Background: an optimization exercise with open tools, aiming at small area. Do not read the settings as production practice.
At most, simulation tests tie the RTL to the original design; equivalence was not proved.
The series may have gaps, and a smaller design here may also do less where the tests do not look.
The RTL of run 2 was laid out without a check of its function.

[config.mk]
export PLATFORM = sky130hd
export DESIGN_NAME = serial_protocol_converter
export DESIGN_NICKNAME = serial_protocol_converter
export VERILOG_FILES = /design/flow/design.v
export SDC_FILE = /design/flow/constraint.sdc
export NUM_CORES = 4
export LEC_CHECK = 0
export CAP_MARGIN = 20
export CORE_MARGIN = 2
export CORE_UTILIZATION = 40
export SLEW_MARGIN = 20
[constraint.sdc]
create_clock -name core_clock -period 10.0 [get_ports {clk}]
set_input_delay 2.0000 -clock core_clock [delete_from_list [all_inputs] [get_ports {clk}]]
set_output_delay 2.0000 -clock core_clock [all_outputs]
set_load 0.01 [all_outputs]
[design.v]
module serial_protocol_converter (
    input               clk,
    input               rst_n,
    input [7:0]         cmd_opcode,
    input [15:0]        cmd_addr,
    input [31:0]        cmd_data,
    input               cmd_valid,
    output reg          spi_sclk,
    output reg          spi_mosi,
    input               spi_miso,
    output reg [3:0]    spi_cs,
    input               uart_rx,
    output reg          uart_tx,
    output [7:0]        pwm_out,
    output reg [31:0]   tx_data,
    output reg          tx_en,
    input               tx_done
);
wire op_hi0 = (cmd_opcode[7:4] == 4'h0);
wire cmd_02 = cmd_valid & op_hi0 & (cmd_opcode[3:0] == 4'h2);
wire cmd_04 = cmd_valid & op_hi0 & (cmd_opcode[3:0] == 4'h4);
wire cmd_05 = cmd_valid & op_hi0 & (cmd_opcode[3:0] == 4'h5);
wire cmd_06 = cmd_valid & op_hi0 & (cmd_opcode[3:0] == 4'h6);
wire cmd_07 = cmd_valid & op_hi0 & (cmd_opcode[3:0] == 4'h7);
wire cmd_08 = cmd_valid & op_hi0 & (cmd_opcode[3:0] == 4'h8);
reg [31:0] spi_tx_reg;
reg [31:0] i2c_tx_reg;       
reg        i2c_tx_v;
reg [15:0] uart_div;         
reg [7:0]  uart_tx_reg;
wire        div_zero = (cmd_data[15:0] == 16'd0);
wire [15:0] div_in   = cmd_data[15:0] | (div_zero ? 16'd434 : 16'd0);
always @(posedge clk or negedge rst_n) begin
    if (!rst_n) begin
        spi_tx_reg  <= 32'd0;
        i2c_tx_v    <= 1'b0;
        uart_div    <= 16'd434;
        uart_tx_reg <= 8'd0;
    end else begin
        if (cmd_02) spi_tx_reg  <= cmd_data;
        if (cmd_04) i2c_tx_v    <= 1'b1;
        if (cmd_05) uart_div    <= div_in;
        if (cmd_06) uart_tx_reg <= cmd_data[7:0];
    end
end
always @(posedge clk) begin
    if (cmd_04) i2c_tx_reg <= cmd_data;
end
reg        spi_busy, spi_oth;
reg [4:0]  spi_bit_cnt;
reg [31:0] spi_shift_reg;
reg [31:0] spi_rx_reg;       
reg        spi_rx_v;
wire spi_idle = ~spi_busy & ~spi_oth;
wire spi_last = spi_sclk & (spi_bit_cnt == 5'd0);
wire spi_load = spi_idle & cmd_02;
wire spi_step = spi_busy & spi_sclk;
always @(posedge clk or negedge rst_n) begin
    if (!rst_n) begin
        spi_busy <= 1'b0;
        spi_oth  <= 1'b0;
        spi_sclk <= 1'b0;
        spi_mosi <= 1'b0;
        spi_cs   <= 4'hF;
        spi_rx_v <= 1'b0;
    end else begin
        spi_busy <= spi_idle ? cmd_02 : (spi_busy & ~spi_last);
        spi_oth  <= spi_idle & ~cmd_02 & (cmd_04 | cmd_06);
        spi_sclk <= spi_busy & ~spi_sclk;
        if (spi_oth)
            spi_mosi <= 1'b0;
        else if (spi_step)
            spi_mosi <= spi_shift_reg[31];
        if (spi_oth | (spi_step & (spi_bit_cnt == 5'd0)))
            spi_cs <= 4'hF;
        else if (spi_load)
            spi_cs <= ~(4'b0001 << cmd_addr[1:0]);
        if (spi_step & (spi_bit_cnt == 5'd0))
            spi_rx_v <= 1'b1;
    end
end
always @(posedge clk) begin
    if (spi_load) begin
        spi_shift_reg <= spi_tx_reg;
        spi_bit_cnt   <= 5'd31;
    end else if (spi_step) begin
        spi_shift_reg <= {spi_shift_reg[30:0], spi_miso};
        spi_bit_cnt   <= spi_bit_cnt - 5'd1;
    end
    if (spi_step & (spi_bit_cnt == 5'd0))
        spi_rx_reg <= {spi_shift_reg[30:0], spi_miso};
end
reg        i2c_busy;
reg [7:0]  i2c_cnt;
reg [31:0] i2c_rx_reg;       
reg        i2c_rx_v;
wire i2c_at200 = (i2c_cnt == 8'h0B);
wire i2c_at201 = (i2c_cnt == 8'h16);
always @(posedge clk or negedge rst_n) begin
    if (!rst_n) begin
        i2c_busy <= 1'b0;
        i2c_rx_v <= 1'b0;
    end else begin
        if (!i2c_busy)
            i2c_busy <= cmd_04;
        else if (i2c_at201)
            i2c_busy <= 1'b0;
        if (i2c_busy & i2c_at200)
            i2c_rx_v <= i2c_tx_v;
    end
end
always @(posedge clk) begin
    if (!i2c_busy)
        i2c_cnt <= 8'd0;
    else
        i2c_cnt <= {i2c_cnt[6:0], ~(i2c_cnt[7] ^ i2c_cnt[5] ^ i2c_cnt[4] ^ i2c_cnt[3])};
    if (i2c_busy & i2c_at200)
        i2c_rx_reg <= i2c_tx_reg;
end
reg        utx_active;
reg [15:0] utx_cnt;
reg [9:0]  utx_shift;        
wire [16:0] utx_inc  = {1'b0, utx_cnt} + 17'd1;
wire        utx_tick = (utx_inc >= {1'b0, uart_div});
always @(posedge clk or negedge rst_n) begin
    if (!rst_n) begin
        utx_active <= 1'b0;
        uart_tx    <= 1'b1;
    end else begin
        if (!utx_active) begin
            utx_active <= cmd_06;
            uart_tx    <= ~cmd_06;
        end else if (utx_tick) begin
            uart_tx <= utx_shift[0];
            if (utx_shift[9:1] == 9'd0)
                utx_active <= 1'b0;
        end
    end
end
always @(posedge clk) begin
    if (!utx_active) begin
        utx_cnt   <= 16'd0;
        utx_shift <= {1'b1, uart_tx_reg, 1'b0};
    end else if (utx_tick) begin
        utx_cnt   <= 16'd0;
        utx_shift <= {1'b0, utx_shift[9:1]};
    end else begin
        utx_cnt   <= utx_inc[15:0];
    end
end
localparam RX_IDLE = 2'd0, RX_START = 2'd1, RX_DATA = 2'd2, RX_STOP = 2'd3;
reg        rx_sync0, rx_sync1;
reg [1:0]  rx_state;
reg [15:0] urx_cnt;          
reg [7:0]  rx_shift;         
reg [7:0]  rx_data;          
reg        rx_data_v;
wire urx_hi0  = (urx_cnt[15:1] == 15'd0);
wire urx_zero = urx_hi0 & ~urx_cnt[0];
wire urx_one  = urx_hi0 &  urx_cnt[0];
always @(posedge clk or negedge rst_n) begin
    if (!rst_n) begin
        rx_sync0  <= 1'b1;
        rx_sync1  <= 1'b1;
        rx_state  <= RX_IDLE;
        rx_data_v <= 1'b0;
    end else begin
        rx_sync0 <= uart_rx;
        rx_sync1 <= rx_sync0;
        case (rx_state)
            RX_IDLE:  if (!rx_sync1) rx_state <= RX_START;
            RX_START: if (urx_zero) rx_state <= rx_sync1 ? RX_IDLE : RX_DATA;
            RX_DATA:  if (urx_one & rx_shift[0]) rx_state <= RX_STOP;
            default:  if (urx_one) begin
                          rx_state  <= RX_IDLE;
                          rx_data_v <= 1'b1;
                      end
        endcase
    end
end
always @(posedge clk) begin
    case (rx_state)
        RX_IDLE: urx_cnt <= {1'b0, uart_div[15:1]};
        RX_START: begin
            if (urx_zero) begin
                urx_cnt  <= uart_div;
                rx_shift <= 8'h80;
            end else
                urx_cnt <= urx_cnt - 16'd1;
        end
        RX_DATA: begin
            if (urx_one) begin
                urx_cnt  <= uart_div;
                rx_shift <= {rx_sync1, rx_shift[7:1]};
            end else
                urx_cnt <= urx_cnt - 16'd1;
        end
        default: begin
            if (urx_one)
                rx_data <= rx_shift;
            else
                urx_cnt <= urx_cnt - 16'd1;
        end
    endcase
end
wire addr_hi0 = (cmd_addr[15:2] == 14'd0);
wire sel_spi  = addr_hi0 & (cmd_addr[1:0] == 2'd1) & spi_rx_v;
wire sel_i2c  = addr_hi0 & (cmd_addr[1:0] == 2'd2) & i2c_rx_v;
wire sel_uart = addr_hi0 & (cmd_addr[1:0] == 2'd3) & rx_data_v;
wire [31:0] rd_data = ({32{sel_spi}} & spi_rx_reg)
                    | ({32{sel_i2c}} & i2c_rx_reg)
                    | {24'd0, {8{sel_uart}} & rx_data};
always @(posedge clk or negedge rst_n) begin
    if (!rst_n) begin
        tx_data <= 32'd0;
        tx_en   <= 1'b0;
    end else begin
        if (cmd_08) begin
            tx_data <= rd_data;
            tx_en   <= 1'b1;
        end else if (!cmd_valid && tx_done)
            tx_en   <= 1'b0;
    end
end
wire [31:0] pwm_prod   = cmd_data[31:16] * cmd_data[15:0];
wire        pwm_wr     = cmd_07 & (cmd_addr[15:3] == 13'd0);
reg [7:0]  pwm_v;            
reg [7:0]  pwm_q;
assign pwm_out = pwm_q;
always @(posedge clk or negedge rst_n) begin
    if (!rst_n)
        pwm_v <= 8'd0;
    else if (pwm_wr)
        pwm_v[cmd_addr[2:0]] <= 1'b1;
end
genvar j;
generate
    for (j = 0; j < 8; j = j + 1) begin : pwm_ch
        reg [15:0] period;
        reg [15:0] thresh;   
        reg [15:0] cnt;
        wire        we   = pwm_wr & (cmd_addr[2:0] == j);
        wire [16:0] inc  = {1'b0, cnt} + 17'd1;
        wire        wrap = ~pwm_v[j] | (inc >= {1'b0, period});
        always @(posedge clk) begin
            if (we) begin
                period <= cmd_data[31:16];
                thresh <= pwm_prod[31:16];
            end
            cnt <= wrap ? 16'd0 : inc[15:0];
        end
        always @(posedge clk or negedge rst_n) begin
            if (!rst_n)
                pwm_q[j] <= 1'b0;
            else
                pwm_q[j] <= pwm_v[j] & (cnt < thresh);
        end
    end
endgenerate
endmodule
[run.sh]
#!/bin/bash
# synth_recipe.tcl (not shown) runs the flow's synth.tcl, then flattens the netlist and writes it again
# the make line also repeats each setting of config.mk as NAME=value (left out here)
make -C /OpenROAD-flow-scripts/flow DESIGN_CONFIG=/design/flow/config.mk WORK_HOME=/design/flow/orfs CLKGATE_MAP_FILE= SYNTH_SCRIPT=/design/flow/synth_recipe.tcl finish
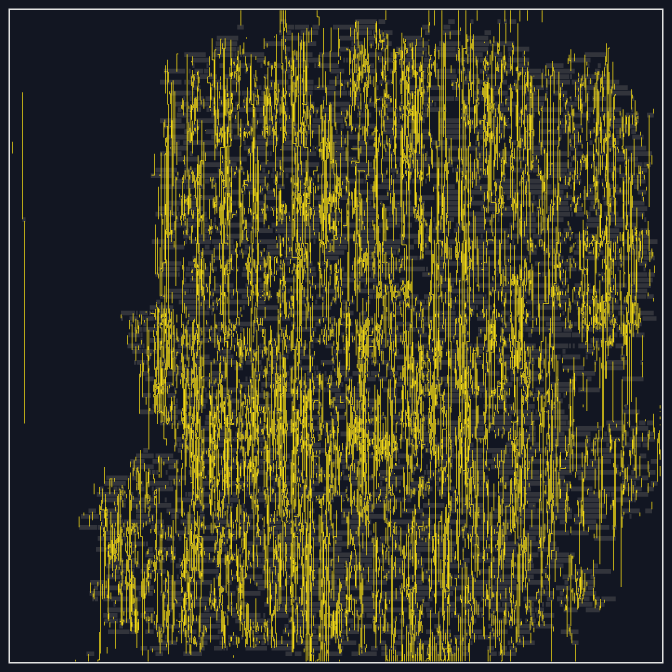
Run 1: met2 routing
- longest straight run: 123 um
- share of all routed wire: 48%
- main direction: vertical
met2 Resource Use GR: 0.3364
final WL: 101600 um

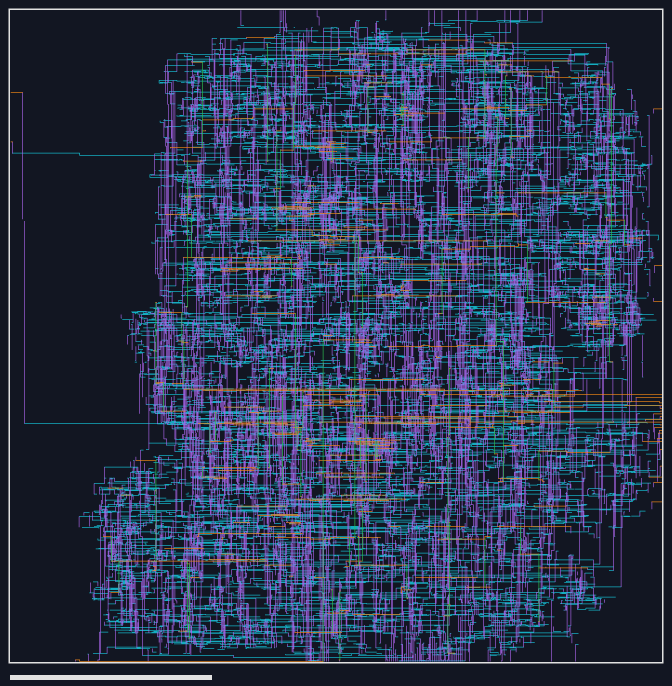
Run 1: wiring by layer
The bar under the picture is 100 um long.
- metal 1: cyan (wire length 46.2 mm)
- metal 3: orange (wire length 4740 um)
- metal 4: green (wire length 2280 um)
- metal 2: purple (wire length 48.4 mm)
routed wire length per instance: 19.53 um
GRT Resource Usage Total: 0.2001
total number of vias: 26540

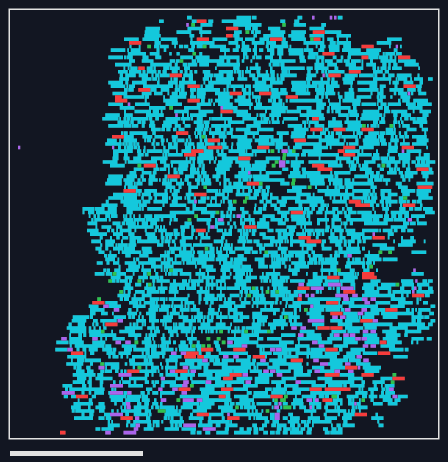
Run 1: drive-strength map
The bar under the picture is 100 um long.
- _2 cells: purple (cells 143)
- _6 and larger: red (cells 109)
- _0 and _1 cells: cyan (cells 3511)
- _3 and _4 cells: green (cells 79)
layout overhead on the synthesized area: 13.94%
post-route design area: 46280 um^2
number of buffers other than clock buffers in the final layout: 185
post-route setup slack: 1135 ps

==> metrics.log, run 1 <==
[metrics] most frequently used cell type in the post-synthesis netlist: inv_1
[metrics] final critical delay including setup and external delays: 8865 ps
[metrics] DRC errors left: 0
[metrics] CTS tree: done
[metrics] vertical die dimension: 322.7 um
[metrics] post-route fraction of the period consumed by the critical path: 0.8865
[metrics] RSZ-0062 raised after global routing: no
[metrics] std cell rows: 116
[metrics] share of the yosys chip area belonging to registers: 0.4686
[metrics] worst reg2reg endpoint: utx_shift[3]
[metrics] global-route wire length before repair: 159100 um
[metrics] outcome: timing/DRC/antenna clean
[metrics] number of search-and-repair iterations in the first detailed-routing pass: 7
[metrics] main combinational cell family by area after synthesis: adder cells
[metrics] share of the synthesized area in compound gates (AO/OA/AOI/OAI): 0.07929
[metrics] Worst slew margin: 0.2463
[metrics] FMAX: 0.1128 GHz
[metrics] Post-synth ARST share: 0.1754
[metrics] number of buffers added for setup after CTS: 0
[metrics] count of distinct cell types in the synthesized netlist: 74
[metrics] critical path fanouts, max: 17
[metrics] vias in the first global route: about 27000
[metrics] post-synthesis xor/xnor area fraction: 0.03472
[metrics] starting utilization of the core area: 0.4044
[metrics] number of pins exceeding their max-slew limit in the final report: 0
[metrics] clock net sink count: approximately 710
[metrics] startpoint of the tightest hold check path: rx_sync0
[metrics] final core utilization: 0.4608
[metrics] terminating pin of the worst hold path: rx_sync1
[metrics] number of H-tree levels: 3
[metrics] number of hold buffers added after cts: 0
[metrics] crit path from: cmd_data[14]
[metrics] routability congestion estimate: 0.8392
[metrics] clock skew: 22.03 ps
[metrics] mux contribution to synthesized area: 0.02125
[metrics] worst hold path class: flip-flop to flip-flop
[metrics] most common flop cell mapped by yosys: edfxtp_1
[metrics] delay contributed by the slowest stage of the critical path: 1050 ps
[metrics] buffer levels on the longest clock path: 3
[metrics] hpwl dp: just over 70000 um
[metrics] flip-flop and latch count after synthesis: just over 700
[metrics] Synth warnings: 1
[metrics] hold violation count in the final report: 0
[metrics] mapped cell area: 40620 um^2
==> run 1: critical path, delay by kind of cell <==
family	cells	cell delay (ps)
compound gates	6	1540
buf+inv	2	1110
xor+xnor	1	730
fa+ha+maj	7	3560
simple gates	1	220
==> run 1: final cells by class <==
cell class / instances / area, um^2 / share of cell area
multi-input cells: 2276 / 19190 / 0.4147
flip-flops and latches: 707 / 19030 / 0.4113
clock buffers: 112 / 2328 / 0.05031
inverters: 526 / 1974 / 0.04266
well taps: 1357 / 1698 / 0.03669
repair buffers: 185 / 1675 / 0.03620
clock inverters: 36 / 372.9 / 0.008056
diodes: 3 / 7.507 / 0.0001622
==> run 1: placed cells by master (no fill, tap or decap), types with 10 or more instances in the layout <==
cell,instances
a211oi_1,14
a21boi_0,16
a21o_1,94
a21oi_1,82
a22oi_1,38
a31oi_1,10
and2_1,143
and3_1,51
and4_1,12
buf_4,72
clkbuf_1,17
clkbuf_16,85
clkbuf_8,10
clkdlybuf4s50_1,99
clkinv_2,16
dfrtp_1,112
dfstp_2,12
dfxtp_1,159
edfxtp_1,424
fa_1,193
ha_1,382
inv_1,526
mux2_2,74
nand2_1,303
nand2b_1,24
nand3_1,111
nand3b_1,12
nand4_1,61
nor2_1,100
nor2b_1,91
nor3_1,22
nor4_1,13
o2111ai_1,11
o211ai_1,12
o21a_1,11
o21ai_0,123
xnor2_1,101
xor2_1,60
==> run 1: worst max path at each step <==
stage | end | slack (ps) | depth (start not counted)
global placement | pwm_ch[3].thresh[3] | 770 | 19
CTS | pwm_ch[7].thresh[11] | 1200 | 17
finish | pwm_ch[7].thresh[11] | 1140 | 17
floorplan | pwm_ch[0].thresh[15] | 2120 | 22
detailed placement | pwm_ch[3].thresh[11] | 570 | 17
global route | pwm_ch[7].thresh[11] | 750 | 17
==> run 1: per-layer routing <==
| metal | vias to the layer above | part of all wire | track usage |
|---|---|---|---|
| met4 | 0 | 0.022 | 0.05716 |
| met2 | 589 | 0.48 | 0.3364 |
| met1 | 13130 | 0.45 | 0.2706 |
| met3 | 151 | 0.047 | 0.02637 |
| li1 | 12670 | - | - |
| met5 | - | 0 | 0 |
==> run 1: kinds of logic (layout without fill, tap and decap cells) <==
kind of cell,count (synthesis),in the layout
AND/OR/NAND/NOR,976,976
flip-flops,707,707
buffers and inverters,636,859
adder cells (fa/ha/maj),575,575
AO/OA/AOI/OAI,487,487
XOR/XNOR,161,161
multiplexers,77,77
other,0,3
==> run 2: a larger rewrite; changed files in full <==
==> design.v <==
module pwm_module (
    input  wire        clk,
    input  wire        rst_n,
    input  wire [15:0] period,    
    input  wire [15:0] duty,      
    output reg         pwm_out
);
    reg [15:0] cnt;
    wire [31:0] prod = period * {16'd0, duty};  
    wire [31:0] mul = ( {16'd0, period} * {16'd0, duty} );
    wire [15:0] thresh = mul[31:16];  
    always @(posedge clk or negedge rst_n) begin
        if (!rst_n) begin
            cnt <= 16'd0;
            pwm_out <= 1'b0;
        end else begin
            if (period == 16'd0) begin
                cnt <= 16'd0;
                pwm_out <= 1'b0;
            end else begin
                if (cnt >= period - 1) begin
                    cnt <= 16'd0;
                end else begin
                    cnt <= cnt + 1'b1;
                end
                if (thresh == 16'd0) begin
                    pwm_out <= 1'b0;
                end else begin
                    pwm_out <= (cnt < thresh) ? 1'b1 : 1'b0;
                end
            end
        end
    end
endmodule
module i2c_controller (
    input               clk,
    input               rst_n,
    input  [31:0]       config_reg,
    input  [31:0]       tx_data,
    output reg [31:0]   rx_data,
    input               start,
    output reg          done
);
localparam IDLE = 2'd0;
localparam BUSY = 2'd1;
localparam DONE = 2'd2;
reg [1:0] state;
reg [15:0] counter;
always @(posedge clk or negedge rst_n) begin
    if (!rst_n) begin
        state <= IDLE;
        counter <= 16'd0;
        done <= 1'b0;
        rx_data <= 32'd0;
    end else begin
        case (state)
            IDLE: begin
                done <= 1'b0;
                if (start) begin
                    state <= BUSY;
                    counter <= 16'd0;
                end
            end
            BUSY: begin
                counter <= counter + 1'b1;
                if (counter == 16'd200) begin
                    rx_data <= tx_data;  
                    done <= 1'b1;
                    state <= DONE;
                end
            end
            DONE: begin
                done <= 1'b0;
                state <= IDLE;
            end
            default: state <= IDLE;
        endcase
    end
end
endmodule
module uart_controller (
    input               clk,
    input               rst_n,
    input  [31:0]       config_reg,
    input  [31:0]       tx_data,
    output reg [31:0]   rx_data,
    input               tx_start,
    output reg          tx_done,
    output reg          rx_ready,
    output reg          tx,        
    input               rx         
);
parameter DEFAULT_BAUD_DIV = 434;  
wire [15:0] baud_div_w = (config_reg[15:0] == 16'd0) ? DEFAULT_BAUD_DIV[15:0] : config_reg[15:0];
reg [15:0] baud_cnt_tx;
reg [3:0]  tx_bit_idx;
reg [9:0]  tx_shift;  
reg        tx_active;
reg [15:0] baud_cnt_rx;
reg [3:0]  rx_bit_idx;
reg [7:0]  rx_shift;
reg        rx_active;
reg        rx_sync0, rx_sync1;  
reg        rx_sample_en;
reg [15:0] rx_sample_cnt;
always @(posedge clk or negedge rst_n) begin
    if (!rst_n) begin
        rx_sync0 <= 1'b1;
        rx_sync1 <= 1'b1;
    end else begin
        rx_sync0 <= rx;
        rx_sync1 <= rx_sync0;
    end
end
always @(posedge clk or negedge rst_n) begin
    if (!rst_n) begin
        baud_cnt_tx <= 16'd0;
        tx_bit_idx <= 4'd0;
        tx_shift <= 10'b1111111111;
        tx_active <= 1'b0;
        tx <= 1'b1;  
        tx_done <= 1'b0;
    end else begin
        tx_done <= 1'b0;
        if (!tx_active) begin
            if (tx_start) begin
                tx_shift <= {1'b1, tx_data[7:0], 1'b0};
                tx_bit_idx <= 4'd0;
                baud_cnt_tx <= 16'd0;
                tx_active <= 1'b1;
                tx <= 1'b0;  
            end else begin
                tx <= 1'b1;
            end
        end else begin
            if (baud_cnt_tx >= baud_div_w - 1) begin
                baud_cnt_tx <= 16'd0;
                tx <= tx_shift[0];
                tx_shift <= {1'b1, tx_shift[9:1]};  
                tx_bit_idx <= tx_bit_idx + 1'b1;
                if (tx_bit_idx == 4'd9) begin
                    tx_active <= 1'b0;
                    tx_done <= 1'b1;  
                    tx <= 1'b1;  
                end
            end else begin
                baud_cnt_tx <= baud_cnt_tx + 1'b1;
            end
        end
    end
end
localparam RX_STATE_IDLE = 2'd0;
localparam RX_STATE_START = 2'd1;
localparam RX_STATE_DATA = 2'd2;
localparam RX_STATE_STOP = 2'd3;
reg [1:0] rx_state;
always @(posedge clk or negedge rst_n) begin
    if (!rst_n) begin
        rx_state <= RX_STATE_IDLE;
        baud_cnt_rx <= 16'd0;
        rx_bit_idx <= 4'd0;
        rx_shift <= 8'd0;
        rx_active <= 1'b0;
        rx_ready <= 1'b0;
        rx_data <= 32'd0;
    end else begin
        rx_ready <= 1'b0;
        case (rx_state)
            RX_STATE_IDLE: begin
                if (rx_sync1 == 1'b0) begin
                    baud_cnt_rx <= (baud_div_w >> 1);
                    rx_state <= RX_STATE_START;
                end
            end
            RX_STATE_START: begin
                if (baud_cnt_rx == 16'd0) begin
                    if (rx_sync1 == 1'b0) begin
                        rx_bit_idx <= 4'd0;
                        baud_cnt_rx <= baud_div_w - 1;
                        rx_state <= RX_STATE_DATA;
                    end else begin
                        rx_state <= RX_STATE_IDLE;
                    end
                end else begin
                    baud_cnt_rx <= baud_cnt_rx - 1'b1;
                end
            end
            RX_STATE_DATA: begin
                if (baud_cnt_rx == 16'd0) begin
                    rx_shift <= {rx_sync1, rx_shift[7:1]};  
                    rx_bit_idx <= rx_bit_idx + 1'b1;
                    baud_cnt_rx <= baud_div_w - 1;
                    if (rx_bit_idx == 4'd7) begin
                        rx_state <= RX_STATE_STOP;
                    end
                end else begin
                    baud_cnt_rx <= baud_cnt_rx - 1'b1;
                end
            end
            RX_STATE_STOP: begin
                if (baud_cnt_rx == 16'd0) begin
                    rx_data <= {24'd0, rx_shift};  
                    rx_ready <= 1'b1;  
                    rx_state <= RX_STATE_IDLE;
                end else begin
                    baud_cnt_rx <= baud_cnt_rx - 1'b1;
                end
            end
            default: rx_state <= RX_STATE_IDLE;
        endcase
    end
end
endmodule
module serial_protocol_converter (
    input               clk,
    input               rst_n,
    input [7:0]         cmd_opcode,
    input [15:0]        cmd_addr,
    input [31:0]        cmd_data,
    input               cmd_valid,
    output reg          spi_sclk,
    output reg          spi_mosi,
    input               spi_miso,
    output reg [3:0]    spi_cs,
    input               uart_rx,
    output              uart_tx,
    output [7:0]        pwm_out,
    output reg [31:0]   tx_data,
    output reg          tx_en,
    input               tx_done
);
reg [31:0]   spi_config_reg;   
reg [31:0]   spi_tx_reg;       
reg [31:0]   spi_rx_reg;       
reg [31:0]   i2c_config_reg;   
reg [31:0]   i2c_tx_reg;       
wire [31:0]  i2c_rx_reg;       
reg [31:0]   uart_config_reg;  
reg [31:0]   uart_tx_reg;      
wire [31:0]  uart_rx_reg;      
reg [31:0]   pwm_config_reg[7:0];  
wire         i2c_done;
wire         uart_tx_done;
wire         uart_rx_ready;
localparam IDLE   = 3'd0;
localparam SPI_TX = 3'd1;
localparam SPI_RX = 3'd2;
localparam I2C_TX = 3'd3;
localparam I2C_RX = 3'd4;
localparam UART_TX= 3'd5;
localparam UART_RX= 3'd6;
reg [2:0] current_state, next_state;
integer idx;
always @(posedge clk or negedge rst_n) begin
    if (!rst_n) begin
        spi_config_reg <= 32'd0;
        spi_tx_reg <= 32'd0;
        i2c_config_reg <= 32'd0;
        i2c_tx_reg <= 32'd0;
        uart_config_reg <= 32'd0;
        uart_tx_reg <= 32'd0;
        for (idx = 0; idx < 8; idx = idx + 1) begin
            pwm_config_reg[idx] <= 32'd0;
        end
        tx_data <= 32'd0;
        tx_en <= 1'b0;
    end else if (cmd_valid) begin
        case (cmd_opcode)
            8'h01: spi_config_reg <= cmd_data;
            8'h02: spi_tx_reg <= cmd_data;
            8'h03: i2c_config_reg <= cmd_data;
            8'h04: i2c_tx_reg <= cmd_data;
            8'h05: uart_config_reg <= cmd_data;
            8'h06: uart_tx_reg <= cmd_data;
            8'h07: begin
                if (cmd_addr < 8) begin
                    pwm_config_reg[cmd_addr] <= cmd_data;
                end
            end
            8'h08: begin
                case (cmd_addr)
                    16'h0001: tx_data <= spi_rx_reg;
                    16'h0002: tx_data <= i2c_rx_reg;
                    16'h0003: tx_data <= uart_rx_reg;
                    default:  tx_data <= 32'd0;
                endcase
                tx_en <= 1'b1;
            end
            default: ;
        endcase
    end else if (tx_done) begin
        tx_en <= 1'b0;
    end
end
reg [5:0] spi_bit_cnt;
reg [31:0] spi_shift_reg;
always @(posedge clk or negedge rst_n) begin
    if (!rst_n) begin
        spi_sclk <= 1'b0;
        spi_mosi <= 1'b0;
        spi_cs <= 4'hF;
        spi_bit_cnt <= 6'd0;
        spi_shift_reg <= 32'd0;
        spi_rx_reg <= 32'd0;
    end else begin
        case (current_state)
            IDLE: begin
                spi_sclk <= 1'b0;
                if (cmd_valid && cmd_opcode == 8'h02) begin
                    spi_cs <= ~(1 << (cmd_addr[1:0]));  
                    spi_shift_reg <= spi_tx_reg;
                    spi_bit_cnt <= 6'd31;
                end
            end
            SPI_TX: begin
                spi_sclk <= ~spi_sclk;
                if (spi_sclk) begin
                    spi_mosi <= spi_shift_reg[31];
                    spi_shift_reg <= {spi_shift_reg[30:0], spi_miso};
                    if (spi_bit_cnt == 0) begin
                        spi_cs <= 4'hF;
                        spi_rx_reg <= {spi_shift_reg[30:0], spi_miso};
                        spi_bit_cnt <= 6'd0;
                    end else begin
                        spi_bit_cnt <= spi_bit_cnt - 1'b1;
                    end
                end
            end
            default: begin
                spi_sclk <= 1'b0;
                spi_mosi <= 1'b0;
                spi_cs <= 4'hF;
            end
        endcase
    end
end
i2c_controller i2c_controller_inst (
    .clk        (clk),
    .rst_n      (rst_n),
    .config_reg (i2c_config_reg),
    .tx_data    (i2c_tx_reg),
    .rx_data    (i2c_rx_reg),
    .start      (cmd_valid && cmd_opcode == 8'h04),
    .done       (i2c_done)
);
uart_controller uart_controller_inst (
    .clk        (clk),
    .rst_n      (rst_n),
    .config_reg (uart_config_reg),
    .tx_data    (uart_tx_reg),
    .rx_data    (uart_rx_reg),
    .tx_start   (cmd_valid && cmd_opcode == 8'h06),
    .tx_done    (uart_tx_done),
    .rx_ready   (uart_rx_ready),
    .tx         (uart_tx),
    .rx         (uart_rx)
);
generate
    genvar j;
    for (j = 0; j < 8; j = j + 1) begin : pwm_generator
        pwm_module pwm_module_inst (
            .clk        (clk),
            .rst_n      (rst_n),
            .period     (pwm_config_reg[j][31:16]),
            .duty       (pwm_config_reg[j][15:0]),
            .pwm_out    (pwm_out[j])
        );
    end
endgenerate
always @(*) begin
    case (current_state)
        IDLE: begin
            if (cmd_valid && cmd_opcode == 8'h02)
                next_state = SPI_TX;
            else if (cmd_valid && cmd_opcode == 8'h04)
                next_state = I2C_TX;
            else if (cmd_valid && cmd_opcode == 8'h06)
                next_state = UART_TX;
            else
                next_state = IDLE;
        end
        SPI_TX: begin
            if (spi_bit_cnt == 0 && spi_sclk)
                next_state = IDLE;
            else
                next_state = SPI_TX;
        end
        default: next_state = IDLE;
    endcase
end
always @(posedge clk or negedge rst_n) begin
    if (!rst_n)
        current_state <= IDLE;
    else
        current_state <= next_state;
end
endmodule
==> run 2 against run 1 <==
  * Via count rose to 2.9 times the previous value
  * Critical path depth up 14
  * Worst hold slack improved by 80 ps
  * Flip-flop and latch count is 6 higher
  * Area after synthesis grew to 2.5 times the previous value
  * Maximum frequency increased by 6.0%
  * Critical path type is now flip-flop to flip-flop
  * Largest cell class unchanged
==> metrics.log, run 2 <==
[metrics] number of design-rule violations left by the first detailed-router iteration: between 4000 and 5000
[metrics] vias in the first global route: slightly above 80000
[metrics] most frequently used cell type in the post-synthesis netlist: inv_1
[metrics] buffer levels on the longest clock path: 3
[metrics] length in cells of the worst reg-to-reg path: 31
[metrics] share of final-layout standard cells stronger than drive strength 1: 0.06385
[metrics] highest routed metal layer: met5
[metrics] net count of the mapped netlist: roughly 14000
[metrics] routability congestion estimate: 0.8849
[metrics] count of distinct cell types in the synthesized netlist: 101
[metrics] RSZ-0062 raised after global routing: no
[metrics] hold violation count in the final report: 0
[metrics] number of top-level design ports: between 100 and 150
[metrics] number of cells on the critical path: 31
[metrics] CTS root buf: clkbuf_16
[metrics] mux contribution to synthesized area: 0.04405
[metrics] post-route fraction of the period consumed by the critical path: 0.8362
[metrics] delay contributed by the slowest stage of the critical path: 1080 ps
[metrics] category of cells accounting for the largest share of critical-path delay: adder cells
[metrics] met3 wirelength from detailed routing: ~16000 um
[metrics] clock skew: 33.01 ps
[metrics] share of the synthesized area in compound gates (AO/OA/AOI/OAI): 0.06286
[metrics] met2 Resource Use GR: 0.3686
[metrics] std cell rows: 186
[metrics] number of H-tree levels: 3
[metrics] clock net sink count: 713
[metrics] Synth warnings: 6
[metrics] global-route met1 utilization: 0.2772
[metrics] capture point of the critical path: pwm_generator[6].pwm_module_inst.pwm_out
[metrics] mapped cell area: 103500 um^2
[metrics] number of resized instances in the post-cts repair step: 0
[metrics] DRC errors left: 0
[metrics] number of hold buffers added after cts: 0
[metrics] fraction of met3 tracks used by global routing: 0.03288
[metrics] GRT overflow: 0
[metrics] number of buffers added for setup after CTS: 0
[metrics] share of the yosys chip area belonging to registers: 0.1726
[metrics] layout overhead on the synthesized area: 6.450%
[metrics] most area-consuming cells after synthesis: fa_1, dfrtp_1, ha_1, inv_1, and2_1
[metrics] met1 routed wirelength after detailed routing: roughly 120000 um
[metrics] starting utilization of the core area: 0.4027
[metrics] outcome: timing/DRC/antenna clean
[metrics] most common flop cell mapped by yosys: dfrtp_1
[metrics] flip-flop and latch count after synthesis: 713
[metrics] sequential cell area in the final layout: between 15000 and 20000 um^2
[metrics] Post-synth ARST share: 1.000
[metrics] startpoint of the worst register-to-register path: pwm_config_reg[6][25]
[metrics] leading cell type in the layout, fill and taps excluded: inv_1
[metrics] slew at the pin with the worst max-slew slack: 1119 ps
[metrics] post-synthesis xor/xnor area fraction: 0.03326
[metrics] CP required: 10600 ps
[metrics] post-route setup TNS: 0 ps
[metrics] FMAX: 0.1196 GHz
[metrics] most frequent cells in the layout: inv_1, fa_1, nand2_1
[metrics] number of search-and-repair iterations in the first detailed-routing pass: 5
[metrics] Buf+Inv Stages, Crit Path: 3
[metrics] worst reg2reg endpoint: pwm_generator[6].pwm_module_inst.pwm_out
[metrics] crit path from: pwm_config_reg[6][25]
[metrics] area used by multi-input combinational logic: 76290 um^2
[metrics] critical path fanouts, max: 22
[metrics] Worst slew margin: 0.2542
[metrics] global-route wire length before repair: 453100 um
[metrics] peak-usage layer in the global routing report: met2
[metrics] hpwl dp: 203200 um
[metrics] main combinational cell family by area after synthesis: adder cells
[metrics] wire length on met2: 133500 um
[metrics] number of pins exceeding their max-slew limit in the final report: 0
[metrics] worst hold path class: flip-flop to flip-flop
[metrics] most used standard cells in the synthesized netlist: inv_1, fa_1, nand2_1, ha_1, and2_1
[metrics] CTS tree: done
[metrics] vertical die dimension: 512.6 um
[metrics] cell at the slowest stage of the critical path: dfrtp_1
[metrics] final critical delay including setup and external delays: 8362 ps
[metrics] cell type with the highest aggregate area in the netlist: fa_1
-- run 2: cell types whose count changed after synthesis, sizes merged, moves of 585 or more --
| cell | previous run | this run |
|---|---|---|
| and2 | 143 | 942 |
| dfrtp | 112 | 697 |
| fa | 193 | 1544 |
| ha | 382 | 1102 |
| inv | 526 | 1935 |
| nand2 | 303 | 1541 |
-- run 2: worst min-delay path by stage --
stage                                       start                            end  slack [ps]  depth (start not counted)
detailed placement  uart_controller_inst.rx_sync0  uart_controller_inst.rx_sync1         420                          0
global placement    uart_controller_inst.rx_sync0  uart_controller_inst.rx_sync1         420                          0
floorplan           uart_controller_inst.rx_sync0  uart_controller_inst.rx_sync1         350                          0
CTS                 uart_controller_inst.rx_sync0  uart_controller_inst.rx_sync1         440                          0
finish              uart_controller_inst.rx_sync0  uart_controller_inst.rx_sync1         430                          0
global route        uart_controller_inst.rx_sync0  uart_controller_inst.rx_sync1         430                          0
-- run 2: kinds of logic after synthesis --
| logic type | Yosys count |
|---|---|
| AND/OR/NAND/NOR | 3497 |
| adder cells (fa/ha/maj) | 2646 |
| buffers and inverters | 2476 |
| AO/OA/AOI/OAI | 1006 |
| flip-flops | 713 |
| multiplexers | 407 |
| XOR/XNOR | 392 |
-- run 2: cell type report --
| class | instances | area share |
|---|---|---|
| well taps | 3384 | 0.03844 |
| repair buffers | 166 | 0.01390 |
| inverters | 1935 | 0.06595 |
| clock buffers | 111 | 0.02175 |
| multi-input cells | 7948 | 0.6927 |
| flip-flops and latches | 713 | 0.1622 |
| diodes | 14 | 0.0003181 |
| clock inverters | 44 | 0.004760 |
-- run 2: through the flow --
step,instance area [um^2],setup WS [ps],util
after floorplan,103500,2701,-
after global placement,107100,1859,0.4170
after detailed placement,107100,1737,0.4170
after CTS,110100,1676,0.4283
after global routing,110100,1174,0.4286
final,110100,1638,0.4287
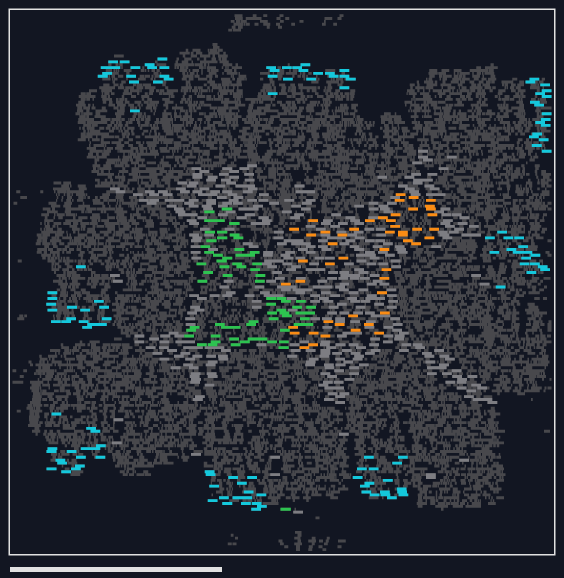
Run 2: sequential cells colored by instance or generate block
The bar under the picture is 200 um long. Other sequential cells in the stronger gray, the rest of the logic in the fainter gray.
- pwm_generator: cyan (sequential cells 136; where all over the die)
- uart_controller_inst: green (sequential cells 70; where center)
- i2c_controller_inst: orange (sequential cells 50)
final core utilization: 0.4287
Die ar.: 262700 um^2
count of placed standard cells in the final layout, fillers left out: 14320

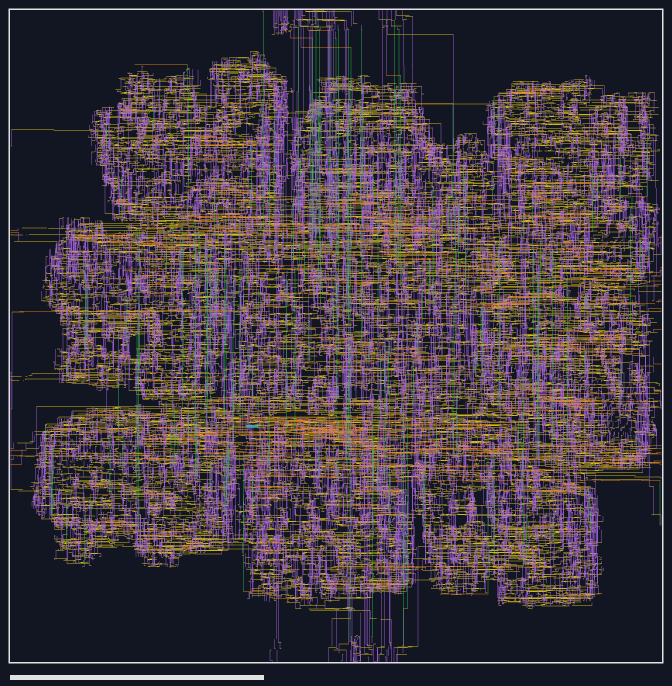
Run 2: wiring by layer
The bar under the picture is 200 um long.
- metal 1: yellow (wire length 117 mm)
- metal 3: orange (wire length 15600 um)
- metal 4: green (wire length 11400 um)
- metal 5: cyan (wire length 8.30 um)
- metal 2: purple (wire length 134 mm)
routed wire length per instance: 19.42 um
GRT Resource Usage Total: 0.2166
final WL: 277900 um
total number of vias: 75670

## Run 3: large edit since run 2, in outline
design.v: 397 -> 1261 lines; modules unchanged: 0
  pwm_thresh_mul: new, 941 lines
  serial_protocol_converter: edited, 184 -> 320 lines
  removed: pwm_module, i2c_controller, uart_controller
==> module serial_protocol_converter as of run 3 <==
module serial_protocol_converter (
    input               clk,
    input               rst_n,
    input [7:0]         cmd_opcode,
    input [15:0]        cmd_addr,
    input [31:0]        cmd_data,
    input               cmd_valid,
    output reg          spi_sclk,
    output reg          spi_mosi,
    input               spi_miso,
    output reg [3:0]    spi_cs,
    input               uart_rx,
    output reg          uart_tx,
    output [7:0]        pwm_out,
    output reg [31:0]   tx_data,
    output reg          tx_en,
    input               tx_done
);
wire op_hi0 = (cmd_opcode[7:4] == 4'h0);
wire cmd_02 = cmd_valid & op_hi0 & (cmd_opcode[3:0] == 4'h2);
wire cmd_04 = cmd_valid & op_hi0 & (cmd_opcode[3:0] == 4'h4);
wire cmd_05 = cmd_valid & op_hi0 & (cmd_opcode[3:0] == 4'h5);
wire cmd_06 = cmd_valid & op_hi0 & (cmd_opcode[3:0] == 4'h6);
wire cmd_07 = cmd_valid & op_hi0 & (cmd_opcode[3:0] == 4'h7);
wire cmd_08 = cmd_valid & op_hi0 & (cmd_opcode[3:0] == 4'h8);
reg [31:0] spi_tx_reg;       
reg        spi_tx_v;
reg [31:0] i2c_tx_reg;       
reg        i2c_tx_v;
reg [15:0] uart_div;         
reg [7:0]  uart_tx_reg;      
reg        uart_tx_v;
wire        div_zero = (cmd_data[15:0] == 16'd0);
wire [15:0] div_in   = cmd_data[15:0] | (div_zero ? 16'd434 : 16'd0);
always @(posedge clk or negedge rst_n) begin
    if (!rst_n) begin
        spi_tx_v    <= 1'b0;
        i2c_tx_v    <= 1'b0;
        uart_div    <= 16'd434;
        uart_tx_v   <= 1'b0;
    end else begin
        if (cmd_02) spi_tx_v    <= 1'b1;
        if (cmd_04) i2c_tx_v    <= 1'b1;
        if (cmd_05) uart_div    <= div_in;
        if (cmd_06) uart_tx_v   <= 1'b1;
    end
end
always @(posedge clk) begin
    if (cmd_02) spi_tx_reg  <= cmd_data;
    if (cmd_04) i2c_tx_reg  <= cmd_data;
    if (cmd_06) uart_tx_reg <= cmd_data[7:0];
end
reg        spi_busy, spi_oth;
reg [4:0]  spi_bit_cnt;
reg [31:0] spi_shift_reg;
reg [31:0] spi_rx_reg;       
reg        spi_rx_v;
wire spi_idle = ~spi_busy & ~spi_oth;
wire spi_last = spi_sclk & (spi_bit_cnt == 5'd0);
wire spi_load = spi_idle & cmd_02;
wire spi_step = spi_busy & spi_sclk;
always @(posedge clk or negedge rst_n) begin
    if (!rst_n) begin
        spi_busy <= 1'b0;
        spi_oth  <= 1'b0;
        spi_sclk <= 1'b0;
        spi_mosi <= 1'b0;
        spi_cs   <= 4'hF;
        spi_rx_v <= 1'b0;
    end else begin
        spi_busy <= spi_idle ? cmd_02 : (spi_busy & ~spi_last);
        spi_oth  <= spi_idle & ~cmd_02 & (cmd_04 | cmd_06);
        spi_sclk <= spi_busy & ~spi_sclk;
        if (spi_oth)
            spi_mosi <= 1'b0;
        else if (spi_step)
            spi_mosi <= spi_shift_reg[31];
        if (spi_oth | (spi_step & (spi_bit_cnt == 5'd0)))
            spi_cs <= 4'hF;
        else if (spi_load)
            spi_cs <= ~(4'b0001 << cmd_addr[1:0]);
        if (spi_step & (spi_bit_cnt == 5'd0))
            spi_rx_v <= 1'b1;
    end
end
always @(posedge clk) begin
    if (spi_load) begin
        spi_shift_reg <= spi_tx_reg & {32{spi_tx_v}};
        spi_bit_cnt   <= 5'd31;
    end else if (spi_step) begin
        spi_shift_reg <= {spi_shift_reg[30:0], spi_miso};
        spi_bit_cnt   <= spi_bit_cnt - 5'd1;
    end
    if (spi_step & (spi_bit_cnt == 5'd0))
        spi_rx_reg <= {spi_shift_reg[30:0], spi_miso};
end
reg        i2c_busy;
reg [7:0]  i2c_cnt;
reg [31:0] i2c_rx_reg;       
reg        i2c_rx_v;
wire i2c_at200 = (i2c_cnt == 8'h0B);
wire i2c_at201 = (i2c_cnt == 8'h16);
always @(posedge clk or negedge rst_n) begin
    if (!rst_n) begin
        i2c_busy <= 1'b0;
        i2c_rx_v <= 1'b0;
    end else begin
        if (!i2c_busy)
            i2c_busy <= cmd_04;
        else if (i2c_at201)
            i2c_busy <= 1'b0;
        if (i2c_busy & i2c_at200)
            i2c_rx_v <= i2c_tx_v;
    end
end
always @(posedge clk) begin
    if (!i2c_busy)
        i2c_cnt <= 8'd0;
    else
        i2c_cnt <= {i2c_cnt[6:0], ~(i2c_cnt[7] ^ i2c_cnt[5] ^ i2c_cnt[4] ^ i2c_cnt[3])};
    if (i2c_busy & i2c_at200)
        i2c_rx_reg <= i2c_tx_reg;
end
reg        utx_active;
reg [15:0] utx_cnt;
reg [9:0]  utx_shift;        
wire [16:0] utx_ic;
wire [15:0] utx_inc;
wire [16:0] utx_gc;
assign utx_ic[0] = 1'b1;
assign utx_gc[0] = 1'b1;
genvar ub;
generate
    for (ub = 0; ub < 16; ub = ub + 1) begin : utx_bits
        assign utx_inc[ub]  = utx_cnt[ub] ^ utx_ic[ub];
        assign utx_ic[ub+1] = utx_cnt[ub] & utx_ic[ub];
        assign utx_gc[ub+1] = (utx_inc[ub] & ~uart_div[ub])
                            | ((utx_inc[ub] | ~uart_div[ub]) & utx_gc[ub]);
    end
endgenerate
wire utx_tick = utx_ic[16] | utx_gc[16];
always @(posedge clk or negedge rst_n) begin
    if (!rst_n) begin
        utx_active <= 1'b0;
        uart_tx    <= 1'b1;
    end else begin
        if (!utx_active) begin
            utx_active <= cmd_06;
            uart_tx    <= ~cmd_06;
        end else if (utx_tick) begin
            uart_tx <= utx_shift[0];
            if (utx_shift[9:1] == 9'd0)
                utx_active <= 1'b0;
        end
    end
end
always @(posedge clk) begin
    if (!utx_active) begin
        utx_cnt   <= 16'd0;
        utx_shift <= {1'b1, uart_tx_reg & {8{uart_tx_v}}, 1'b0};
    end else if (utx_tick) begin
        utx_cnt   <= 16'd0;
        utx_shift <= {1'b0, utx_shift[9:1]};
    end else begin
        utx_cnt   <= utx_inc;
    end
end
localparam RX_IDLE = 2'd0, RX_START = 2'd1, RX_DATA = 2'd2, RX_STOP = 2'd3;
reg        rx_sync0, rx_sync1;
reg [1:0]  rx_state;
reg [15:0] urx_cnt;          
reg [7:0]  rx_shift;         
reg [7:0]  rx_data;          
reg        rx_data_v;
wire [16:0] urx_bc;
wire [15:0] urx_dec;
assign urx_bc[0] = 1'b1;
genvar rb;
generate
    for (rb = 0; rb < 16; rb = rb + 1) begin : urx_bits
        assign urx_dec[rb]  = urx_cnt[rb] ^ urx_bc[rb];
        assign urx_bc[rb+1] = ~urx_cnt[rb] & urx_bc[rb];
    end
endgenerate
wire urx_hi0  = (urx_cnt[15:1] == 15'd0);
wire urx_zero = urx_hi0 & ~urx_cnt[0];
wire urx_one  = urx_hi0 &  urx_cnt[0];
always @(posedge clk or negedge rst_n) begin
    if (!rst_n) begin
        rx_sync0  <= 1'b1;
        rx_sync1  <= 1'b1;
        rx_state  <= RX_IDLE;
        rx_data_v <= 1'b0;
    end else begin
        rx_sync0 <= uart_rx;
        rx_sync1 <= rx_sync0;
        case (rx_state)
            RX_IDLE:  if (!rx_sync1) rx_state <= RX_START;
            RX_START: if (urx_zero) rx_state <= rx_sync1 ? RX_IDLE : RX_DATA;
            RX_DATA:  if (urx_one & rx_shift[0]) rx_state <= RX_STOP;
            default:  if (urx_one) begin
                          rx_state  <= RX_IDLE;
                          rx_data_v <= 1'b1;
                      end
        endcase
    end
end
always @(posedge clk) begin
    case (rx_state)
        RX_IDLE: urx_cnt <= {1'b0, uart_div[15:1]};
        RX_START: begin
            if (urx_zero) begin
                urx_cnt  <= uart_div;
                rx_shift <= 8'h80;
            end else
                urx_cnt <= urx_dec;
        end
        RX_DATA: begin
            if (urx_one) begin
                urx_cnt  <= uart_div;
                rx_shift <= {rx_sync1, rx_shift[7:1]};
            end else
                urx_cnt <= urx_dec;
        end
        default: begin
            urx_cnt <= urx_dec;
            if (urx_one)
                rx_data <= rx_shift;
        end
    endcase
end
wire addr_hi0 = (cmd_addr[15:2] == 14'd0);
wire sel_spi  = addr_hi0 & (cmd_addr[1:0] == 2'd1) & spi_rx_v;
wire sel_i2c  = addr_hi0 & (cmd_addr[1:0] == 2'd2) & i2c_rx_v;
wire sel_uart = addr_hi0 & (cmd_addr[1:0] == 2'd3) & rx_data_v;
wire [31:0] rd_data = ({32{sel_spi}} & spi_rx_reg)
                    | ({32{sel_i2c}} & i2c_rx_reg)
                    | {24'd0, {8{sel_uart}} & rx_data};
reg [31:0] tx_data_r;
reg        tx_data_v;
always @(*) tx_data = tx_data_r & {32{tx_data_v}};
always @(posedge clk) begin
    if (cmd_08)
        tx_data_r <= rd_data;
end
always @(posedge clk or negedge rst_n) begin
    if (!rst_n) begin
        tx_data_v <= 1'b0;
        tx_en     <= 1'b0;
    end else begin
        if (cmd_08) begin
            tx_data_v <= 1'b1;
            tx_en     <= 1'b1;
        end else if (!cmd_valid && tx_done)
            tx_en     <= 1'b0;
    end
end
wire [15:0] pwm_per  = cmd_data[31:16];
wire [15:0] pwm_thr;         
wire        pwm_wr   = cmd_07 & (cmd_addr[15:3] == 13'd0);
pwm_thresh_mul pwm_mul (
    .a  (cmd_data[31:16]),
    .b  (cmd_data[15:0]),
    .y  (pwm_thr)
);
wire [16:0] pwm_kc;
wire [15:0] pwm_kin;
assign pwm_kc[0] = 1'b1;
genvar kb;
generate
    for (kb = 0; kb < 16; kb = kb + 1) begin : pwm_kbits
        assign pwm_kin[kb]  = ~pwm_per[kb] ^ pwm_kc[kb];
        assign pwm_kc[kb+1] = ~pwm_per[kb] & pwm_kc[kb];
    end
endgenerate
wire pwm_vin = (pwm_per != 16'd0);
reg [7:0]  pwm_v;
reg [7:0]  pwm_q;
assign pwm_out = pwm_q;
genvar j, b;
generate
    for (j = 0; j < 8; j = j + 1) begin : pwm_ch
        reg  [15:0] pwm_k;
        reg  [15:0] pwm_nt;
        reg  [15:0] cnt;
        wire        we = pwm_wr & (cmd_addr[2:0] == j);
        wire [16:0] ic;          
        wire [15:0] inc;
        wire [16:0] wc;          
        wire [16:0] tc;          
        assign ic[0] = 1'b1;
        assign wc[0] = 1'b1;
        assign tc[0] = 1'b1;
        for (b = 0; b < 16; b = b + 1) begin : bits
            assign inc[b]  = cnt[b] ^ ic[b];
            assign ic[b+1] = cnt[b] & ic[b];
            assign wc[b+1] = (cnt[b] & pwm_k[b])  | ((cnt[b] | pwm_k[b])  & wc[b]);
            assign tc[b+1] = (cnt[b] & pwm_nt[b]) | ((cnt[b] | pwm_nt[b]) & tc[b]);
        end
        wire wrap = ~pwm_v[j] | wc[16];
        always @(posedge clk) begin
            if (we) begin
                pwm_k  <= pwm_kin;
                pwm_nt <= ~pwm_thr;
            end
            cnt <= wrap ? 16'd0 : inc;
        end
        always @(posedge clk or negedge rst_n) begin
            if (!rst_n) begin
                pwm_v[j] <= 1'b0;
                pwm_q[j] <= 1'b0;
            end else begin
                if (we)
                    pwm_v[j] <= pwm_vin;
                pwm_q[j] <= pwm_v[j] & ~tc[16];
            end
        end
    end
endgenerate
endmodule
--- a/config.mk
+++ b/config.mk
@@ -9,3 +9,6 @@
 export CORE_MARGIN = 2
 export CORE_UTILIZATION = 40
+export CTS_BUF_LIST = sky130_fd_sc_hd__clkbuf_8
+export CTS_CLUSTER_DIAMETER = 60
+export CTS_CLUSTER_SIZE = 16
 export SLEW_MARGIN = 20
==> run 3 against run 2 <==
  * Still clean on timing, DRC and antenna
  * Via count shrank 69%
  * Clock skew up 16 ps
  * Final cell count shrank 70%
  * Core utilization grew 2.6 points
  * Sequential share of layout area up 33 points
  * Worst hold slack lost 66 ps
  * Global-route usage decreased by 2.0 points
  * Area after synthesis is 66% lower
  * Final area fell by 64%
==> metrics.log, run 3 <==
[metrics] outcome: timing/DRC/antenna clean
[metrics] cell type with the highest aggregate area in the netlist: edfxtp_1
[metrics] capturing element type of the critical path: flip-flop
[metrics] post-route setup TNS: 0 ps
[metrics] worst hold path class: flip-flop to flip-flop
[metrics] final critical delay including setup and external delays: 9395 ps
[metrics] most area-consuming cells after synthesis: edfxtp_1, dfxtp_1, ha_1, fa_1, dfrtp_1
[metrics] number of buffers created by CTS: 60
[metrics] count of placed standard cells in the final layout, fillers left out: 4249
[metrics] area used by multi-input combinational logic: 14630 um^2
[metrics] Core Area: 86890 um^2
[metrics] CTS tree: done
[metrics] buffer levels on the longest clock path: 3
[metrics] count of distinct cell types in the synthesized netlist: 82
[metrics] antenna-violating nets left: 0
[metrics] pin count of the biggest net entering global routing: 80
[metrics] RSZ-0062 raised after global routing: no
[metrics] length in cells of the worst reg-to-reg path: 21
[metrics] hold violation count in the final report: 0
[metrics] hpwl dp: 61140 um
[metrics] clock skew: approximately 49 ps
[metrics] Die ar.: around 90000 um^2
[metrics] fraction of synthesized cell area taken by the top area cell type: 0.4105
[metrics] std cell rows: 108
[metrics] number of violations of the max-capacitance limit: 0
[metrics] CTS root buf: clkbuf_8
[metrics] number of flops mapped to enable cells by yosys: 480
[metrics] data arrival time at the worst-slack endpoint: 9820 ps
[metrics] layout overhead on the synthesized area: 12.46%
[metrics] starting utilization of the core area: 0.4041
[metrics] number of design-rule violations left by the first detailed-router iteration: 1920
[metrics] CP required: 10420 ps
[metrics] leading cell type in the layout, fill and taps excluded: edfxtp_1
[metrics] Port Buffer Count: 109
[metrics] critical path fanouts, max: 9
[metrics] vertical die dimension: 300.3 um
[metrics] clock latency on the worst-skew pair: between 700 and 800 ps
[metrics] final WL: 87750 um
[metrics] number of search-and-repair iterations in the first detailed-routing pass: 9
[metrics] Worst slew margin: 0.3191
[metrics] clock slew seen by the registers of the worst setup and hold paths: roughly 110 ps
[metrics] DIE WIDTH: roughly 300 um
[metrics] number of H-tree levels: 2
[metrics] number of buffers added for setup after CTS: 0
[metrics] routability congestion estimate: between 0.8 and 0.9
[metrics] Post-synth ARST share: 0.07746
[metrics] post-DR vias/cell: 5.465
[metrics] terminating pin of the worst hold path: rx_sync1
[metrics] crit path from: cmd_data[5]
[metrics] number of hold buffers added after cts: 0
[metrics] post-placement cell count: roughly 4100
[metrics] flip-flop and latch count after synthesis: 710
[metrics] share of final-layout standard cells stronger than drive strength 1: 0.09871
[metrics] crit start category: primary input
[metrics] worst hold stages: 0
[metrics] setup-violating endpoint count in the final report: 0
[metrics] vias in the first global route: ~23000
[metrics] Worst Setup Path Type: primary input to flip-flop
[metrics] number of resized instances in the post-cts repair step: 0
[metrics] most common flop cell mapped by yosys: edfxtp_1
[metrics] most frequent cells in the layout: edfxtp_1, inv_1, ha_1
[metrics] number of pins exceeding their max-slew limit in the final report: 0
[metrics] count of nets after finishing: 3406
[metrics] startpoint of the worst register-to-register path: utx_cnt[0]
[metrics] global-route wire length before repair: 137100 um
[metrics] clock net sink count: 710
[metrics] initial antenna violation count: 15
[metrics] mapped cell area: 35110 um^2
[metrics] Synth warnings: 1
[metrics] register-to-register setup slack: slightly below 4000 ps
[metrics] post-route fraction of the period consumed by the critical path: 0.9395
[metrics] net count of the mapped netlist: 3244
[metrics] slew at the pin with the worst max-slew slack: 1018 ps
[metrics] GRT overflow: 0
[metrics] DRC errors left: 0
[metrics] most used standard cells in the synthesized netlist: edfxtp_1, inv_1, ha_1, nand2_1, dfxtp_1
[metrics] average size of a mapped cell: 12.21 um^2
[metrics] number of fillers in the final layout: slightly below 8000
[metrics] share of the yosys chip area belonging to registers: 0.5499
[metrics] cells after synthesis: 2876
[metrics] number of top-level design ports: 110
[metrics] total number of vias: 23220
[metrics] most frequently used cell type in the post-synthesis netlist: edfxtp_1
[metrics] startpoint of the tightest hold check path: rx_sync0
[metrics] worst reg2reg endpoint: utx_shift[5]
[metrics] FMAX: 0.1064 GHz
run 3: how the worst max path moves through the flow:
| stage | depth (start not counted) | end |
|---|---|---|
| 4_1_cts | 30 | pwm_ch[0].pwm_nt[14] |
| 3_5_place_dp | 30 | pwm_ch[0].pwm_nt[14] |
| 3_3_place_gp | 30 | pwm_ch[0].pwm_nt[14] |
| 5_1_grt | 30 | pwm_ch[2].pwm_nt[14] |
| 2_1_floorplan | 29 | pwm_ch[0].pwm_nt[14] |
| 6_report | 28 | pwm_ch[0].pwm_nt[14] |
run 3: metal layers:
layer | vias to the layer above | wire length [um] | GRT usage | share of wire
met5 | - | 11 | 0 | 0.00013
met4 | 2 | 2053 | 0.05202 | 0.023
met3 | 129 | 5431 | 0.02262 | 0.062
met2 | 656 | 40930 | 0.3197 | 0.47
met1 | 11610 | 39320 | 0.2779 | 0.45
li1 | 10830 | - | - | -
run 3: cells by family after synthesis:
family / count (synthesis) / synth area share
flops: 710 / 0.5499
simple gates: 653 / 0.09519
compound gates: 643 / 0.1265
fa+ha+maj: 353 / 0.1449
buf+inv: 335 / 0.03631
xor+xnor: 149 / 0.03717
mux: 33 / 0.009978
run 3: layout make-up:
class | count | area share
clock inverters | 50 | 0.01062
repair buffers | 221 | 0.05020
clock buffers | 64 | 0.02231
well taps | 1155 | 0.03660
inverters | 214 | 0.02034
diodes | 4 | 0.0002535
flip-flops and latches | 710 | 0.4890
multi-input cells | 1831 | 0.3706
run 3: critical path, cell delays in order:
cell and delay (ps):
clkdlybuf4s50_1 700, nor2b_2 390, buf_4 230, xor2_1 230, fa_1 490, fa_1 560, inv_1 60, fa_1 490
a31oi_1 150, o22ai_1 180, maj3_1 410, o311a_1 310, a2111oi_0 360, nor3_1 140, fa_1 450, fa_1 420
a21o_1 170, a21oi_1 200, o21bai_1 90, a21oi_1 200, o21bai_1 90, a21oi_1 210, o21bai_1 90, a21oi_1 200
o21ai_0 190, a2111oi_0 480, nor3_1 120, buf_4 210
run 3: stage by stage:
step	setup slack (ps)	hold WS (ps)	instance area (um^2)
6_report	605.0	362.2	39480
5_1_grt	295.5	370.2	39480
4_1_cts	795.3	363.0	39470
3_5_place_dp	59.28	347.3	38170
3_3_place_gp	179.4	345.7	38120
2_1_floorplan	618.4	345.2	35110
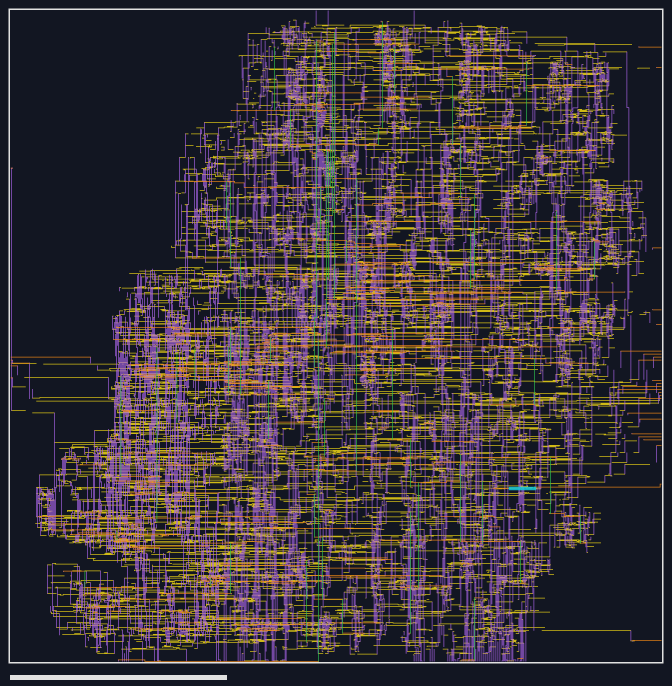
Run 3: wiring by layer
The bar under the picture is 100 um long.
- metal 2: purple (wire length 40.9 mm)
- metal 1: yellow (wire length 39.3 mm)
- metal 3: orange (wire length 5430 um)
- metal 4: green (wire length 2050 um)
- metal 5: cyan (wire length 11.0 um)
GRT Resource Usage Total: 0.1961
routed wire length per instance: 20.65 um

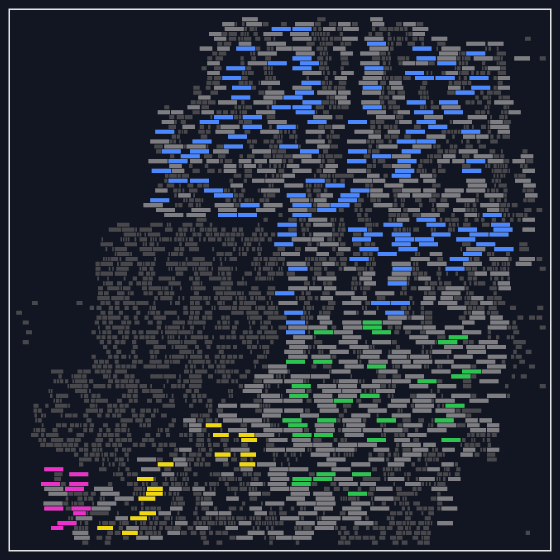
Run 3: sequential cells grouped by signal name
Other sequential cells in the stronger gray, the rest of the logic in the fainter gray.
- i2c_rx_reg: green (sequential cells 32)
- pwm_ch.pwm_nt: blue (sequential cells 128)
- uart_div: yellow (sequential cells 16; where lower left)
- utx_shift: magenta (sequential cells 10; where lower left)
sequential cell area in the final layout: 19310 um^2
final core utilization: 0.4544
proportion of cell area occupied by registers: 0.4890

--- run 4 (diff from run 3) ---
--- a/config.mk
+++ b/config.mk
@@ -7,8 +7,8 @@
 export LEC_CHECK = 0
 export CAP_MARGIN = 20
 export CORE_MARGIN = 2
-export CORE_UTILIZATION = 40
-export CTS_BUF_LIST = sky130_fd_sc_hd__clkbuf_8
-export CTS_CLUSTER_DIAMETER = 60
-export CTS_CLUSTER_SIZE = 16
+export CORE_UTILIZATION = 60
+export CTS_BUF_LIST = sky130_fd_sc_hd__clkbuf_16
+export CTS_CLUSTER_DIAMETER = 100
+export CTS_CLUSTER_SIZE = 30
 export SLEW_MARGIN = 20
==> run 4 against run 3 <==
  * Die area down 33%
  * Wire length shrank 4.5%
  * First-iteration DRC count is essentially flat
  * Register-to-register slack better by 70 ps
  * Setup slack improved by 34 ps
  * Sequential share of layout area increased by 1.3 points
  * Global-route usage grew 8.6 points
  * Largest cell class unchanged
==> metrics.log, run 4 <==
[metrics] CTS root buf: clkbuf_16
[metrics] hold violation count in the final report: 0
[metrics] worst hold path class: flip-flop to flip-flop
[metrics] number of violations of the max-capacitance limit: 0
[metrics] initial antenna violation count: 7
[metrics] clock skew: between 20 and 30 ps
[metrics] worst hold stages: 0
[metrics] outcome: timing/DRC/antenna clean
[metrics] share of the synthesized area in compound gates (AO/OA/AOI/OAI): 0.1265
[metrics] number of hold buffers added after cts: 0
[metrics] number of design-rule violations left by the first detailed-router iteration: 1919
[metrics] register-to-register setup slack: 4010 ps
[metrics] clock net sink count: 710
[metrics] Post-synth ARST share: 0.07746
[metrics] number of buffers created by CTS: 29
[metrics] Die ar.: 60470 um^2
[metrics] post-route fraction of the period consumed by the critical path: 0.9361
[metrics] buffer levels on the longest clock path: 3
[metrics] std cell rows: 88
[metrics] startpoint of the tightest hold check path: rx_sync0
[metrics] net count of the mapped netlist: between 3000 and 4000
[metrics] most area-consuming cells after synthesis: edfxtp_1, dfxtp_1, ha_1, fa_1, dfrtp_1
[metrics] crit start category: primary input
[metrics] number of pins exceeding their max-slew limit in the final report: 0
[metrics] adder-cell area share of the yosys netlist: 0.1449
[metrics] critical path fanouts, max: 20
[metrics] average size of a mapped cell: between 10 and 15 um^2
[metrics] final critical delay including setup and external delays: between 9000 and 10000 ps
[metrics] leading cell type in the layout, fill and taps excluded: edfxtp_1
[metrics] mux contribution to synthesized area: 0.009978
[metrics] FMAX: 0.1068 GHz
[metrics] DRC errors left: 0
[metrics] number of H-tree levels: 1
[metrics] post-route setup TNS: 0 ps
[metrics] Worst Setup Path Type: primary input to flip-flop
[metrics] fraction of synthesized cell area taken by the top area cell type: 0.4105
[metrics] number of resized instances in the post-cts repair step: 0
[metrics] CP required: between 10000 and 15000 ps
[metrics] global-route wire length before repair: 129900 um
[metrics] cells after synthesis: 2876
[metrics] mapped cell area: 35110 um^2
[metrics] post-DR vias/cell: 6.096
[metrics] vertical die dimension: roughly 250 um
[metrics] most frequent cells in the layout: edfxtp_1, inv_1, ha_1
[metrics] Synth warnings: 1
[metrics] global-route met1 utilization: 0.4144
[metrics] share of final-layout standard cells stronger than drive strength 1: 0.07955
[metrics] flip-flop and latch count after synthesis: 710
[metrics] Port Buffer Count: 109
[metrics] delay contributed by the slowest stage of the critical path: 600 ps
[metrics] pin count of the biggest net entering global routing: 79
[metrics] post-placement cell count: 3728
[metrics] number of top-level design ports: 110
[metrics] DIE WIDTH: 245.9 um
[metrics] antenna-violating nets left: 0
[metrics] length in cells of the worst reg-to-reg path: 21
[metrics] slew at the pin with the worst max-slew slack: 1096 ps
[metrics] GRT overflow: 0
[metrics] vias in the first global route: approximately 23000
[metrics] count of placed standard cells in the final layout, fillers left out: 3784
[metrics] CTS tree: done
[metrics] share of the yosys chip area belonging to registers: 0.5499
[metrics] fraction of met3 tracks used by global routing: 0.03721
[metrics] number of search-and-repair iterations in the first detailed-routing pass: 6
[metrics] most used standard cells in the synthesized netlist: edfxtp_1, inv_1, ha_1, nand2_1, dfxtp_1
[metrics] capturing element type of the critical path: flip-flop
[metrics] routability congestion estimate: roughly 0.9
[metrics] hpwl dp: between 50000 and 60000 um
[metrics] number of flops mapped to enable cells by yosys: 480
[metrics] count of nets after finishing: 3362
[metrics] worst reg2reg endpoint: utx_shift[3]
[metrics] post-synthesis xor/xnor area fraction: 0.03717
[metrics] main combinational cell family by area after synthesis: adder cells
[metrics] data arrival time at the worst-slack endpoint: 9750 ps
[metrics] cell at the slowest stage of the critical path: clkdlybuf4s50_1
[metrics] setup-violating endpoint count in the final report: 0
[metrics] RSZ-0062 raised after global routing: no
[metrics] Core Area: between 50000 and 60000 um^2
[metrics] startpoint of the worst register-to-register path: utx_cnt[0]
## run 4: cell counts after synthesis
No cell type changed its count.
## run 4: through the flow
| stage | hold WS [ps] | worst slack [ps] | utilization |
|---|---|---|---|
| floorplan | 345.2 | 618.4 | - |
| global placement | 348.3 | 95.45 | 0.6492 |
| detailed placement | 346.8 | 60.00 | 0.6497 |
| CTS | 363.5 | 711.2 | 0.6656 |
| global route | 372.3 | 50.73 | 0.6659 |
| finish | 364.2 | 639.2 | 0.6660 |
## run 4: worst max-delay path by stage
stage / startpoint / slack [ps] / cells after the start / end
floorplan: cmd_data[3] / 620 / 29 / pwm_ch[0].pwm_nt[14]
global placement: cmd_data[3] / 100 / 30 / pwm_ch[6].pwm_nt[14]
detailed placement: cmd_data[1] / 60 / 30 / pwm_ch[6].pwm_nt[14]
CTS: cmd_data[1] / 710 / 30 / pwm_ch[1].pwm_nt[14]
global route: cmd_data[3] / 50 / 30 / pwm_ch[1].pwm_nt[14]
finish: cmd_data[1] / 640 / 30 / pwm_ch[1].pwm_nt[14]
## run 4: critical path: cells and delay by family
| family | cells | cell delay (ps) |
|---|---|---|
| AOI/OAI and AO/OA | 13 | 2610 |
| and+or+nand+nor | 5 | 820 |
| adders and majority gates | 6 | 2930 |
| buffers and inverters | 6 | 1390 |
## run 4: layer usage
| metal | share of wire | vias up |
|---|---|---|
| met5 | 0 | - |
| met4 | 0.026 | 0 |
| met3 | 0.070 | 108 |
| met2 | 0.46 | 755 |
| met1 | 0.44 | 11500 |
| li1 | - | 10710 |
## run 4: cells by family (layout without fill, tap and decap cells)
kind of cell | Yosys count | count (layout)
flip-flops | 710 | 710
AND/OR/NAND/NOR | 653 | 653
AO/OA/AOI/OAI | 643 | 643
adder cells (fa/ha/maj) | 353 | 353
buffers and inverters | 335 | 476
XOR/XNOR | 149 | 149
multiplexers | 33 | 33
other | 0 | 2
## run 4: area by class of cell
cell class,count,area (um^2)
fill,4381,19310
clock buffer,29,725.7
multi-input combinational,1831,14650
timing repair buffer,208,1852
antenna,2,5.005
inverter,214,803.3
tap,765,957.2
sequential,710,19310
clock inverter,25,195.2
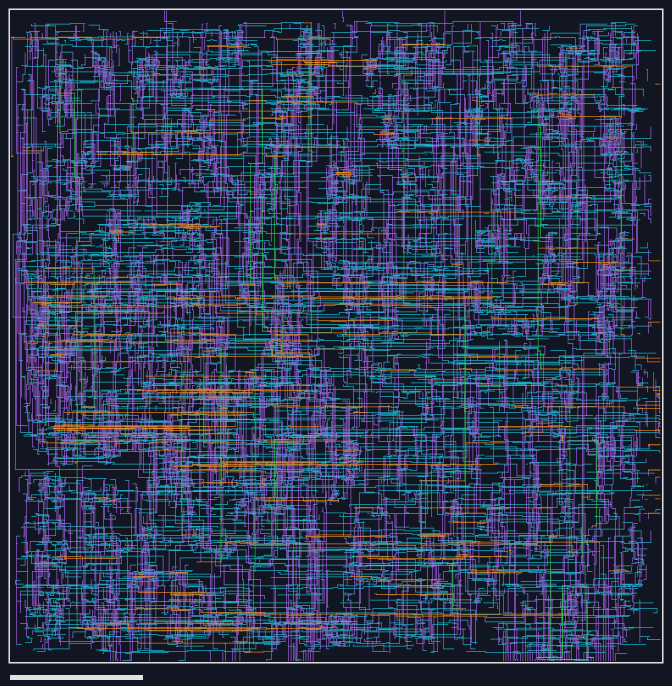
Run 4: wiring by layer
The bar under the picture is 50 um long.
- metal 4: green (wire length 2140 um)
- metal 3: orange (wire length 5860 um)
- metal 1: cyan (wire length 37.2 mm)
- metal 2: purple (wire length 38.6 mm)
total number of vias: 23070
GRT Resource Usage Total: 0.2820
routed wire length per instance: 22.13 um
final WL: 83760 um

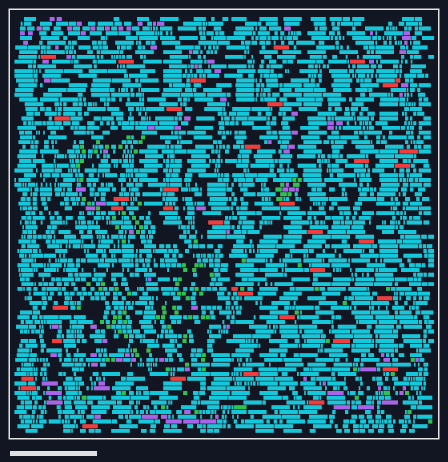
Run 4: drive-strength map
The bar under the picture is 50 um long.
- _6 and larger: red (cells 37)
- _0 and _1 cells: cyan (cells 2777)
- _2 cells: purple (cells 97)
- _3 and _4 cells: green (cells 106)
number of buffers other than clock buffers in the final layout: 208
post-route design area: 38500 um^2
layout overhead on the synthesized area: 9.647%
post-route setup slack: 639.2 ps

--- run 5 (diff from run 4) ---
--- a/config.mk
+++ b/config.mk
@@ -5,10 +5,11 @@
 export SDC_FILE = /design/flow/constraint.sdc
 export NUM_CORES = 4
 export LEC_CHECK = 0
-export CAP_MARGIN = 20
+export CAP_MARGIN = 0
 export CORE_MARGIN = 2
 export CORE_UTILIZATION = 60
 export CTS_BUF_LIST = sky130_fd_sc_hd__clkbuf_16
 export CTS_CLUSTER_DIAMETER = 100
 export CTS_CLUSTER_SIZE = 30
-export SLEW_MARGIN = 20
+export GPL_TIMING_DRIVEN = 0
+export SLEW_MARGIN = 0
==> run 5 against run 4 <==
  * Still clean on timing, DRC and antenna
  * Sequential share of layout area is 0.34 points lower
  * Final area is 0.67% higher
  * Worst hold slack better by 11 ps
  * Area after synthesis stayed put
==> metrics.log, run 5 <==
[metrics] cell at the slowest stage of the critical path: clkdlybuf4s50_1
[metrics] number of cells on the critical path: 27
[metrics] total number of vias: about 23000
[metrics] number of pins exceeding their max-slew limit in the final report: 0
[metrics] Worst path most repeated cell: fa_1
[metrics] post-route fraction of the period consumed by the critical path: 0.9699
[metrics] clock latency on the worst-skew pair: around 620 ps
[metrics] number of H-tree levels: 1
[metrics] number of top-level design ports: 110
[metrics] DRC errors left: 0
[metrics] hold violation count in the final report: 0
[metrics] CP required: 10390 ps
[metrics] post-placement cell count: 3769
[metrics] starting utilization of the core area: 0.6074
[metrics] pin count of the biggest net entering global routing: 37
[metrics] Place WS: -2199 ps
[metrics] startpoint of the worst register-to-register path: utx_cnt[0]
[metrics] CTS root buf: clkbuf_16
[metrics] layout overhead on the synthesized area: 10.38%
[metrics] Worst slew margin: 0.08547
[metrics] number of search-and-repair iterations in the first detailed-routing pass: 8
[metrics] outcome: timing/DRC/antenna clean
[metrics] number of flops mapped to enable cells by yosys: 480
[metrics] FMAX: between 0.1 and 0.15 GHz
[metrics] share of the yosys chip area belonging to registers: 0.5499
[metrics] final WL: 85950 um
[metrics] number of violations of the max-capacitance limit: 0
[metrics] hpwl dp: 63020 um
[metrics] average size of a mapped cell: approximately 12 um^2
[metrics] delay contributed by the slowest stage of the critical path: ~640 ps
[metrics] worst reg2reg endpoint: utx_shift[4]
[metrics] Die ar.: about 60000 um^2
[metrics] register-to-register setup slack: a little under 4000 ps
[metrics] most frequent cells in the layout: edfxtp_1, inv_1, ha_1
[metrics] leading cell type in the layout, fill and taps excluded: edfxtp_1
[metrics] critical path fanouts, max: 10
[metrics] fraction of synthesized cell area taken by the top area cell type: 0.4105
[metrics] global-route wire length before repair: 133000 um
[metrics] crit path from: cmd_data[29]
[metrics] Worst Setup Path Type: primary input to flip-flop
[metrics] cell type with the highest aggregate area in the netlist: edfxtp_1
[metrics] mapped cell area: between 30000 and 40000 um^2
[metrics] buffer levels on the longest clock path: 3
[metrics] most used standard cells in the synthesized netlist: edfxtp_1, inv_1, ha_1, nand2_1, dfxtp_1
[metrics] clock slew seen by the registers of the worst setup and hold paths: 110 ps
[metrics] std cell rows: between 80 and 90
[metrics] post-route setup slack: 301.2 ps
[metrics] share of final-layout standard cells stronger than drive strength 1: 0.08060
[metrics] DIE WIDTH: 245.9 um
[metrics] most common flop cell mapped by yosys: edfxtp_1
[metrics] initial antenna violation count: 12
[metrics] Port Buffer Count: around 110
[metrics] post-DR vias/cell: ~6.1
[metrics] Post-synth ARST share: 0.07746
[metrics] flip-flop and latch count after synthesis: 710
[metrics] data arrival time at the worst-slack endpoint: 10090 ps
[metrics] setup-violating endpoint count in the final report: 0
[metrics] antenna-violating nets left: 0
[metrics] routed wire length per instance: approximately 23 um
[metrics] Synth warnings: 1
[metrics] worst hold path class: flip-flop to flip-flop
[metrics] number of design-rule violations left by the first detailed-router iteration: 2342
[metrics] most frequently used cell type in the post-synthesis netlist: edfxtp_1
[metrics] net count of the mapped netlist: roughly 3200
[metrics] Buf+Inv Stages, Crit Path: 5
[metrics] instance area after placement: between 30000 and 40000 um^2
[metrics] final critical delay including setup and external delays: between 9000 and 10000 ps
[metrics] GRT Resource Usage Total: 0.2888
[metrics] RSZ-0062 raised after global routing: no
[metrics] count of nets after finishing: roughly 3400
[metrics] GRT overflow: 0
[metrics] length in cells of the worst reg-to-reg path: 21
-- run 5: area by class of cell --
class | instances | area (um^2)
repair buffers | 133 | 1410
fillers | 4300 | 19050
multi-input cells | 1831 | 14810
clock inverters | 25 | 193.9
clock buffers | 29 | 725.7
inverters | 214 | 803.3
diodes | 1 | 2.502
plain buffers | 110 | 545.5
well taps | 765 | 957.2
flip-flops and latches | 710 | 19310
-- run 5: cell families after synthesis --
group                    after synthesis  share of synthesized area
AND/OR/NAND/NOR                      653                    0.09519
AO/OA/AOI/OAI                        643                     0.1265
multiplexers                          33                   0.009978
buffers and inverters                335                    0.03631
XOR/XNOR                             149                    0.03717
adder cells (fa/ha/maj)              353                     0.1449
flip-flops                           710                     0.5499
-- run 5: worst min-delay path by stage --
stage,start,to,cells after the start
floorplan,rx_sync0,rx_sync1,0
global placement,rx_sync0,rx_sync1,0
detailed placement,rx_sync0,rx_sync1,0
CTS,rx_sync0,rx_sync1,0
global route,rx_sync0,rx_sync1,0
finish,rx_sync0,rx_sync1,0
-- run 5: through the flow --
stage / utilization / setup TNS, ps
3_3_place_gp: 0.6425 / -161630
3_5_place_dp: 0.6503 / -102610
5_1_grt: 0.6704 / 0
4_1_cts: 0.6686 / 0
6_report: 0.6704 / 0
2_1_floorplan: - / 0
-- run 5: metal layers --
| layer | wire length, um | track usage | vias up |
|---|---|---|---|
| li1 | - | - | 10770 |
| met1 | 38550 | 0.4340 | 11750 |
| met2 | 38570 | 0.4423 | 832 |
| met3 | 6859 | 0.04616 | 119 |
| met4 | 1973 | 0.07005 | 0 |
| met5 | 0 | 0 | - |
-- run 5: what timing repair did --
item | in CTS | in global routing
setup buffers | 1 | 4
endpoints found under the setup margin | 64 | 40
resized for setup | 101 | 50
pin swaps | 1 | 4
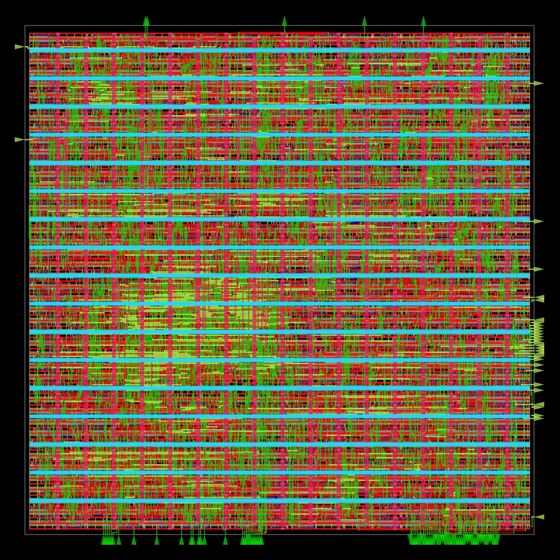
Run 5: the whole layout, all layers
post-route design area: 38750 um^2
vertical die dimension: 245.9 um
count of placed standard cells in the final layout, fillers left out: 3818
final core utilization: 0.6704

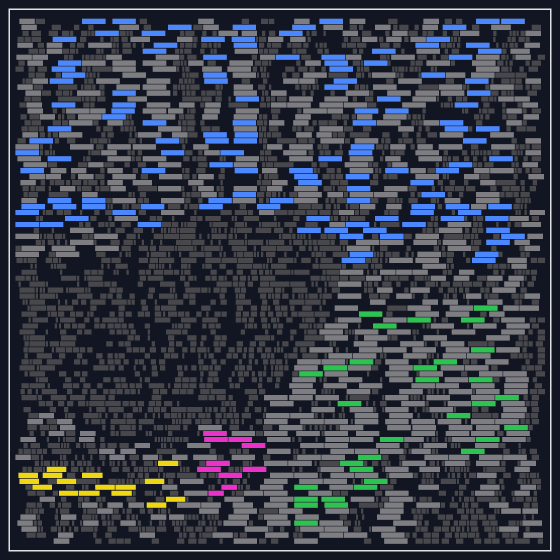
Run 5: sequential cells grouped by signal name
Other sequential cells in the stronger gray, the rest of the logic in the fainter gray.
- pwm_ch.pwm_nt: blue (sequential cells 128)
- i2c_rx_reg: green (sequential cells 32)
- utx_shift: magenta (sequential cells 10; where bottom center)
- uart_div: yellow (sequential cells 16; where lower left)
- not colored: 524
proportion of cell area occupied by registers: 0.4982

--- run 6 (diff from run 5) ---
--- a/config.mk
+++ b/config.mk
@@ -11,5 +11,4 @@
 export CTS_BUF_LIST = sky130_fd_sc_hd__clkbuf_16
 export CTS_CLUSTER_DIAMETER = 100
 export CTS_CLUSTER_SIZE = 30
-export GPL_TIMING_DRIVEN = 0
 export SLEW_MARGIN = 0
==> run 6 against run 5 <==
  * Still clean
  * Wire length down 2.7%
  * First-iteration DRC count down 15%
  * Non-clock buffer count down 36
  * Worst hold slack worse by 12 ps
  * Critical path depth up 6
  * Synthesized cell count unchanged
  * Via count down 2.0%
  * Clock skew down 3.8 ps
  * Core utilization down 0.56 points
  * Clock-buffer cell count unchanged
  * Largest cell class unchanged
  * Highest routed layer unchanged
==> metrics.log, run 6 <==
[metrics] clock skew: 27.50 ps
[metrics] vias in the first global route: 22700
[metrics] count of distinct cell types in the synthesized netlist: 82
[metrics] clock net sink count: 710
[metrics] delay contributed by the slowest stage of the critical path: 600 ps
[metrics] most frequently used cell type in the post-synthesis netlist: edfxtp_1
[metrics] Worst slew margin: 0.1666
[metrics] number of fillers in the final layout: 4349
[metrics] std cell rows: 88
[metrics] flip-flop and latch count after synthesis: 710
[metrics] CTS tree: done
[metrics] Port Buffer Count: 109
[metrics] Die ar.: ~60000 um^2
[metrics] category of cells accounting for the largest share of critical-path delay: compound AO/OA/AOI/OAI gates
[metrics] global-route wire length before repair: 129900 um
[metrics] crit start category: primary input
[metrics] critical path fanouts, max: 14
[metrics] routability congestion estimate: a little under 0.9
[metrics] clock slew seen by the registers of the worst setup and hold paths: 110 ps
[metrics] CP required: 10390 ps
[metrics] cell type with the highest aggregate area in the netlist: edfxtp_1
[metrics] starting utilization of the core area: 0.6074
[metrics] share of final-layout standard cells stronger than drive strength 1: 0.07825
[metrics] net count of the mapped netlist: 3244
[metrics] pin count of the biggest net entering global routing: 79
[metrics] number of design-rule violations left by the first detailed-router iteration: 2002
[metrics] sequential cell area in the final layout: 19310 um^2
[metrics] hpwl dp: 59180 um
[metrics] RSZ-0062 raised after global routing: no
[metrics] outcome: timing/DRC/antenna clean
[metrics] mapped cell area: between 30000 and 40000 um^2
[metrics] number of buffers created by CTS: 29
[metrics] worst hold path class: flip-flop to flip-flop
[metrics] number of resized instances in the post-cts repair step: 0
[metrics] number of buffers added for setup after CTS: 0
[metrics] Worst path most repeated cell: a21oi_1
[metrics] DRC errors left: 0
[metrics] vertical die dimension: 245.9 um
[metrics] routed wire length per instance: ~22 um
[metrics] GRT overflow: 0
[metrics] number of hold buffers added after cts: 0
[metrics] count of nets after finishing: roughly 3400
[metrics] post-route fraction of the period consumed by the critical path: 0.9405
[metrics] fraction of synthesized cell area taken by the top area cell type: 0.4105
[metrics] number of H-tree levels: 1
[metrics] area used by multi-input combinational logic: 14630 um^2
[metrics] setup-violating endpoint count in the final report: 0
[metrics] initial antenna violation count: 7
[metrics] Post-synth ARST share: 0.07746
[metrics] buffer levels on the longest clock path: 3
[metrics] number of search-and-repair iterations in the first detailed-routing pass: 9
[metrics] most used standard cells in the synthesized netlist: edfxtp_1, inv_1, ha_1, nand2_1, dfxtp_1
[metrics] hold violation count in the final report: 0
[metrics] antenna-violating nets left: 0
[metrics] share of the yosys chip area belonging to registers: 0.5499
[metrics] slew at the pin with the worst max-slew slack: 1245 ps
[metrics] post-DR vias/cell: about 6
[metrics] number of pins exceeding their max-slew limit in the final report: 0
[metrics] leading cell type in the layout, fill and taps excluded: edfxtp_1
[metrics] average size of a mapped cell: 12.21 um^2
[metrics] number of violations of the max-capacitance limit: 0
[metrics] cell at the slowest stage of the critical path: clkdlybuf4s50_1
[metrics] FMAX: between 0.1 and 0.15 GHz
[metrics] clock latency on the worst-skew pair: 660 ps
[run 6: per-layer routing]
| metal | global-route usage | routed length [um] |
|---|---|---|
| met1 | 0.4080 | 37120 |
| met2 | 0.4513 | 38330 |
| met3 | 0.04016 | 5773 |
| met4 | 0.07398 | 2420 |
| met5 | 0 | 0 |
[run 6: metrics by stage]
stage,worst slack [ps],utilization,cell area [um^2],cells,hold slack [ps]
after floorplan,618.4,-,35110,2876,345.2
after detailed placement,33.89,0.6492,37530,3727,346.8
after global placement,95.45,0.6492,37530,3727,348.3
after global routing,34.75,0.6647,38420,3781,372.1
after CTS,701.8,0.6647,38420,3781,363.8
final,595.4,0.6648,38430,3782,363.0
[run 6: area by class of cell]
type / instances / share of cell area
clock buffer: 29 / 0.01889
clock inverter: 25 / 0.004461
sequential: 710 / 0.5025
timing repair buffer: 207 / 0.04747
inverter: 214 / 0.02090
tap: 765 / 0.02491
antenna: 1 / 0.00006512
multi-input combinational: 1831 / 0.3808
[run 6: cells by family (layout without fill, tap and decap cells)]
family,Yosys count,after routing,share of synthesized area
AO/OA/AOI/OAI,643,643,0.1265
XOR/XNOR,149,149,0.03717
adder cells (fa/ha/maj),353,353,0.1449
buffers and inverters,335,475,0.03631
flip-flops,710,710,0.5499
multiplexers,33,33,0.009978
other,0,1,0
AND/OR/NAND/NOR,653,653,0.09519
[run 6: path summary, 6_finish.rpt]
path | start | end | slack [ps] | depth (start not counted)
setup / recovery | cmd_data[3] | pwm_ch[1].pwm_nt[14] | 600 | 33
min in group asynchronous | rst_n | tx_en | 1470 | 1
hold / removal | rx_sync0 | rx_sync1 | 360 | 0
max in group asynchronous | rst_n | pwm_v[5] | 7920 | 1
setup reg to reg | utx_cnt[0] | utx_shift[3] | 4060 | 21
hold reg to reg | rx_sync0 | rx_sync1 | 360 | 0
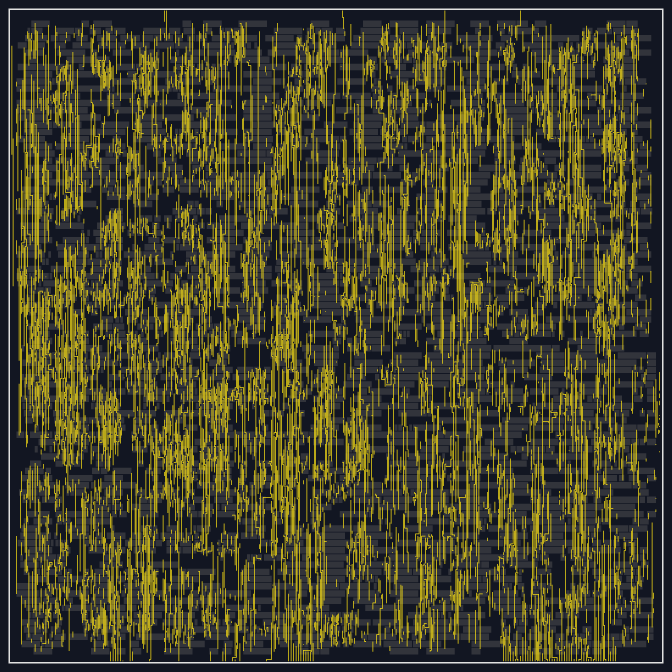
Run 6: met2 routing
- share of all routed wire: 46%
- wire length on this layer: 38.3 mm
- nets with wire on the layer: 2847
final WL: 83650 um
total number of vias: 23000

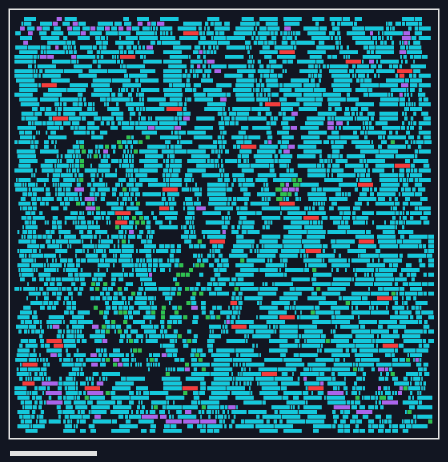
Run 6: drive-strength map
The bar under the picture is 50 um long.
- _3 and _4 cells: green (cells 106)
- _2 cells: purple (cells 95)
- _0 and _1 cells: cyan (cells 2780)
- _6 and larger: red (cells 35)
layout overhead on the synthesized area: 9.447%
post-route design area: 38430 um^2
number of buffers other than clock buffers in the final layout: 207

--- run 7 (diff from run 6) ---
--- a/config.mk
+++ b/config.mk
@@ -5,10 +5,10 @@
 export SDC_FILE = /design/flow/constraint.sdc
 export NUM_CORES = 4
 export LEC_CHECK = 0
-export CAP_MARGIN = 0
+export CAP_MARGIN = 20
 export CORE_MARGIN = 2
-export CORE_UTILIZATION = 60
+export CORE_UTILIZATION = 40
 export CTS_BUF_LIST = sky130_fd_sc_hd__clkbuf_16
 export CTS_CLUSTER_DIAMETER = 100
 export CTS_CLUSTER_SIZE = 30
-export SLEW_MARGIN = 0
+export SLEW_MARGIN = 20
==> run 7 against run 6 <==
  * Still clean
  * Setup slack got worse by 38 ps
  * Non-clock buffer count up 14
  * Worst hold slack about the same
  * Area after synthesis did not move
  * Critical path depth is 3 lower
  * Core utilization shrank 22 points
  * Critical endpoint is now pwm_ch[7].pwm_nt[14]
  * Largest cell class unchanged
==> metrics.log, run 7 <==
[metrics] number of buffers added for setup after CTS: 0
[metrics] number of design-rule violations left by the first detailed-router iteration: 2144
[metrics] net count of the mapped netlist: 3244
[metrics] number of H-tree levels: 1
[metrics] most common flop cell mapped by yosys: edfxtp_1
[metrics] vertical die dimension: 300.3 um
[metrics] most frequently used cell type in the post-synthesis netlist: edfxtp_1
[metrics] Worst Setup Path Type: primary input to flip-flop
[metrics] number of pins exceeding their max-slew limit in the final report: 0
[metrics] Synth warnings: 1
[metrics] number of violations of the max-capacitance limit: 0
[metrics] number of resized instances in the post-cts repair step: 0
[metrics] outcome: timing/DRC/antenna clean
[metrics] DRC errors left: 0
[metrics] Post-synth ARST share: 0.07746
[metrics] initial antenna violation count: 16
[metrics] vias in the first global route: roughly 23000
[metrics] flip-flop and latch count after synthesis: 710
[metrics] slew at the pin with the worst max-slew slack: around 1000 ps
[metrics] routability congestion estimate: 0.8753
[metrics] instance area after placement: 38170 um^2
[metrics] Die ar.: 90160 um^2
[metrics] number of buffers created by CTS: 28
[metrics] cells after synthesis: around 2900
[metrics] mapped cell area: 35110 um^2
[metrics] number of top-level design ports: 110
[metrics] starting utilization of the core area: 0.4041
[metrics] CTS root buf: clkbuf_16
[metrics] buffer levels on the longest clock path: 3
[metrics] clock latency on the worst-skew pair: 610 ps
[metrics] count of distinct cell types in the synthesized netlist: 82
[metrics] CTS tree: done
[metrics] post-DR vias/cell: 5.484
[metrics] post-placement cell count: about 4100
[metrics] data arrival time at the worst-slack endpoint: approximately 9800 ps
[metrics] clock slew seen by the registers of the worst setup and hold paths: 110 ps
[metrics] fraction of synthesized cell area taken by the top area cell type: 0.4105
## run 7: path summary, 6_finish.rpt
kind                        startpoint              endpoint  depth (start not counted)
hold / removal                rx_sync0              rx_sync1                          0
min in group asynchronous        rst_n                 tx_en                          1
setup reg to reg            utx_cnt[0]          utx_shift[5]                         21
hold reg to reg               rx_sync0              rx_sync1                          0
max in group asynchronous        rst_n            utx_active                          1
setup / recovery           cmd_data[5]  pwm_ch[7].pwm_nt[14]                         30
## run 7: stage by stage
step / setup slack [ps] / utilization / hold slack, ps
floorplan: 618.4 / - / 345.2
global placement: 179.4 / 0.4387 / 345.7
detailed placement: 59.28 / 0.4393 / 347.3
CTS: 703.3 / 0.4492 / 364.2
global route: 207.8 / 0.4492 / 371.6
finish: 556.9 / 0.4493 / 363.3
## run 7: cells by family after synthesis
family,share of synthesized area
buffers and inverters,0.03631
multiplexers,0.009978
flip-flops,0.5499
AND/OR/NAND/NOR,0.09519
adder cells (fa/ha/maj),0.1449
AO/OA/AOI/OAI,0.1265
XOR/XNOR,0.03717
## run 7: metal layers
| metal | track usage | part of all wire |
|---|---|---|
| met1 | 0.2744 | 0.45 |
| met2 | 0.3112 | 0.46 |
| met3 | 0.02139 | 0.060 |
| met4 | 0.05738 | 0.029 |
| met5 | 0 | 0.00032 |
## run 7: area by class of cell
type,instances,area [um^2],area share
antenna,3,7.507,0.0001923
clock buffer,30,750.7,0.01923
clock inverter,21,106.4,0.002724
inverter,214,803.3,0.02058
multi-input combinational,1831,14630,0.3749
sequential,710,19310,0.4946
tap,1155,1445,0.03702
timing repair buffer,221,1982,0.05077
## run 7: worst max-delay path, delay by kind of cell
family                     cells  cell delay, ps
and+or+nand+nor                3             410
buffers and inverters          3             870
AOI/OAI and AO/OA             17            3520
adders and majority gates      6            2820
xor gates and xnor gates       1             180
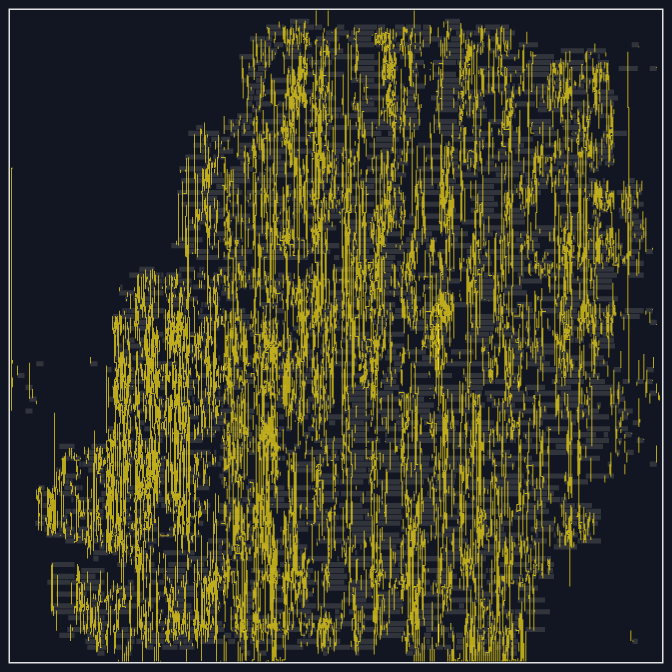
Run 7: met2 routing
- share of all routed wire: 46%
- longest straight run: 112 um
- wire length on this layer: 39.9 mm
met2 Resource Use GR: 0.3112
final WL: 86900 um
total number of vias: 22950

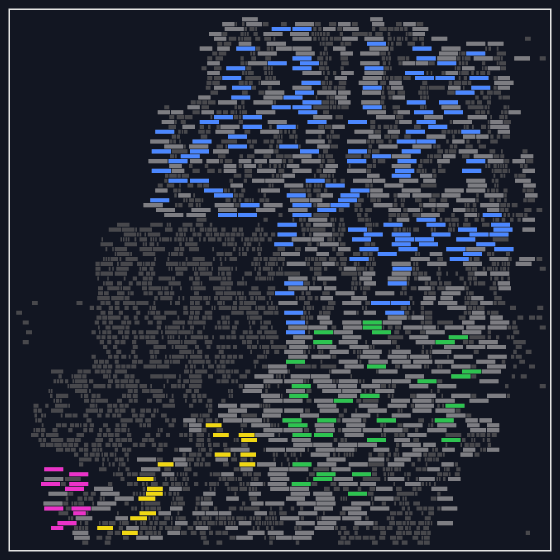
Run 7: sequential cells grouped by signal name
Other sequential cells in the stronger gray, the rest of the logic in the fainter gray.
- i2c_rx_reg: green (sequential cells 32)
- uart_div: yellow (sequential cells 16; where lower left)
- utx_shift: magenta (sequential cells 10; where lower left)
- pwm_ch.pwm_nt: blue (sequential cells 128)
final core utilization: 0.4493
proportion of cell area occupied by registers: 0.4946

--- run 8 (diff from run 7) ---
==> flow/run.sh (new file) <==
#!/bin/bash
# Own layout flow: the standard flow (standard.sh) with two changes.
#  1. After the standard synthesis, flow/polarity.py re-chooses the polarity of
#     the full-adder cells (a full adder is self-dual) so that fewer inverters
#     are needed between them. Registers and logic function are unchanged.
#  2. Ports are buffered with sky130_fd_sc_hd__buf_1 (every port still gets a
#     buffer, as in the standard flow).
# Each tool's output goes to a log file of its own in this folder.
set -euo pipefail
R=orfs/results/${FLOW_PLATFORM}/serial_protocol_converter/base
bash standard.sh synth > synth.log 2>&1
cp "$R/1_2_yosys.v" "$R/1_2_yosys_std.v"
python3 flow/polarity.py "$R/1_2_yosys_std.v" "$R/1_2_yosys_pol.v" > polarity.log 2>&1
mv "$R/1_2_yosys_pol.v" "$R/1_2_yosys.v"
bash standard.sh BUFFER_PORTS_ARGS="-buffer_cell sky130_fd_sc_hd__buf_1" finish > layout.log 2>&1
==> flow/polarity.py (new file) <==
#!/usr/bin/env python3
"""Full-adder polarity assignment on a mapped sky130 netlist.

A full adder is self-dual: FA(~a,~b,~c) = (~sum, ~carry).  Yosys's adder
extraction picks each adder's polarity on its own, which leaves inverters
between adders.  This script chooses a polarity for every fa cell so that
the fewest inverters are needed, removes the design's inverters (except
those that drive ports or assigns) and rebuilds one inverter per net that
still needs an inverted copy.  The logic function is unchanged.

usage: polarity.py IN.v OUT.v
"""
import re, sys, random

src = open(sys.argv[1]).read()
m = re.search(r'^module\s+(\S+)\s*\((.*?)\);', src, re.S | re.M)
body_start = m.end()
body_end = src.rindex('endmodule')
head, body, tail = src[:body_start], src[body_start:body_end], src[body_end:]

# statements end with ';' ; cell instances contain '(' ... ');'
stmts = []
i = 0
# split body into statements, respecting escaped identifiers (which end at whitespace)
buf = ''
n = len(body)
while i < n:
    ch = body[i]
    if ch == '\\':
        j = i
        while j < n and not body[j].isspace():
            j += 1
        buf += body[i:j]
        i = j
        continue
    buf += ch
    i += 1
    if ch == ';':
        stmts.append(buf)
        buf = ''
trailing = buf

cell_re = re.compile(r'^\s*(\S+)\s+(\S+)\s*\((.*)\)\s*;\s*$', re.S)
pin_re = re.compile(r'\.(\w+)\s*\(\s*((?:\\\S+\s*(?:\[\d+\])?|[^()\s]+(?:\s*\[\d+\])?)?)\s*\)')

def norm(net):
    return re.sub(r'\s+', ' ', net.strip())

cells = []   # dicts: idx, type, name, pins(list of (pin, net)), raw
others = []  # (idx, text)
ports = set()
assign_nets = set()
decl_wires = {}
for k, st in enumerate(stmts):
    s = st.strip()
    if re.match(r'^(input|output|inout)\b', s):
        for w in re.findall(r'(\\\S+|[A-Za-z_][\w$]*)\s*(?:;|,)', s.split(']')[-1] if ']' in s.split()[1] else s):
            pass
        name = s.rstrip(';').split()[-1]
        ports.add(name)
        others.append((k, st)); continue
    if s.startswith('wire') or s.startswith('reg'):
        name = s.rstrip(';').split()[-1]
        decl_wires[name] = k
        others.append((k, st)); continue
    if s.startswith('assign'):
        for tok in re.findall(r'\\\S+|[A-Za-z_][\w$.]*', s[6:]):
            assign_nets.add(tok)
        others.append((k, st)); continue
    mm = cell_re.match(st)
    if mm and mm.group(1).startswith('sky130_fd_sc_hd__'):
        pins = [(p, norm(v)) for p, v in pin_re.findall(mm.group(3))]
        cells.append(dict(idx=k, type=mm.group(1), name=mm.group(2), pins=pins))
    else:
        others.append((k, st))

def base(net):
    # name of the declared vector/scalar a net belongs to
    if net.startswith('\\'):
        return net.split(' ')[0]
    return net.split('[')[0].strip()

OUTP = {'X', 'Y', 'Q', 'Q_N', 'COUT', 'SUM'}
isinv = lambda t: re.match(r'sky130_fd_sc_hd__(clk)?inv_\d+$', t) is not None
isfa = lambda t: t == 'sky130_fd_sc_hd__fa_1' or re.match(r'sky130_fd_sc_hd__fa_\d+$', t) is not None

driver = {}
for c in cells:
    for p, v in c['pins']:
        if p in OUTP and v:
            driver[v] = (c, p)

def keep_inv(c):
    y = dict(c['pins'])['Y']
    return base(y) in ports or y in assign_nets or base(y) in assign_nets

removed = [c for c in cells if isinv(c['type']) and not keep_inv(c)]
removed_ids = set(id(c) for c in removed)

def root(net):
    par = 0
    seen = 0
    while net in driver and id(driver[net][0]) in removed_ids:
        net = dict(driver[net][0]['pins'])['A']
        par ^= 1
        seen += 1
        if seen > 100: raise SystemExit('inverter loop')
    return net, par

fas = [c for c in cells if isfa(c['type'])]
fid = {id(c): i for i, c in enumerate(fas)}
f = [0] * len(fas)

# consumers: (cell, pin index, root, par)
cons = []
for c in cells:
    if id(c) in removed_ids: continue
    for pi, (p, v) in enumerate(c['pins']):
        if p in OUTP or not v: continue
        if re.match(r"^\d+'[hbd]", v): continue
        r, par = root(v)
        cons.append((c, pi, r, par))
by_root = {}
for e in cons:
    by_root.setdefault(e[2], []).append(e)

def fdrv(r):
    d = driver.get(r)
    if d and id(d[0]) in fid: return f[fid[id(d[0])]]
    return 0
def fcons(c):
    return f[fid[id(c)]] if id(c) in fid else 0
def need(r):
    fd = fdrv(r)
    for c, pi, rr, par in by_root.get(r, ()):
        if par ^ fcons(c) != fd: return 1
    return 0

# roots touched by each fa
touch = []
for c in fas:
    rs = set()
    for p, v in c['pins']:
        if not v or re.match(r"^\d+'[hbd]", v): continue
        if p in OUTP: rs.add(v)
        else: rs.add(root(v)[0])
    touch.append(rs)

def cost():
    return sum(need(r) for r in by_root)

before = cost()
best = list(f); bestc = before
rng = random.Random(1)
for restart in range(20):
    if restart:
        f[:] = [rng.randint(0, 1) if rng.random() < 0.3 else b for b in best]
    improved = True
    while improved:
        improved = False
        order = list(range(len(fas))); rng.shuffle(order)
        for i in order:
            old = sum(need(r) for r in touch[i])
            f[i] ^= 1
            new = sum(need(r) for r in touch[i])
            if new < old: improved = True
            elif new == old and rng.random() < 0.1: pass
            else: f[i] ^= 1
    c_ = cost()
    if c_ < bestc: bestc = c_; best = list(f)
f[:] = best
after = cost()

# rewrite
newinv = {}
extra_wires = []
extra_cells = []
def inv_of(r):
    if r not in newinv:
        nm = f'_pol{len(newinv)}_'
        newinv[r] = nm
        extra_wires.append(f'  wire {nm};\n')
        ra = r + ' ' if r.startswith('\\') else r
        extra_cells.append(f'  sky130_fd_sc_hd__inv_1 _polinv{len(newinv)}_ (\n    .A({ra}),\n    .Y({nm})\n  );\n')
    return newinv[r]
newpins = {}
for c, pi, r, par in cons:
    want_phys_inverted = (par ^ fcons(c)) != fdrv(r)
    newpins[(id(c), pi)] = inv_of(r) if want_phys_inverted else r
out_stmts = {}
for c in cells:
    if id(c) in removed_ids:
        out_stmts[c['idx']] = ''
        continue
    fl = fcons(c)
    pins = []
    for pi, (p, v) in enumerate(c['pins']):
        if (id(c), pi) in newpins:
            v = newpins[(id(c), pi)]
        elif fl and re.match(r"^1'h[01]$", v):
            v = "1'h1" if v.endswith('0') else "1'h0"
        if v.startswith('\\'): v += ' '
        pins.append(f'    .{p}({v})')
    out_stmts[c['idx']] = f"\n  {c['type']} {c['name']} (\n" + ',\n'.join(pins) + '\n  );'
# which nets are still used
used = set()
for k, txt in out_stmts.items():
    for v in re.findall(r'\.\w+\(([^()]*)\)', txt):
        used.add(base(norm(v)))
for r in newinv: used.add(base(r))
for k, st in others:
    if not st.strip().startswith('wire'):
        for tok in re.findall(r'\\\S+|[A-Za-z_][\w$]*', st):
            used.add(tok)
res = [head]
for k, st in enumerate(stmts):
    if k in out_stmts:
        res.append(out_stmts[k])
    else:
        s = st.strip()
        if s.startswith('wire'):
            name = s.rstrip(';').split()[-1]
            if name not in used and name not in ports:
                continue
        res.append(st)
res.append('\n' + ''.join(extra_wires) + ''.join(extra_cells))
res.append(trailing)
res.append(tail)
open(sys.argv[2], 'w').write(''.join(res))
print(f'fa cells {len(fas)}, flipped {sum(f)}, inverters removed {len(removed)}, '
      f'kept {sum(1 for c in cells if isinv(c["type"])) - len(removed)}, rebuilt {len(newinv)} '
      f'(needed before {before}, after {after})')
==> standard.sh (new file) <==
#!/bin/bash
# synth_recipe.tcl (not shown) runs the flow's synth.tcl, then flattens the netlist and writes it again
# the make line also repeats each setting of config.mk as NAME=value (left out here)
make -C /OpenROAD-flow-scripts/flow DESIGN_CONFIG=/design/flow/config.mk WORK_HOME=/design/flow/orfs CLKGATE_MAP_FILE= SYNTH_SCRIPT=/design/flow/synth_recipe.tcl "${@:-finish}"
--- a/config.mk
+++ b/config.mk
@@ -7,7 +7,7 @@
 export LEC_CHECK = 0
 export CAP_MARGIN = 20
 export CORE_MARGIN = 2
-export CORE_UTILIZATION = 40
+export CORE_UTILIZATION = 60
 export CTS_BUF_LIST = sky130_fd_sc_hd__clkbuf_16
 export CTS_CLUSTER_DIAMETER = 100
 export CTS_CLUSTER_SIZE = 30
removed: run.sh
==> run 8 against run 7 <==
  * Flip-flop and latch count is the same
  * Critical path depth up 2
  * Synthesized cell count decreased by 1.8%
  * Core utilization is 21 points higher
  * Area after synthesis fell by 0.56%
  * Critical endpoint unchanged
  * Largest cell class unchanged
==> metrics.log, run 8 <==
[metrics] outcome: timing/DRC/antenna clean
[metrics] register-to-register setup slack: 4430 ps
[metrics] count of nets after finishing: 3306
[metrics] critical path fanouts, max: 12
[metrics] post-route fraction of the period consumed by the critical path: 0.9333
[metrics] most frequent cells in the layout: edfxtp_1, ha_1, nand2_1
[metrics] net count of the mapped netlist: 3192
[metrics] peak-usage layer in the global routing report: met2
[metrics] GRT overflow: 0
[metrics] clock slew seen by the registers of the worst setup and hold paths: 120 ps
[metrics] terminating pin of the worst hold path: rx_sync1
[metrics] startpoint of the worst register-to-register path: utx_cnt[0]
[metrics] Synth warnings: 1
[metrics] post-DR vias/cell: roughly 6.1
[metrics] Port Buffer Count: between 100 and 150
[metrics] met2 Resource Use GR: 0.4562
[metrics] initial antenna violation count: 2
[metrics] number of violations of the max-capacitance limit: 0
[metrics] Worst path most repeated cell: a21oi_1
[metrics] number of resized instances in the post-cts repair step: 0
[metrics] buffer levels on the longest clock path: 3
[metrics] number of hold buffers added after cts: 0
[metrics] vias in the first global route: between 20000 and 25000
[metrics] Core Area: 57590 um^2
[metrics] setup-violating endpoint count in the final report: 0
[metrics] clock latency on the worst-skew pair: 650 ps
[metrics] slew at the pin with the worst max-slew slack: approximately 1000 ps
[metrics] routability congestion estimate: 0.9107
[metrics] leading cell type in the layout, fill and taps excluded: edfxtp_1
[metrics] GRT Resource Usage Total: 0.2866
[metrics] number of fillers in the final layout: 4393
[metrics] capturing element type of the critical path: flip-flop
[metrics] clock net sink count: 710
[metrics] share of final-layout standard cells stronger than drive strength 1: 0.08136
[metrics] number of pins exceeding their max-slew limit in the final report: 0
[metrics] delay contributed by the slowest stage of the critical path: 540 ps
[metrics] cells after synthesis: 2824
[metrics] number of buffers added for setup after CTS: 0
[metrics] pin count of the biggest net entering global routing: 80
[metrics] std cell rows: 88
[metrics] vertical die dimension: 245.2 um
[metrics] mapped cell area: 34910 um^2
[metrics] hpwl dp: about 59000 um
[metrics] Die ar.: 60140 um^2
[metrics] worst hold path class: flip-flop to flip-flop
[metrics] antenna-violating nets left: 0
[metrics] worst hold stages: 0
[metrics] number of H-tree levels: 1
[metrics] DRC errors left: 0
[metrics] DIE WIDTH: roughly 250 um
[metrics] worst reg2reg endpoint: utx_shift[6]
[metrics] cell at the slowest stage of the critical path: fa_1
[metrics] RSZ-0062 raised after global routing: no
[metrics] CTS tree: done
[metrics] number of buffers created by CTS: 30
[metrics] CP required: 10360 ps
[metrics] Place WS: -125.3 ps
[metrics] length in cells of the worst reg-to-reg path: 21
[metrics] global-route wire length before repair: 131600 um
[metrics] layout overhead on the synthesized area: 7.956%
[metrics] clock skew: 33.68 ps
[metrics] global-route met1 utilization: 0.4263
[metrics] post-route setup slack: 667.0 ps
[metrics] hold violation count in the final report: 0
[metrics] starting utilization of the core area: 0.6063
[metrics] Worst Setup Path Type: primary input to flip-flop
[metrics] fraction of met3 tracks used by global routing: 0.03455
[metrics] crit start category: primary input
[metrics] number of design-rule violations left by the first detailed-router iteration: ~2200
[metrics] Worst slew margin: 0.3045
[metrics] CTS root buf: clkbuf_16
[metrics] number of top-level design ports: 110
[metrics] startpoint of the tightest hold check path: rx_sync0
[metrics] final critical delay including setup and external delays: 9333 ps
[metrics] average size of a mapped cell: approximately 12 um^2
[metrics] data arrival time at the worst-slack endpoint: 9690 ps
[metrics] number of search-and-repair iterations in the first detailed-routing pass: 8
[metrics] FMAX: 0.1071 GHz
==> run 8: worst max-delay path by stage <==
stage	slack, ps	start	end
floorplan	890	cmd_data[3]	pwm_ch[0].pwm_nt[14]
global placement	180	cmd_data[5]	pwm_ch[6].pwm_nt[14]
detailed placement	-130	cmd_data[5]	pwm_ch[5].pwm_nt[14]
CTS	560	cmd_data[5]	pwm_ch[4].pwm_nt[14]
global route	150	cmd_data[5]	pwm_ch[7].pwm_nt[14]
finish	670	cmd_data[5]	pwm_ch[7].pwm_nt[14]
==> run 8: area by class of cell <==
class	count	area, um^2	share of cell area
sequential	710	19310	0.5123
multi-input combinational	1831	14670	0.3891
timing repair buffer	203	1119	0.02968
tap	765	957.2	0.02539
clock buffer	31	775.7	0.02058
inverter	162	608.1	0.01613
clock inverter	25	254.0	0.006739
antenna	2	5.005	0.0001328
==> run 8: metrics by stage <==
| stage | cells | area, um^2 | TNS [ps] | hold WS [ps] |
|---|---|---|---|---|
| detailed placement | 3670 | 36640 | -998.2 | 351.1 |
| global route | 3727 | 37690 | 0 | 370.8 |
| finish | 3729 | 37690 | 0 | 366.4 |
| floorplan | 2824 | 34910 | 0 | 345.2 |
| CTS | 3726 | 37670 | 0 | 364.1 |
| global placement | 3670 | 36640 | 0 | 346.9 |
==> run 8: worst max-delay path: cells and delay by family <==
family                   cells  cell delay [ps]
AO/OA/AOI/OAI               14             3040
XOR/XNOR                     1              270
adder cells (fa/ha/maj)      6             2210
buffers and inverters        7             1100
AND/OR/NAND/NOR              4             1080
==> run 8: per-layer routing <==
metal	part of all wire	routed length, um
met5	0	0
met4	0.021	1751
met3	0.068	5794
met2	0.46	38890
met1	0.45	38500
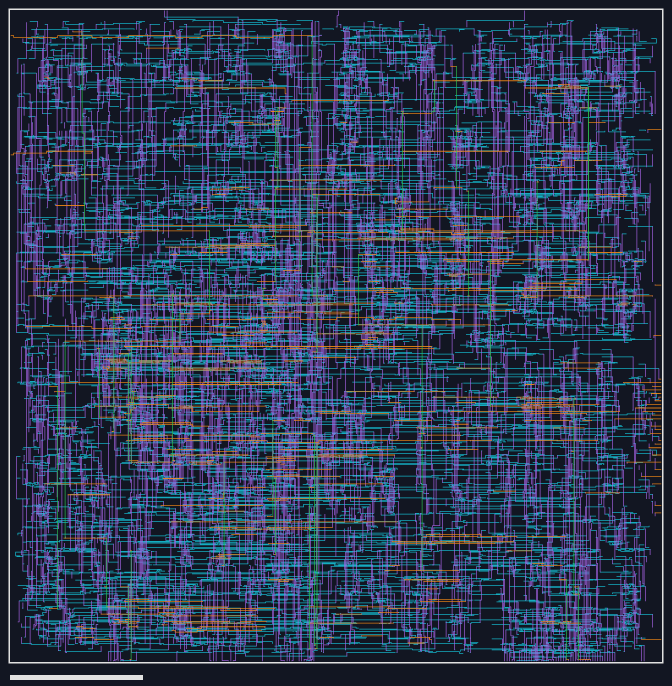
Run 8: wiring by layer
The bar under the picture is 50 um long.
- metal 3: orange (wire length 5790 um)
- metal 2: purple (wire length 38.9 mm)
- metal 4: green (wire length 1750 um)
- metal 1: cyan (wire length 38.5 mm)
final WL: 84940 um
routed wire length per instance: 22.78 um
total number of vias: 22900

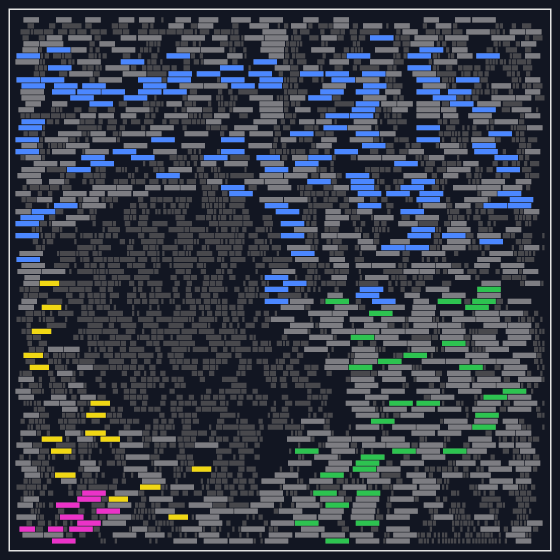
Run 8: sequential cells grouped by signal name
Other sequential cells in the stronger gray, the rest of the logic in the fainter gray.
- i2c_rx_reg: green (sequential cells 32)
- utx_shift: magenta (sequential cells 10; where lower left)
- uart_div: yellow (sequential cells 16; where lower left)
- pwm_ch.pwm_nt: blue (sequential cells 128)
- not colored: 524
proportion of cell area occupied by registers: 0.5123
final core utilization: 0.6546

--- run 9 (diff from run 8) ---
==> flow/run.sh (replaced) <==
#!/bin/bash
# Own layout flow: the standard flow (standard.sh) with three changes.
#  1. After the standard synthesis, flow/polarity.py re-chooses the polarity of
#     the full-adder cells (a full adder is self-dual) so that fewer inverters
#     are needed between them.
#  2. flow/reabc.sh then re-maps the combinational logic between the
#     registers and adder cells with an area-oriented ABC script (area.abc).
#     Registers keep their instances, names and cell types.
#  3. Ports are buffered with sky130_fd_sc_hd__buf_1 (every port still gets a
#     buffer, as in the standard flow).
# Each tool's output goes to a log file of its own in this folder.
set -euo pipefail
R=orfs/results/${FLOW_PLATFORM}/serial_protocol_converter/base
bash standard.sh synth > synth.log 2>&1
cp "$R/1_2_yosys.v" "$R/1_2_yosys_std.v"
python3 flow/polarity.py "$R/1_2_yosys_std.v" "$R/1_2_yosys_pol.v" > polarity.log 2>&1
bash flow/reabc.sh "$R/1_2_yosys_pol.v" "$R/1_2_yosys_abc.v" > reabc.log 2>&1
cp "$R/1_2_yosys_abc.v" "$R/1_2_yosys.v"
bash standard.sh BUFFER_PORTS_ARGS="-buffer_cell sky130_fd_sc_hd__buf_1" finish > layout.log 2>&1
==> flow/area.abc (new file) <==
&get -n
&st
&dch
&nf -R 1000
&st
&dch
&nf -R 1000
&put
==> flow/dont_use.txt (new file) <==
sky130_fd_sc_hd__probe_p_8
sky130_fd_sc_hd__probec_p_8
sky130_fd_sc_hd__lpflow_bleeder_1
sky130_fd_sc_hd__lpflow_clkbufkapwr_1
sky130_fd_sc_hd__lpflow_clkbufkapwr_16
sky130_fd_sc_hd__lpflow_clkbufkapwr_2
sky130_fd_sc_hd__lpflow_clkbufkapwr_4
sky130_fd_sc_hd__lpflow_clkbufkapwr_8
sky130_fd_sc_hd__lpflow_clkinvkapwr_1
sky130_fd_sc_hd__lpflow_clkinvkapwr_16
sky130_fd_sc_hd__lpflow_clkinvkapwr_2
sky130_fd_sc_hd__lpflow_clkinvkapwr_4
sky130_fd_sc_hd__lpflow_clkinvkapwr_8
sky130_fd_sc_hd__lpflow_decapkapwr_12
sky130_fd_sc_hd__lpflow_decapkapwr_3
sky130_fd_sc_hd__lpflow_decapkapwr_4
sky130_fd_sc_hd__lpflow_decapkapwr_6
sky130_fd_sc_hd__lpflow_decapkapwr_8
sky130_fd_sc_hd__lpflow_inputiso0n_1
sky130_fd_sc_hd__lpflow_inputiso0p_1
sky130_fd_sc_hd__lpflow_inputiso1n_1
sky130_fd_sc_hd__lpflow_inputiso1p_1
sky130_fd_sc_hd__lpflow_inputisolatch_1
sky130_fd_sc_hd__lpflow_isobufsrc_1
sky130_fd_sc_hd__lpflow_isobufsrc_16
sky130_fd_sc_hd__lpflow_isobufsrc_2
sky130_fd_sc_hd__lpflow_isobufsrc_4
sky130_fd_sc_hd__lpflow_isobufsrc_8
sky130_fd_sc_hd__lpflow_isobufsrckapwr_16
sky130_fd_sc_hd__lpflow_lsbuf_lh_hl_isowell_tap_1
sky130_fd_sc_hd__lpflow_lsbuf_lh_hl_isowell_tap_2
sky130_fd_sc_hd__lpflow_lsbuf_lh_hl_isowell_tap_4
sky130_fd_sc_hd__lpflow_lsbuf_lh_isowell_4
sky130_fd_sc_hd__lpflow_lsbuf_lh_isowell_tap_1
sky130_fd_sc_hd__lpflow_lsbuf_lh_isowell_tap_2
sky130_fd_sc_hd__lpflow_lsbuf_lh_isowell_tap_4
sky130_fd_sc_hd__fill_1
sky130_fd_sc_hd__fill_2
sky130_fd_sc_hd__fill_4
sky130_fd_sc_hd__fill_8
==> flow/reabc.sh (new file) <==
#!/bin/bash
# usage: reabc.sh IN.v OUT.v
# Re-maps the combinational logic of a mapped netlist with an area-oriented
# ABC script (area.abc). Flip-flops, latches, adder cells and tie cells are
# kept as they are (same instances, same names).
set -euo pipefail
D=$(cd "$(dirname "$0")" && pwd)
YOSYS=${YOSYS:-$FLOW_HOME/../tools/install/yosys/bin/yosys}
LIB=$FLOW_HOME/platforms/sky130hd/lib/sky130_fd_sc_hd__tt_025C_1v80.lib
DU=$(sed -n 's/^\(sky130_fd_sc_hd__[a-z0-9_]*\)$/-dont_use \1/p' "$D/dont_use.txt" | tr '\n' ' ')
"$YOSYS" -p "read_liberty -ignore_miss_func $LIB; read_verilog $1; hierarchy -top $FLOW_TOP;
  setattr -mod -set blackbox 1 sky130_fd_sc_hd__*df* sky130_fd_sc_hd__fa_* sky130_fd_sc_hd__ha_* sky130_fd_sc_hd__conb_* sky130_fd_sc_hd__dl*;
  flatten; opt_clean -purge;
  abc -liberty $LIB $DU -script $D/area.abc -D 10000;
  opt_clean -purge; splitnets; opt_clean -purge;
  hilomap -singleton -hicell sky130_fd_sc_hd__conb_1 HI -locell sky130_fd_sc_hd__conb_1 LO;
  insbuf -buf sky130_fd_sc_hd__buf_1 A X; opt_clean -purge;
  stat -liberty $LIB;
  write_verilog -noattr -noexpr -nohex -nodec $2"
==> run 9 against run 8 <==
  * Sequential share of layout area rose by 1.9 points
  * Critical path depth fell by 4
  * Critical path type unchanged
  * Still clean on timing, DRC and antenna
  * Final cell count fell by 4.4%
  * First-iteration DRC count rose by 0.32%
  * Critical endpoint is now pwm_ch[5].pwm_nt[14]
  * Register-to-register slack improved by 570 ps
  * Setup slack improved by 140 ps
  * Global-route usage fell by 0.48 points
  * Worst hold slack got worse by 3.3 ps
==> metrics.log, run 9 <==
[metrics] outcome: timing/DRC/antenna clean
[metrics] register-to-register setup slack: 5000 ps
[metrics] number of H-tree levels: 1
[metrics] DIE WIDTH: between 200 and 250 um
[metrics] critical path fanouts, max: 12
[metrics] GRT overflow: 0
[metrics] CTS tree: done
[metrics] global-route wire length before repair: around 120000 um
[metrics] routed wire length per instance: between 20 and 25 um
[metrics] number of cells on the critical path: 28
[metrics] number of design-rule violations left by the first detailed-router iteration: 2194
[metrics] FMAX: about 0.11 GHz
[metrics] post-DR vias/cell: a little over 6
[metrics] category of cells accounting for the largest share of critical-path delay: adder cells
[metrics] number of fillers in the final layout: 4249
[metrics] worst reg2reg endpoint: uart_tx
[metrics] hold violation count in the final report: 0
[metrics] delay contributed by the slowest stage of the critical path: 600 ps
[metrics] post-placement cell count: roughly 3500
[metrics] DRC errors left: 0
[metrics] crit path from: cmd_data[5]
[metrics] capturing element type of the critical path: flip-flop
[metrics] slew at the pin with the worst max-slew slack: 1085 ps
[metrics] mapped cell area: 33400 um^2
run 9: through the flow:
step	hold slack, ps	utilization	cell area [um^2]
2_1_floorplan	345.2	-	33400
3_3_place_gp	345.5	0.6433	35440
3_5_place_dp	347.6	0.6438	35470
4_1_cts	364.1	0.6593	36320
5_1_grt	366.4	0.6601	36360
6_report	363.1	0.6601	36360
run 9: per-layer routing:
| metal | up-vias | global-route usage | wire length (um) |
|---|---|---|---|
| li1 | 10110 | - | - |
| met1 | 10880 | 0.4574 | 39030 |
| met2 | 748 | 0.4176 | 34750 |
| met3 | 71 | 0.03169 | 5711 |
| met4 | 2 | 0.04141 | 1191 |
| met5 | - | 0 | 11 |
run 9: final cells by class:
| class | instances | area [um^2] | area share |
|---|---|---|---|
| Clock buffer | 29 | 725.7 | 0.01996 |
| Tap cell | 748 | 935.9 | 0.02574 |
| Multi-Input combinational cell | 1713 | 13610 | 0.3742 |
| Clock inverter | 23 | 128.9 | 0.003544 |
| Sequential cell | 710 | 19310 | 0.5310 |
| Inverter | 145 | 544.3 | 0.01497 |
| Timing Repair Buffer | 197 | 1111 | 0.03055 |
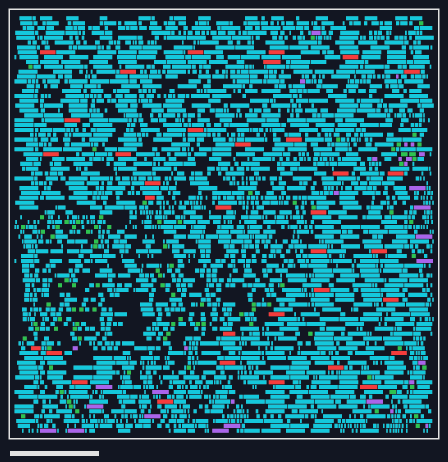
Run 9: drive-strength map
The bar under the picture is 50 um long.
- _3 and _4 cells: green (cells 89)
- _2 cells: purple (cells 31)
- _6 and larger: red (cells 34)
- _0 and _1 cells: cyan (cells 2663)
post-route design area: 36360 um^2
number of buffers other than clock buffers in the final layout: 197
post-route setup slack: 807.0 ps
layout overhead on the synthesized area: 8.874%

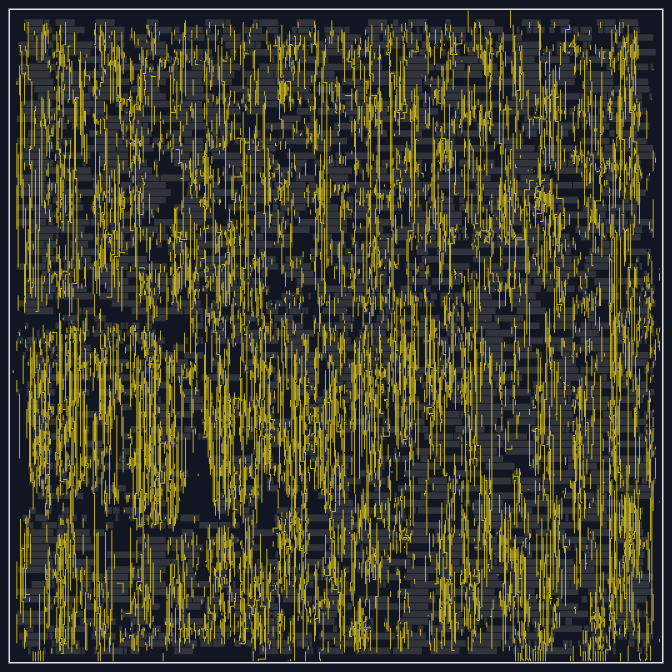
Run 9: met2 routing
- longest straight run: 108 um
- wire length on this layer: 34.7 mm
met2 Resource Use GR: 0.4176
total number of vias: 21810
final WL: 80690 um


==> notes/layouts.md <==
Pictures saved along the way, in no particular order.

The whole layout, all layers.
picture 1
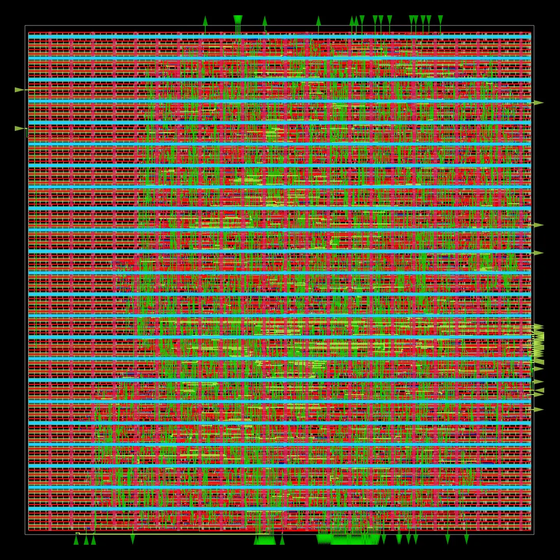
picture 2
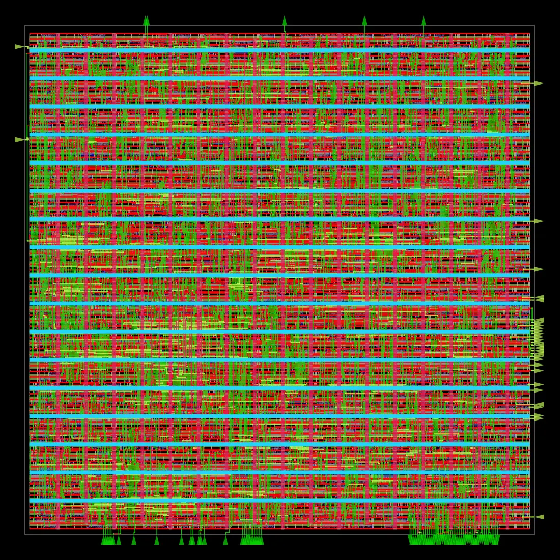
picture 3
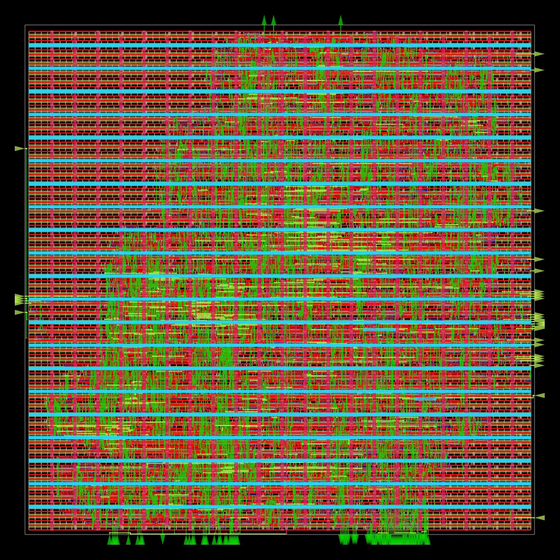
picture 4
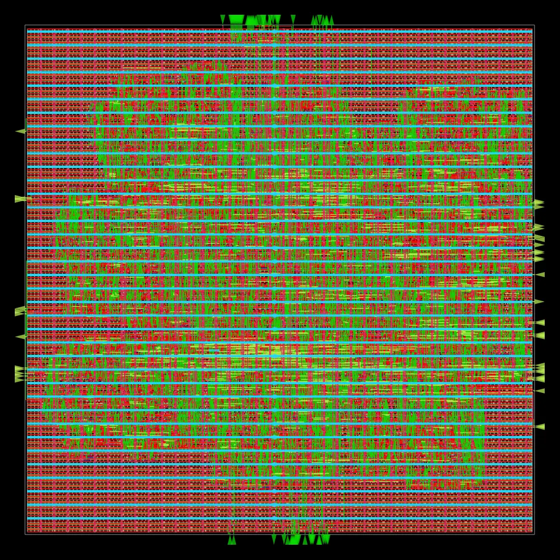
picture 5
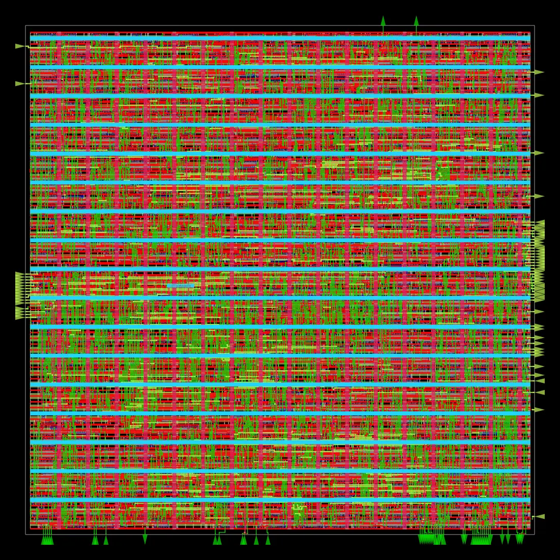
- run 1 = picture 1
- run 6 = picture 2
- run 9 = picture 5
- run 2 = picture 4
- run 7 = picture 3
- most cells: picture 4


## Gallery

Met2 routing.
Plate I
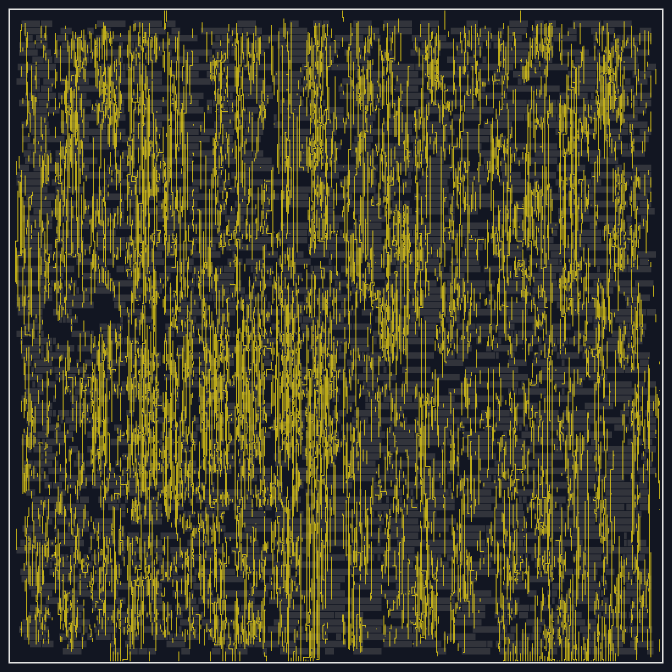
Plate II
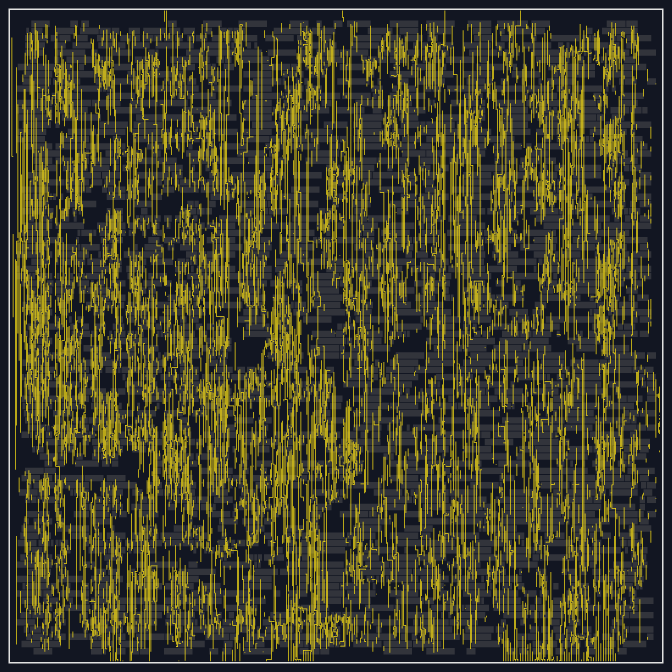
Plate III
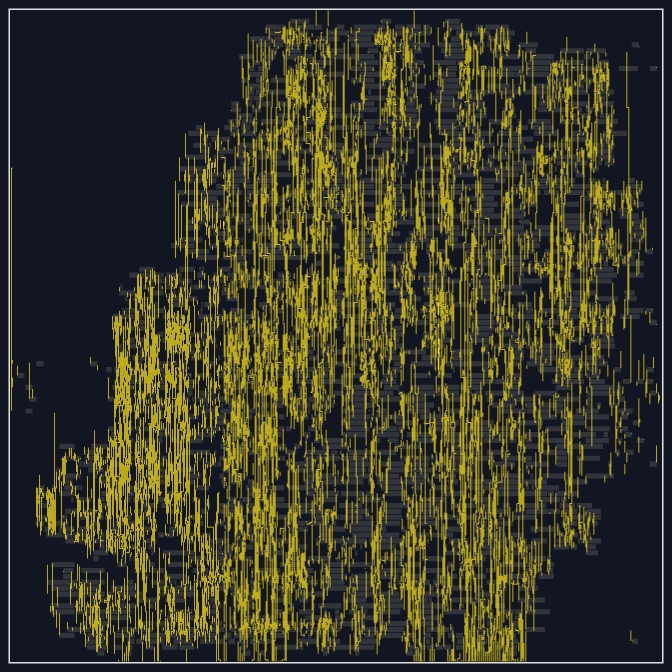
Plate III is run 3.
Plate II is run 4.
Plate I is run 5.

==> static timing again, ports no longer ideal <==
The results above use ideal ports. As a check the final layouts listed here were re-extracted and re-timed, cells and wires unchanged.
Step 1 (the two cells are an assumption about what drives the block):
set clk [get_ports {clk}]
set_driving_cell -lib_cell sky130_fd_sc_hd__clkbuf_16 $clk
set_driving_cell -lib_cell sky130_fd_sc_hd__buf_2 [delete_from_list [all_inputs] $clk]
Step 2, shift: input delay + t, output delay - t, t = (earliest + latest rising clock arrival at the registers) / 2. This alone moves slack from input paths to output paths.
a / b / c = ideal ports / drivers / drivers and shift; a / b = the first two.
run	t (ns)	setup WS [ns]	latest minus earliest clock arrival (ns)	slew at the worst register clock pin (ns)
run 1	0.698	1.135 / 1.107 / 0.409	0.033 / 0.034	0.06 / 0.06
run 2	0.809	1.638 / 1.638 / 1.638	0.041 / 0.041	0.08 / 0.08
run 3	0.750	0.605 / 0.639 / -0.110	0.055 / 0.055	0.11 / 0.11
run 4	0.704	0.639 / 0.677 / -0.027	0.029 / 0.028	0.12 / 0.12
run 5	0.669	0.301 / 0.309 / -0.361	0.041 / 0.041	0.11 / 0.11
run 6	0.709	0.595 / 0.636 / -0.073	0.036 / 0.036	0.11 / 0.11
run 7	0.660	0.557 / 0.595 / -0.065	0.036 / 0.036	0.12 / 0.12
run 8	0.703	0.667 / 0.709 / 0.006	0.039 / 0.039	0.12 / 0.12
run 9	0.673	0.807 / 0.844 / 0.170	0.027 / 0.027	0.12 / 0.12
With both steps, setup timing fails in 5 of these runs, where it was met with ideal ports. The setup slack of run 1, which loses most, moves by -0.028 ns with the drivers and by -0.726 ns with both steps.
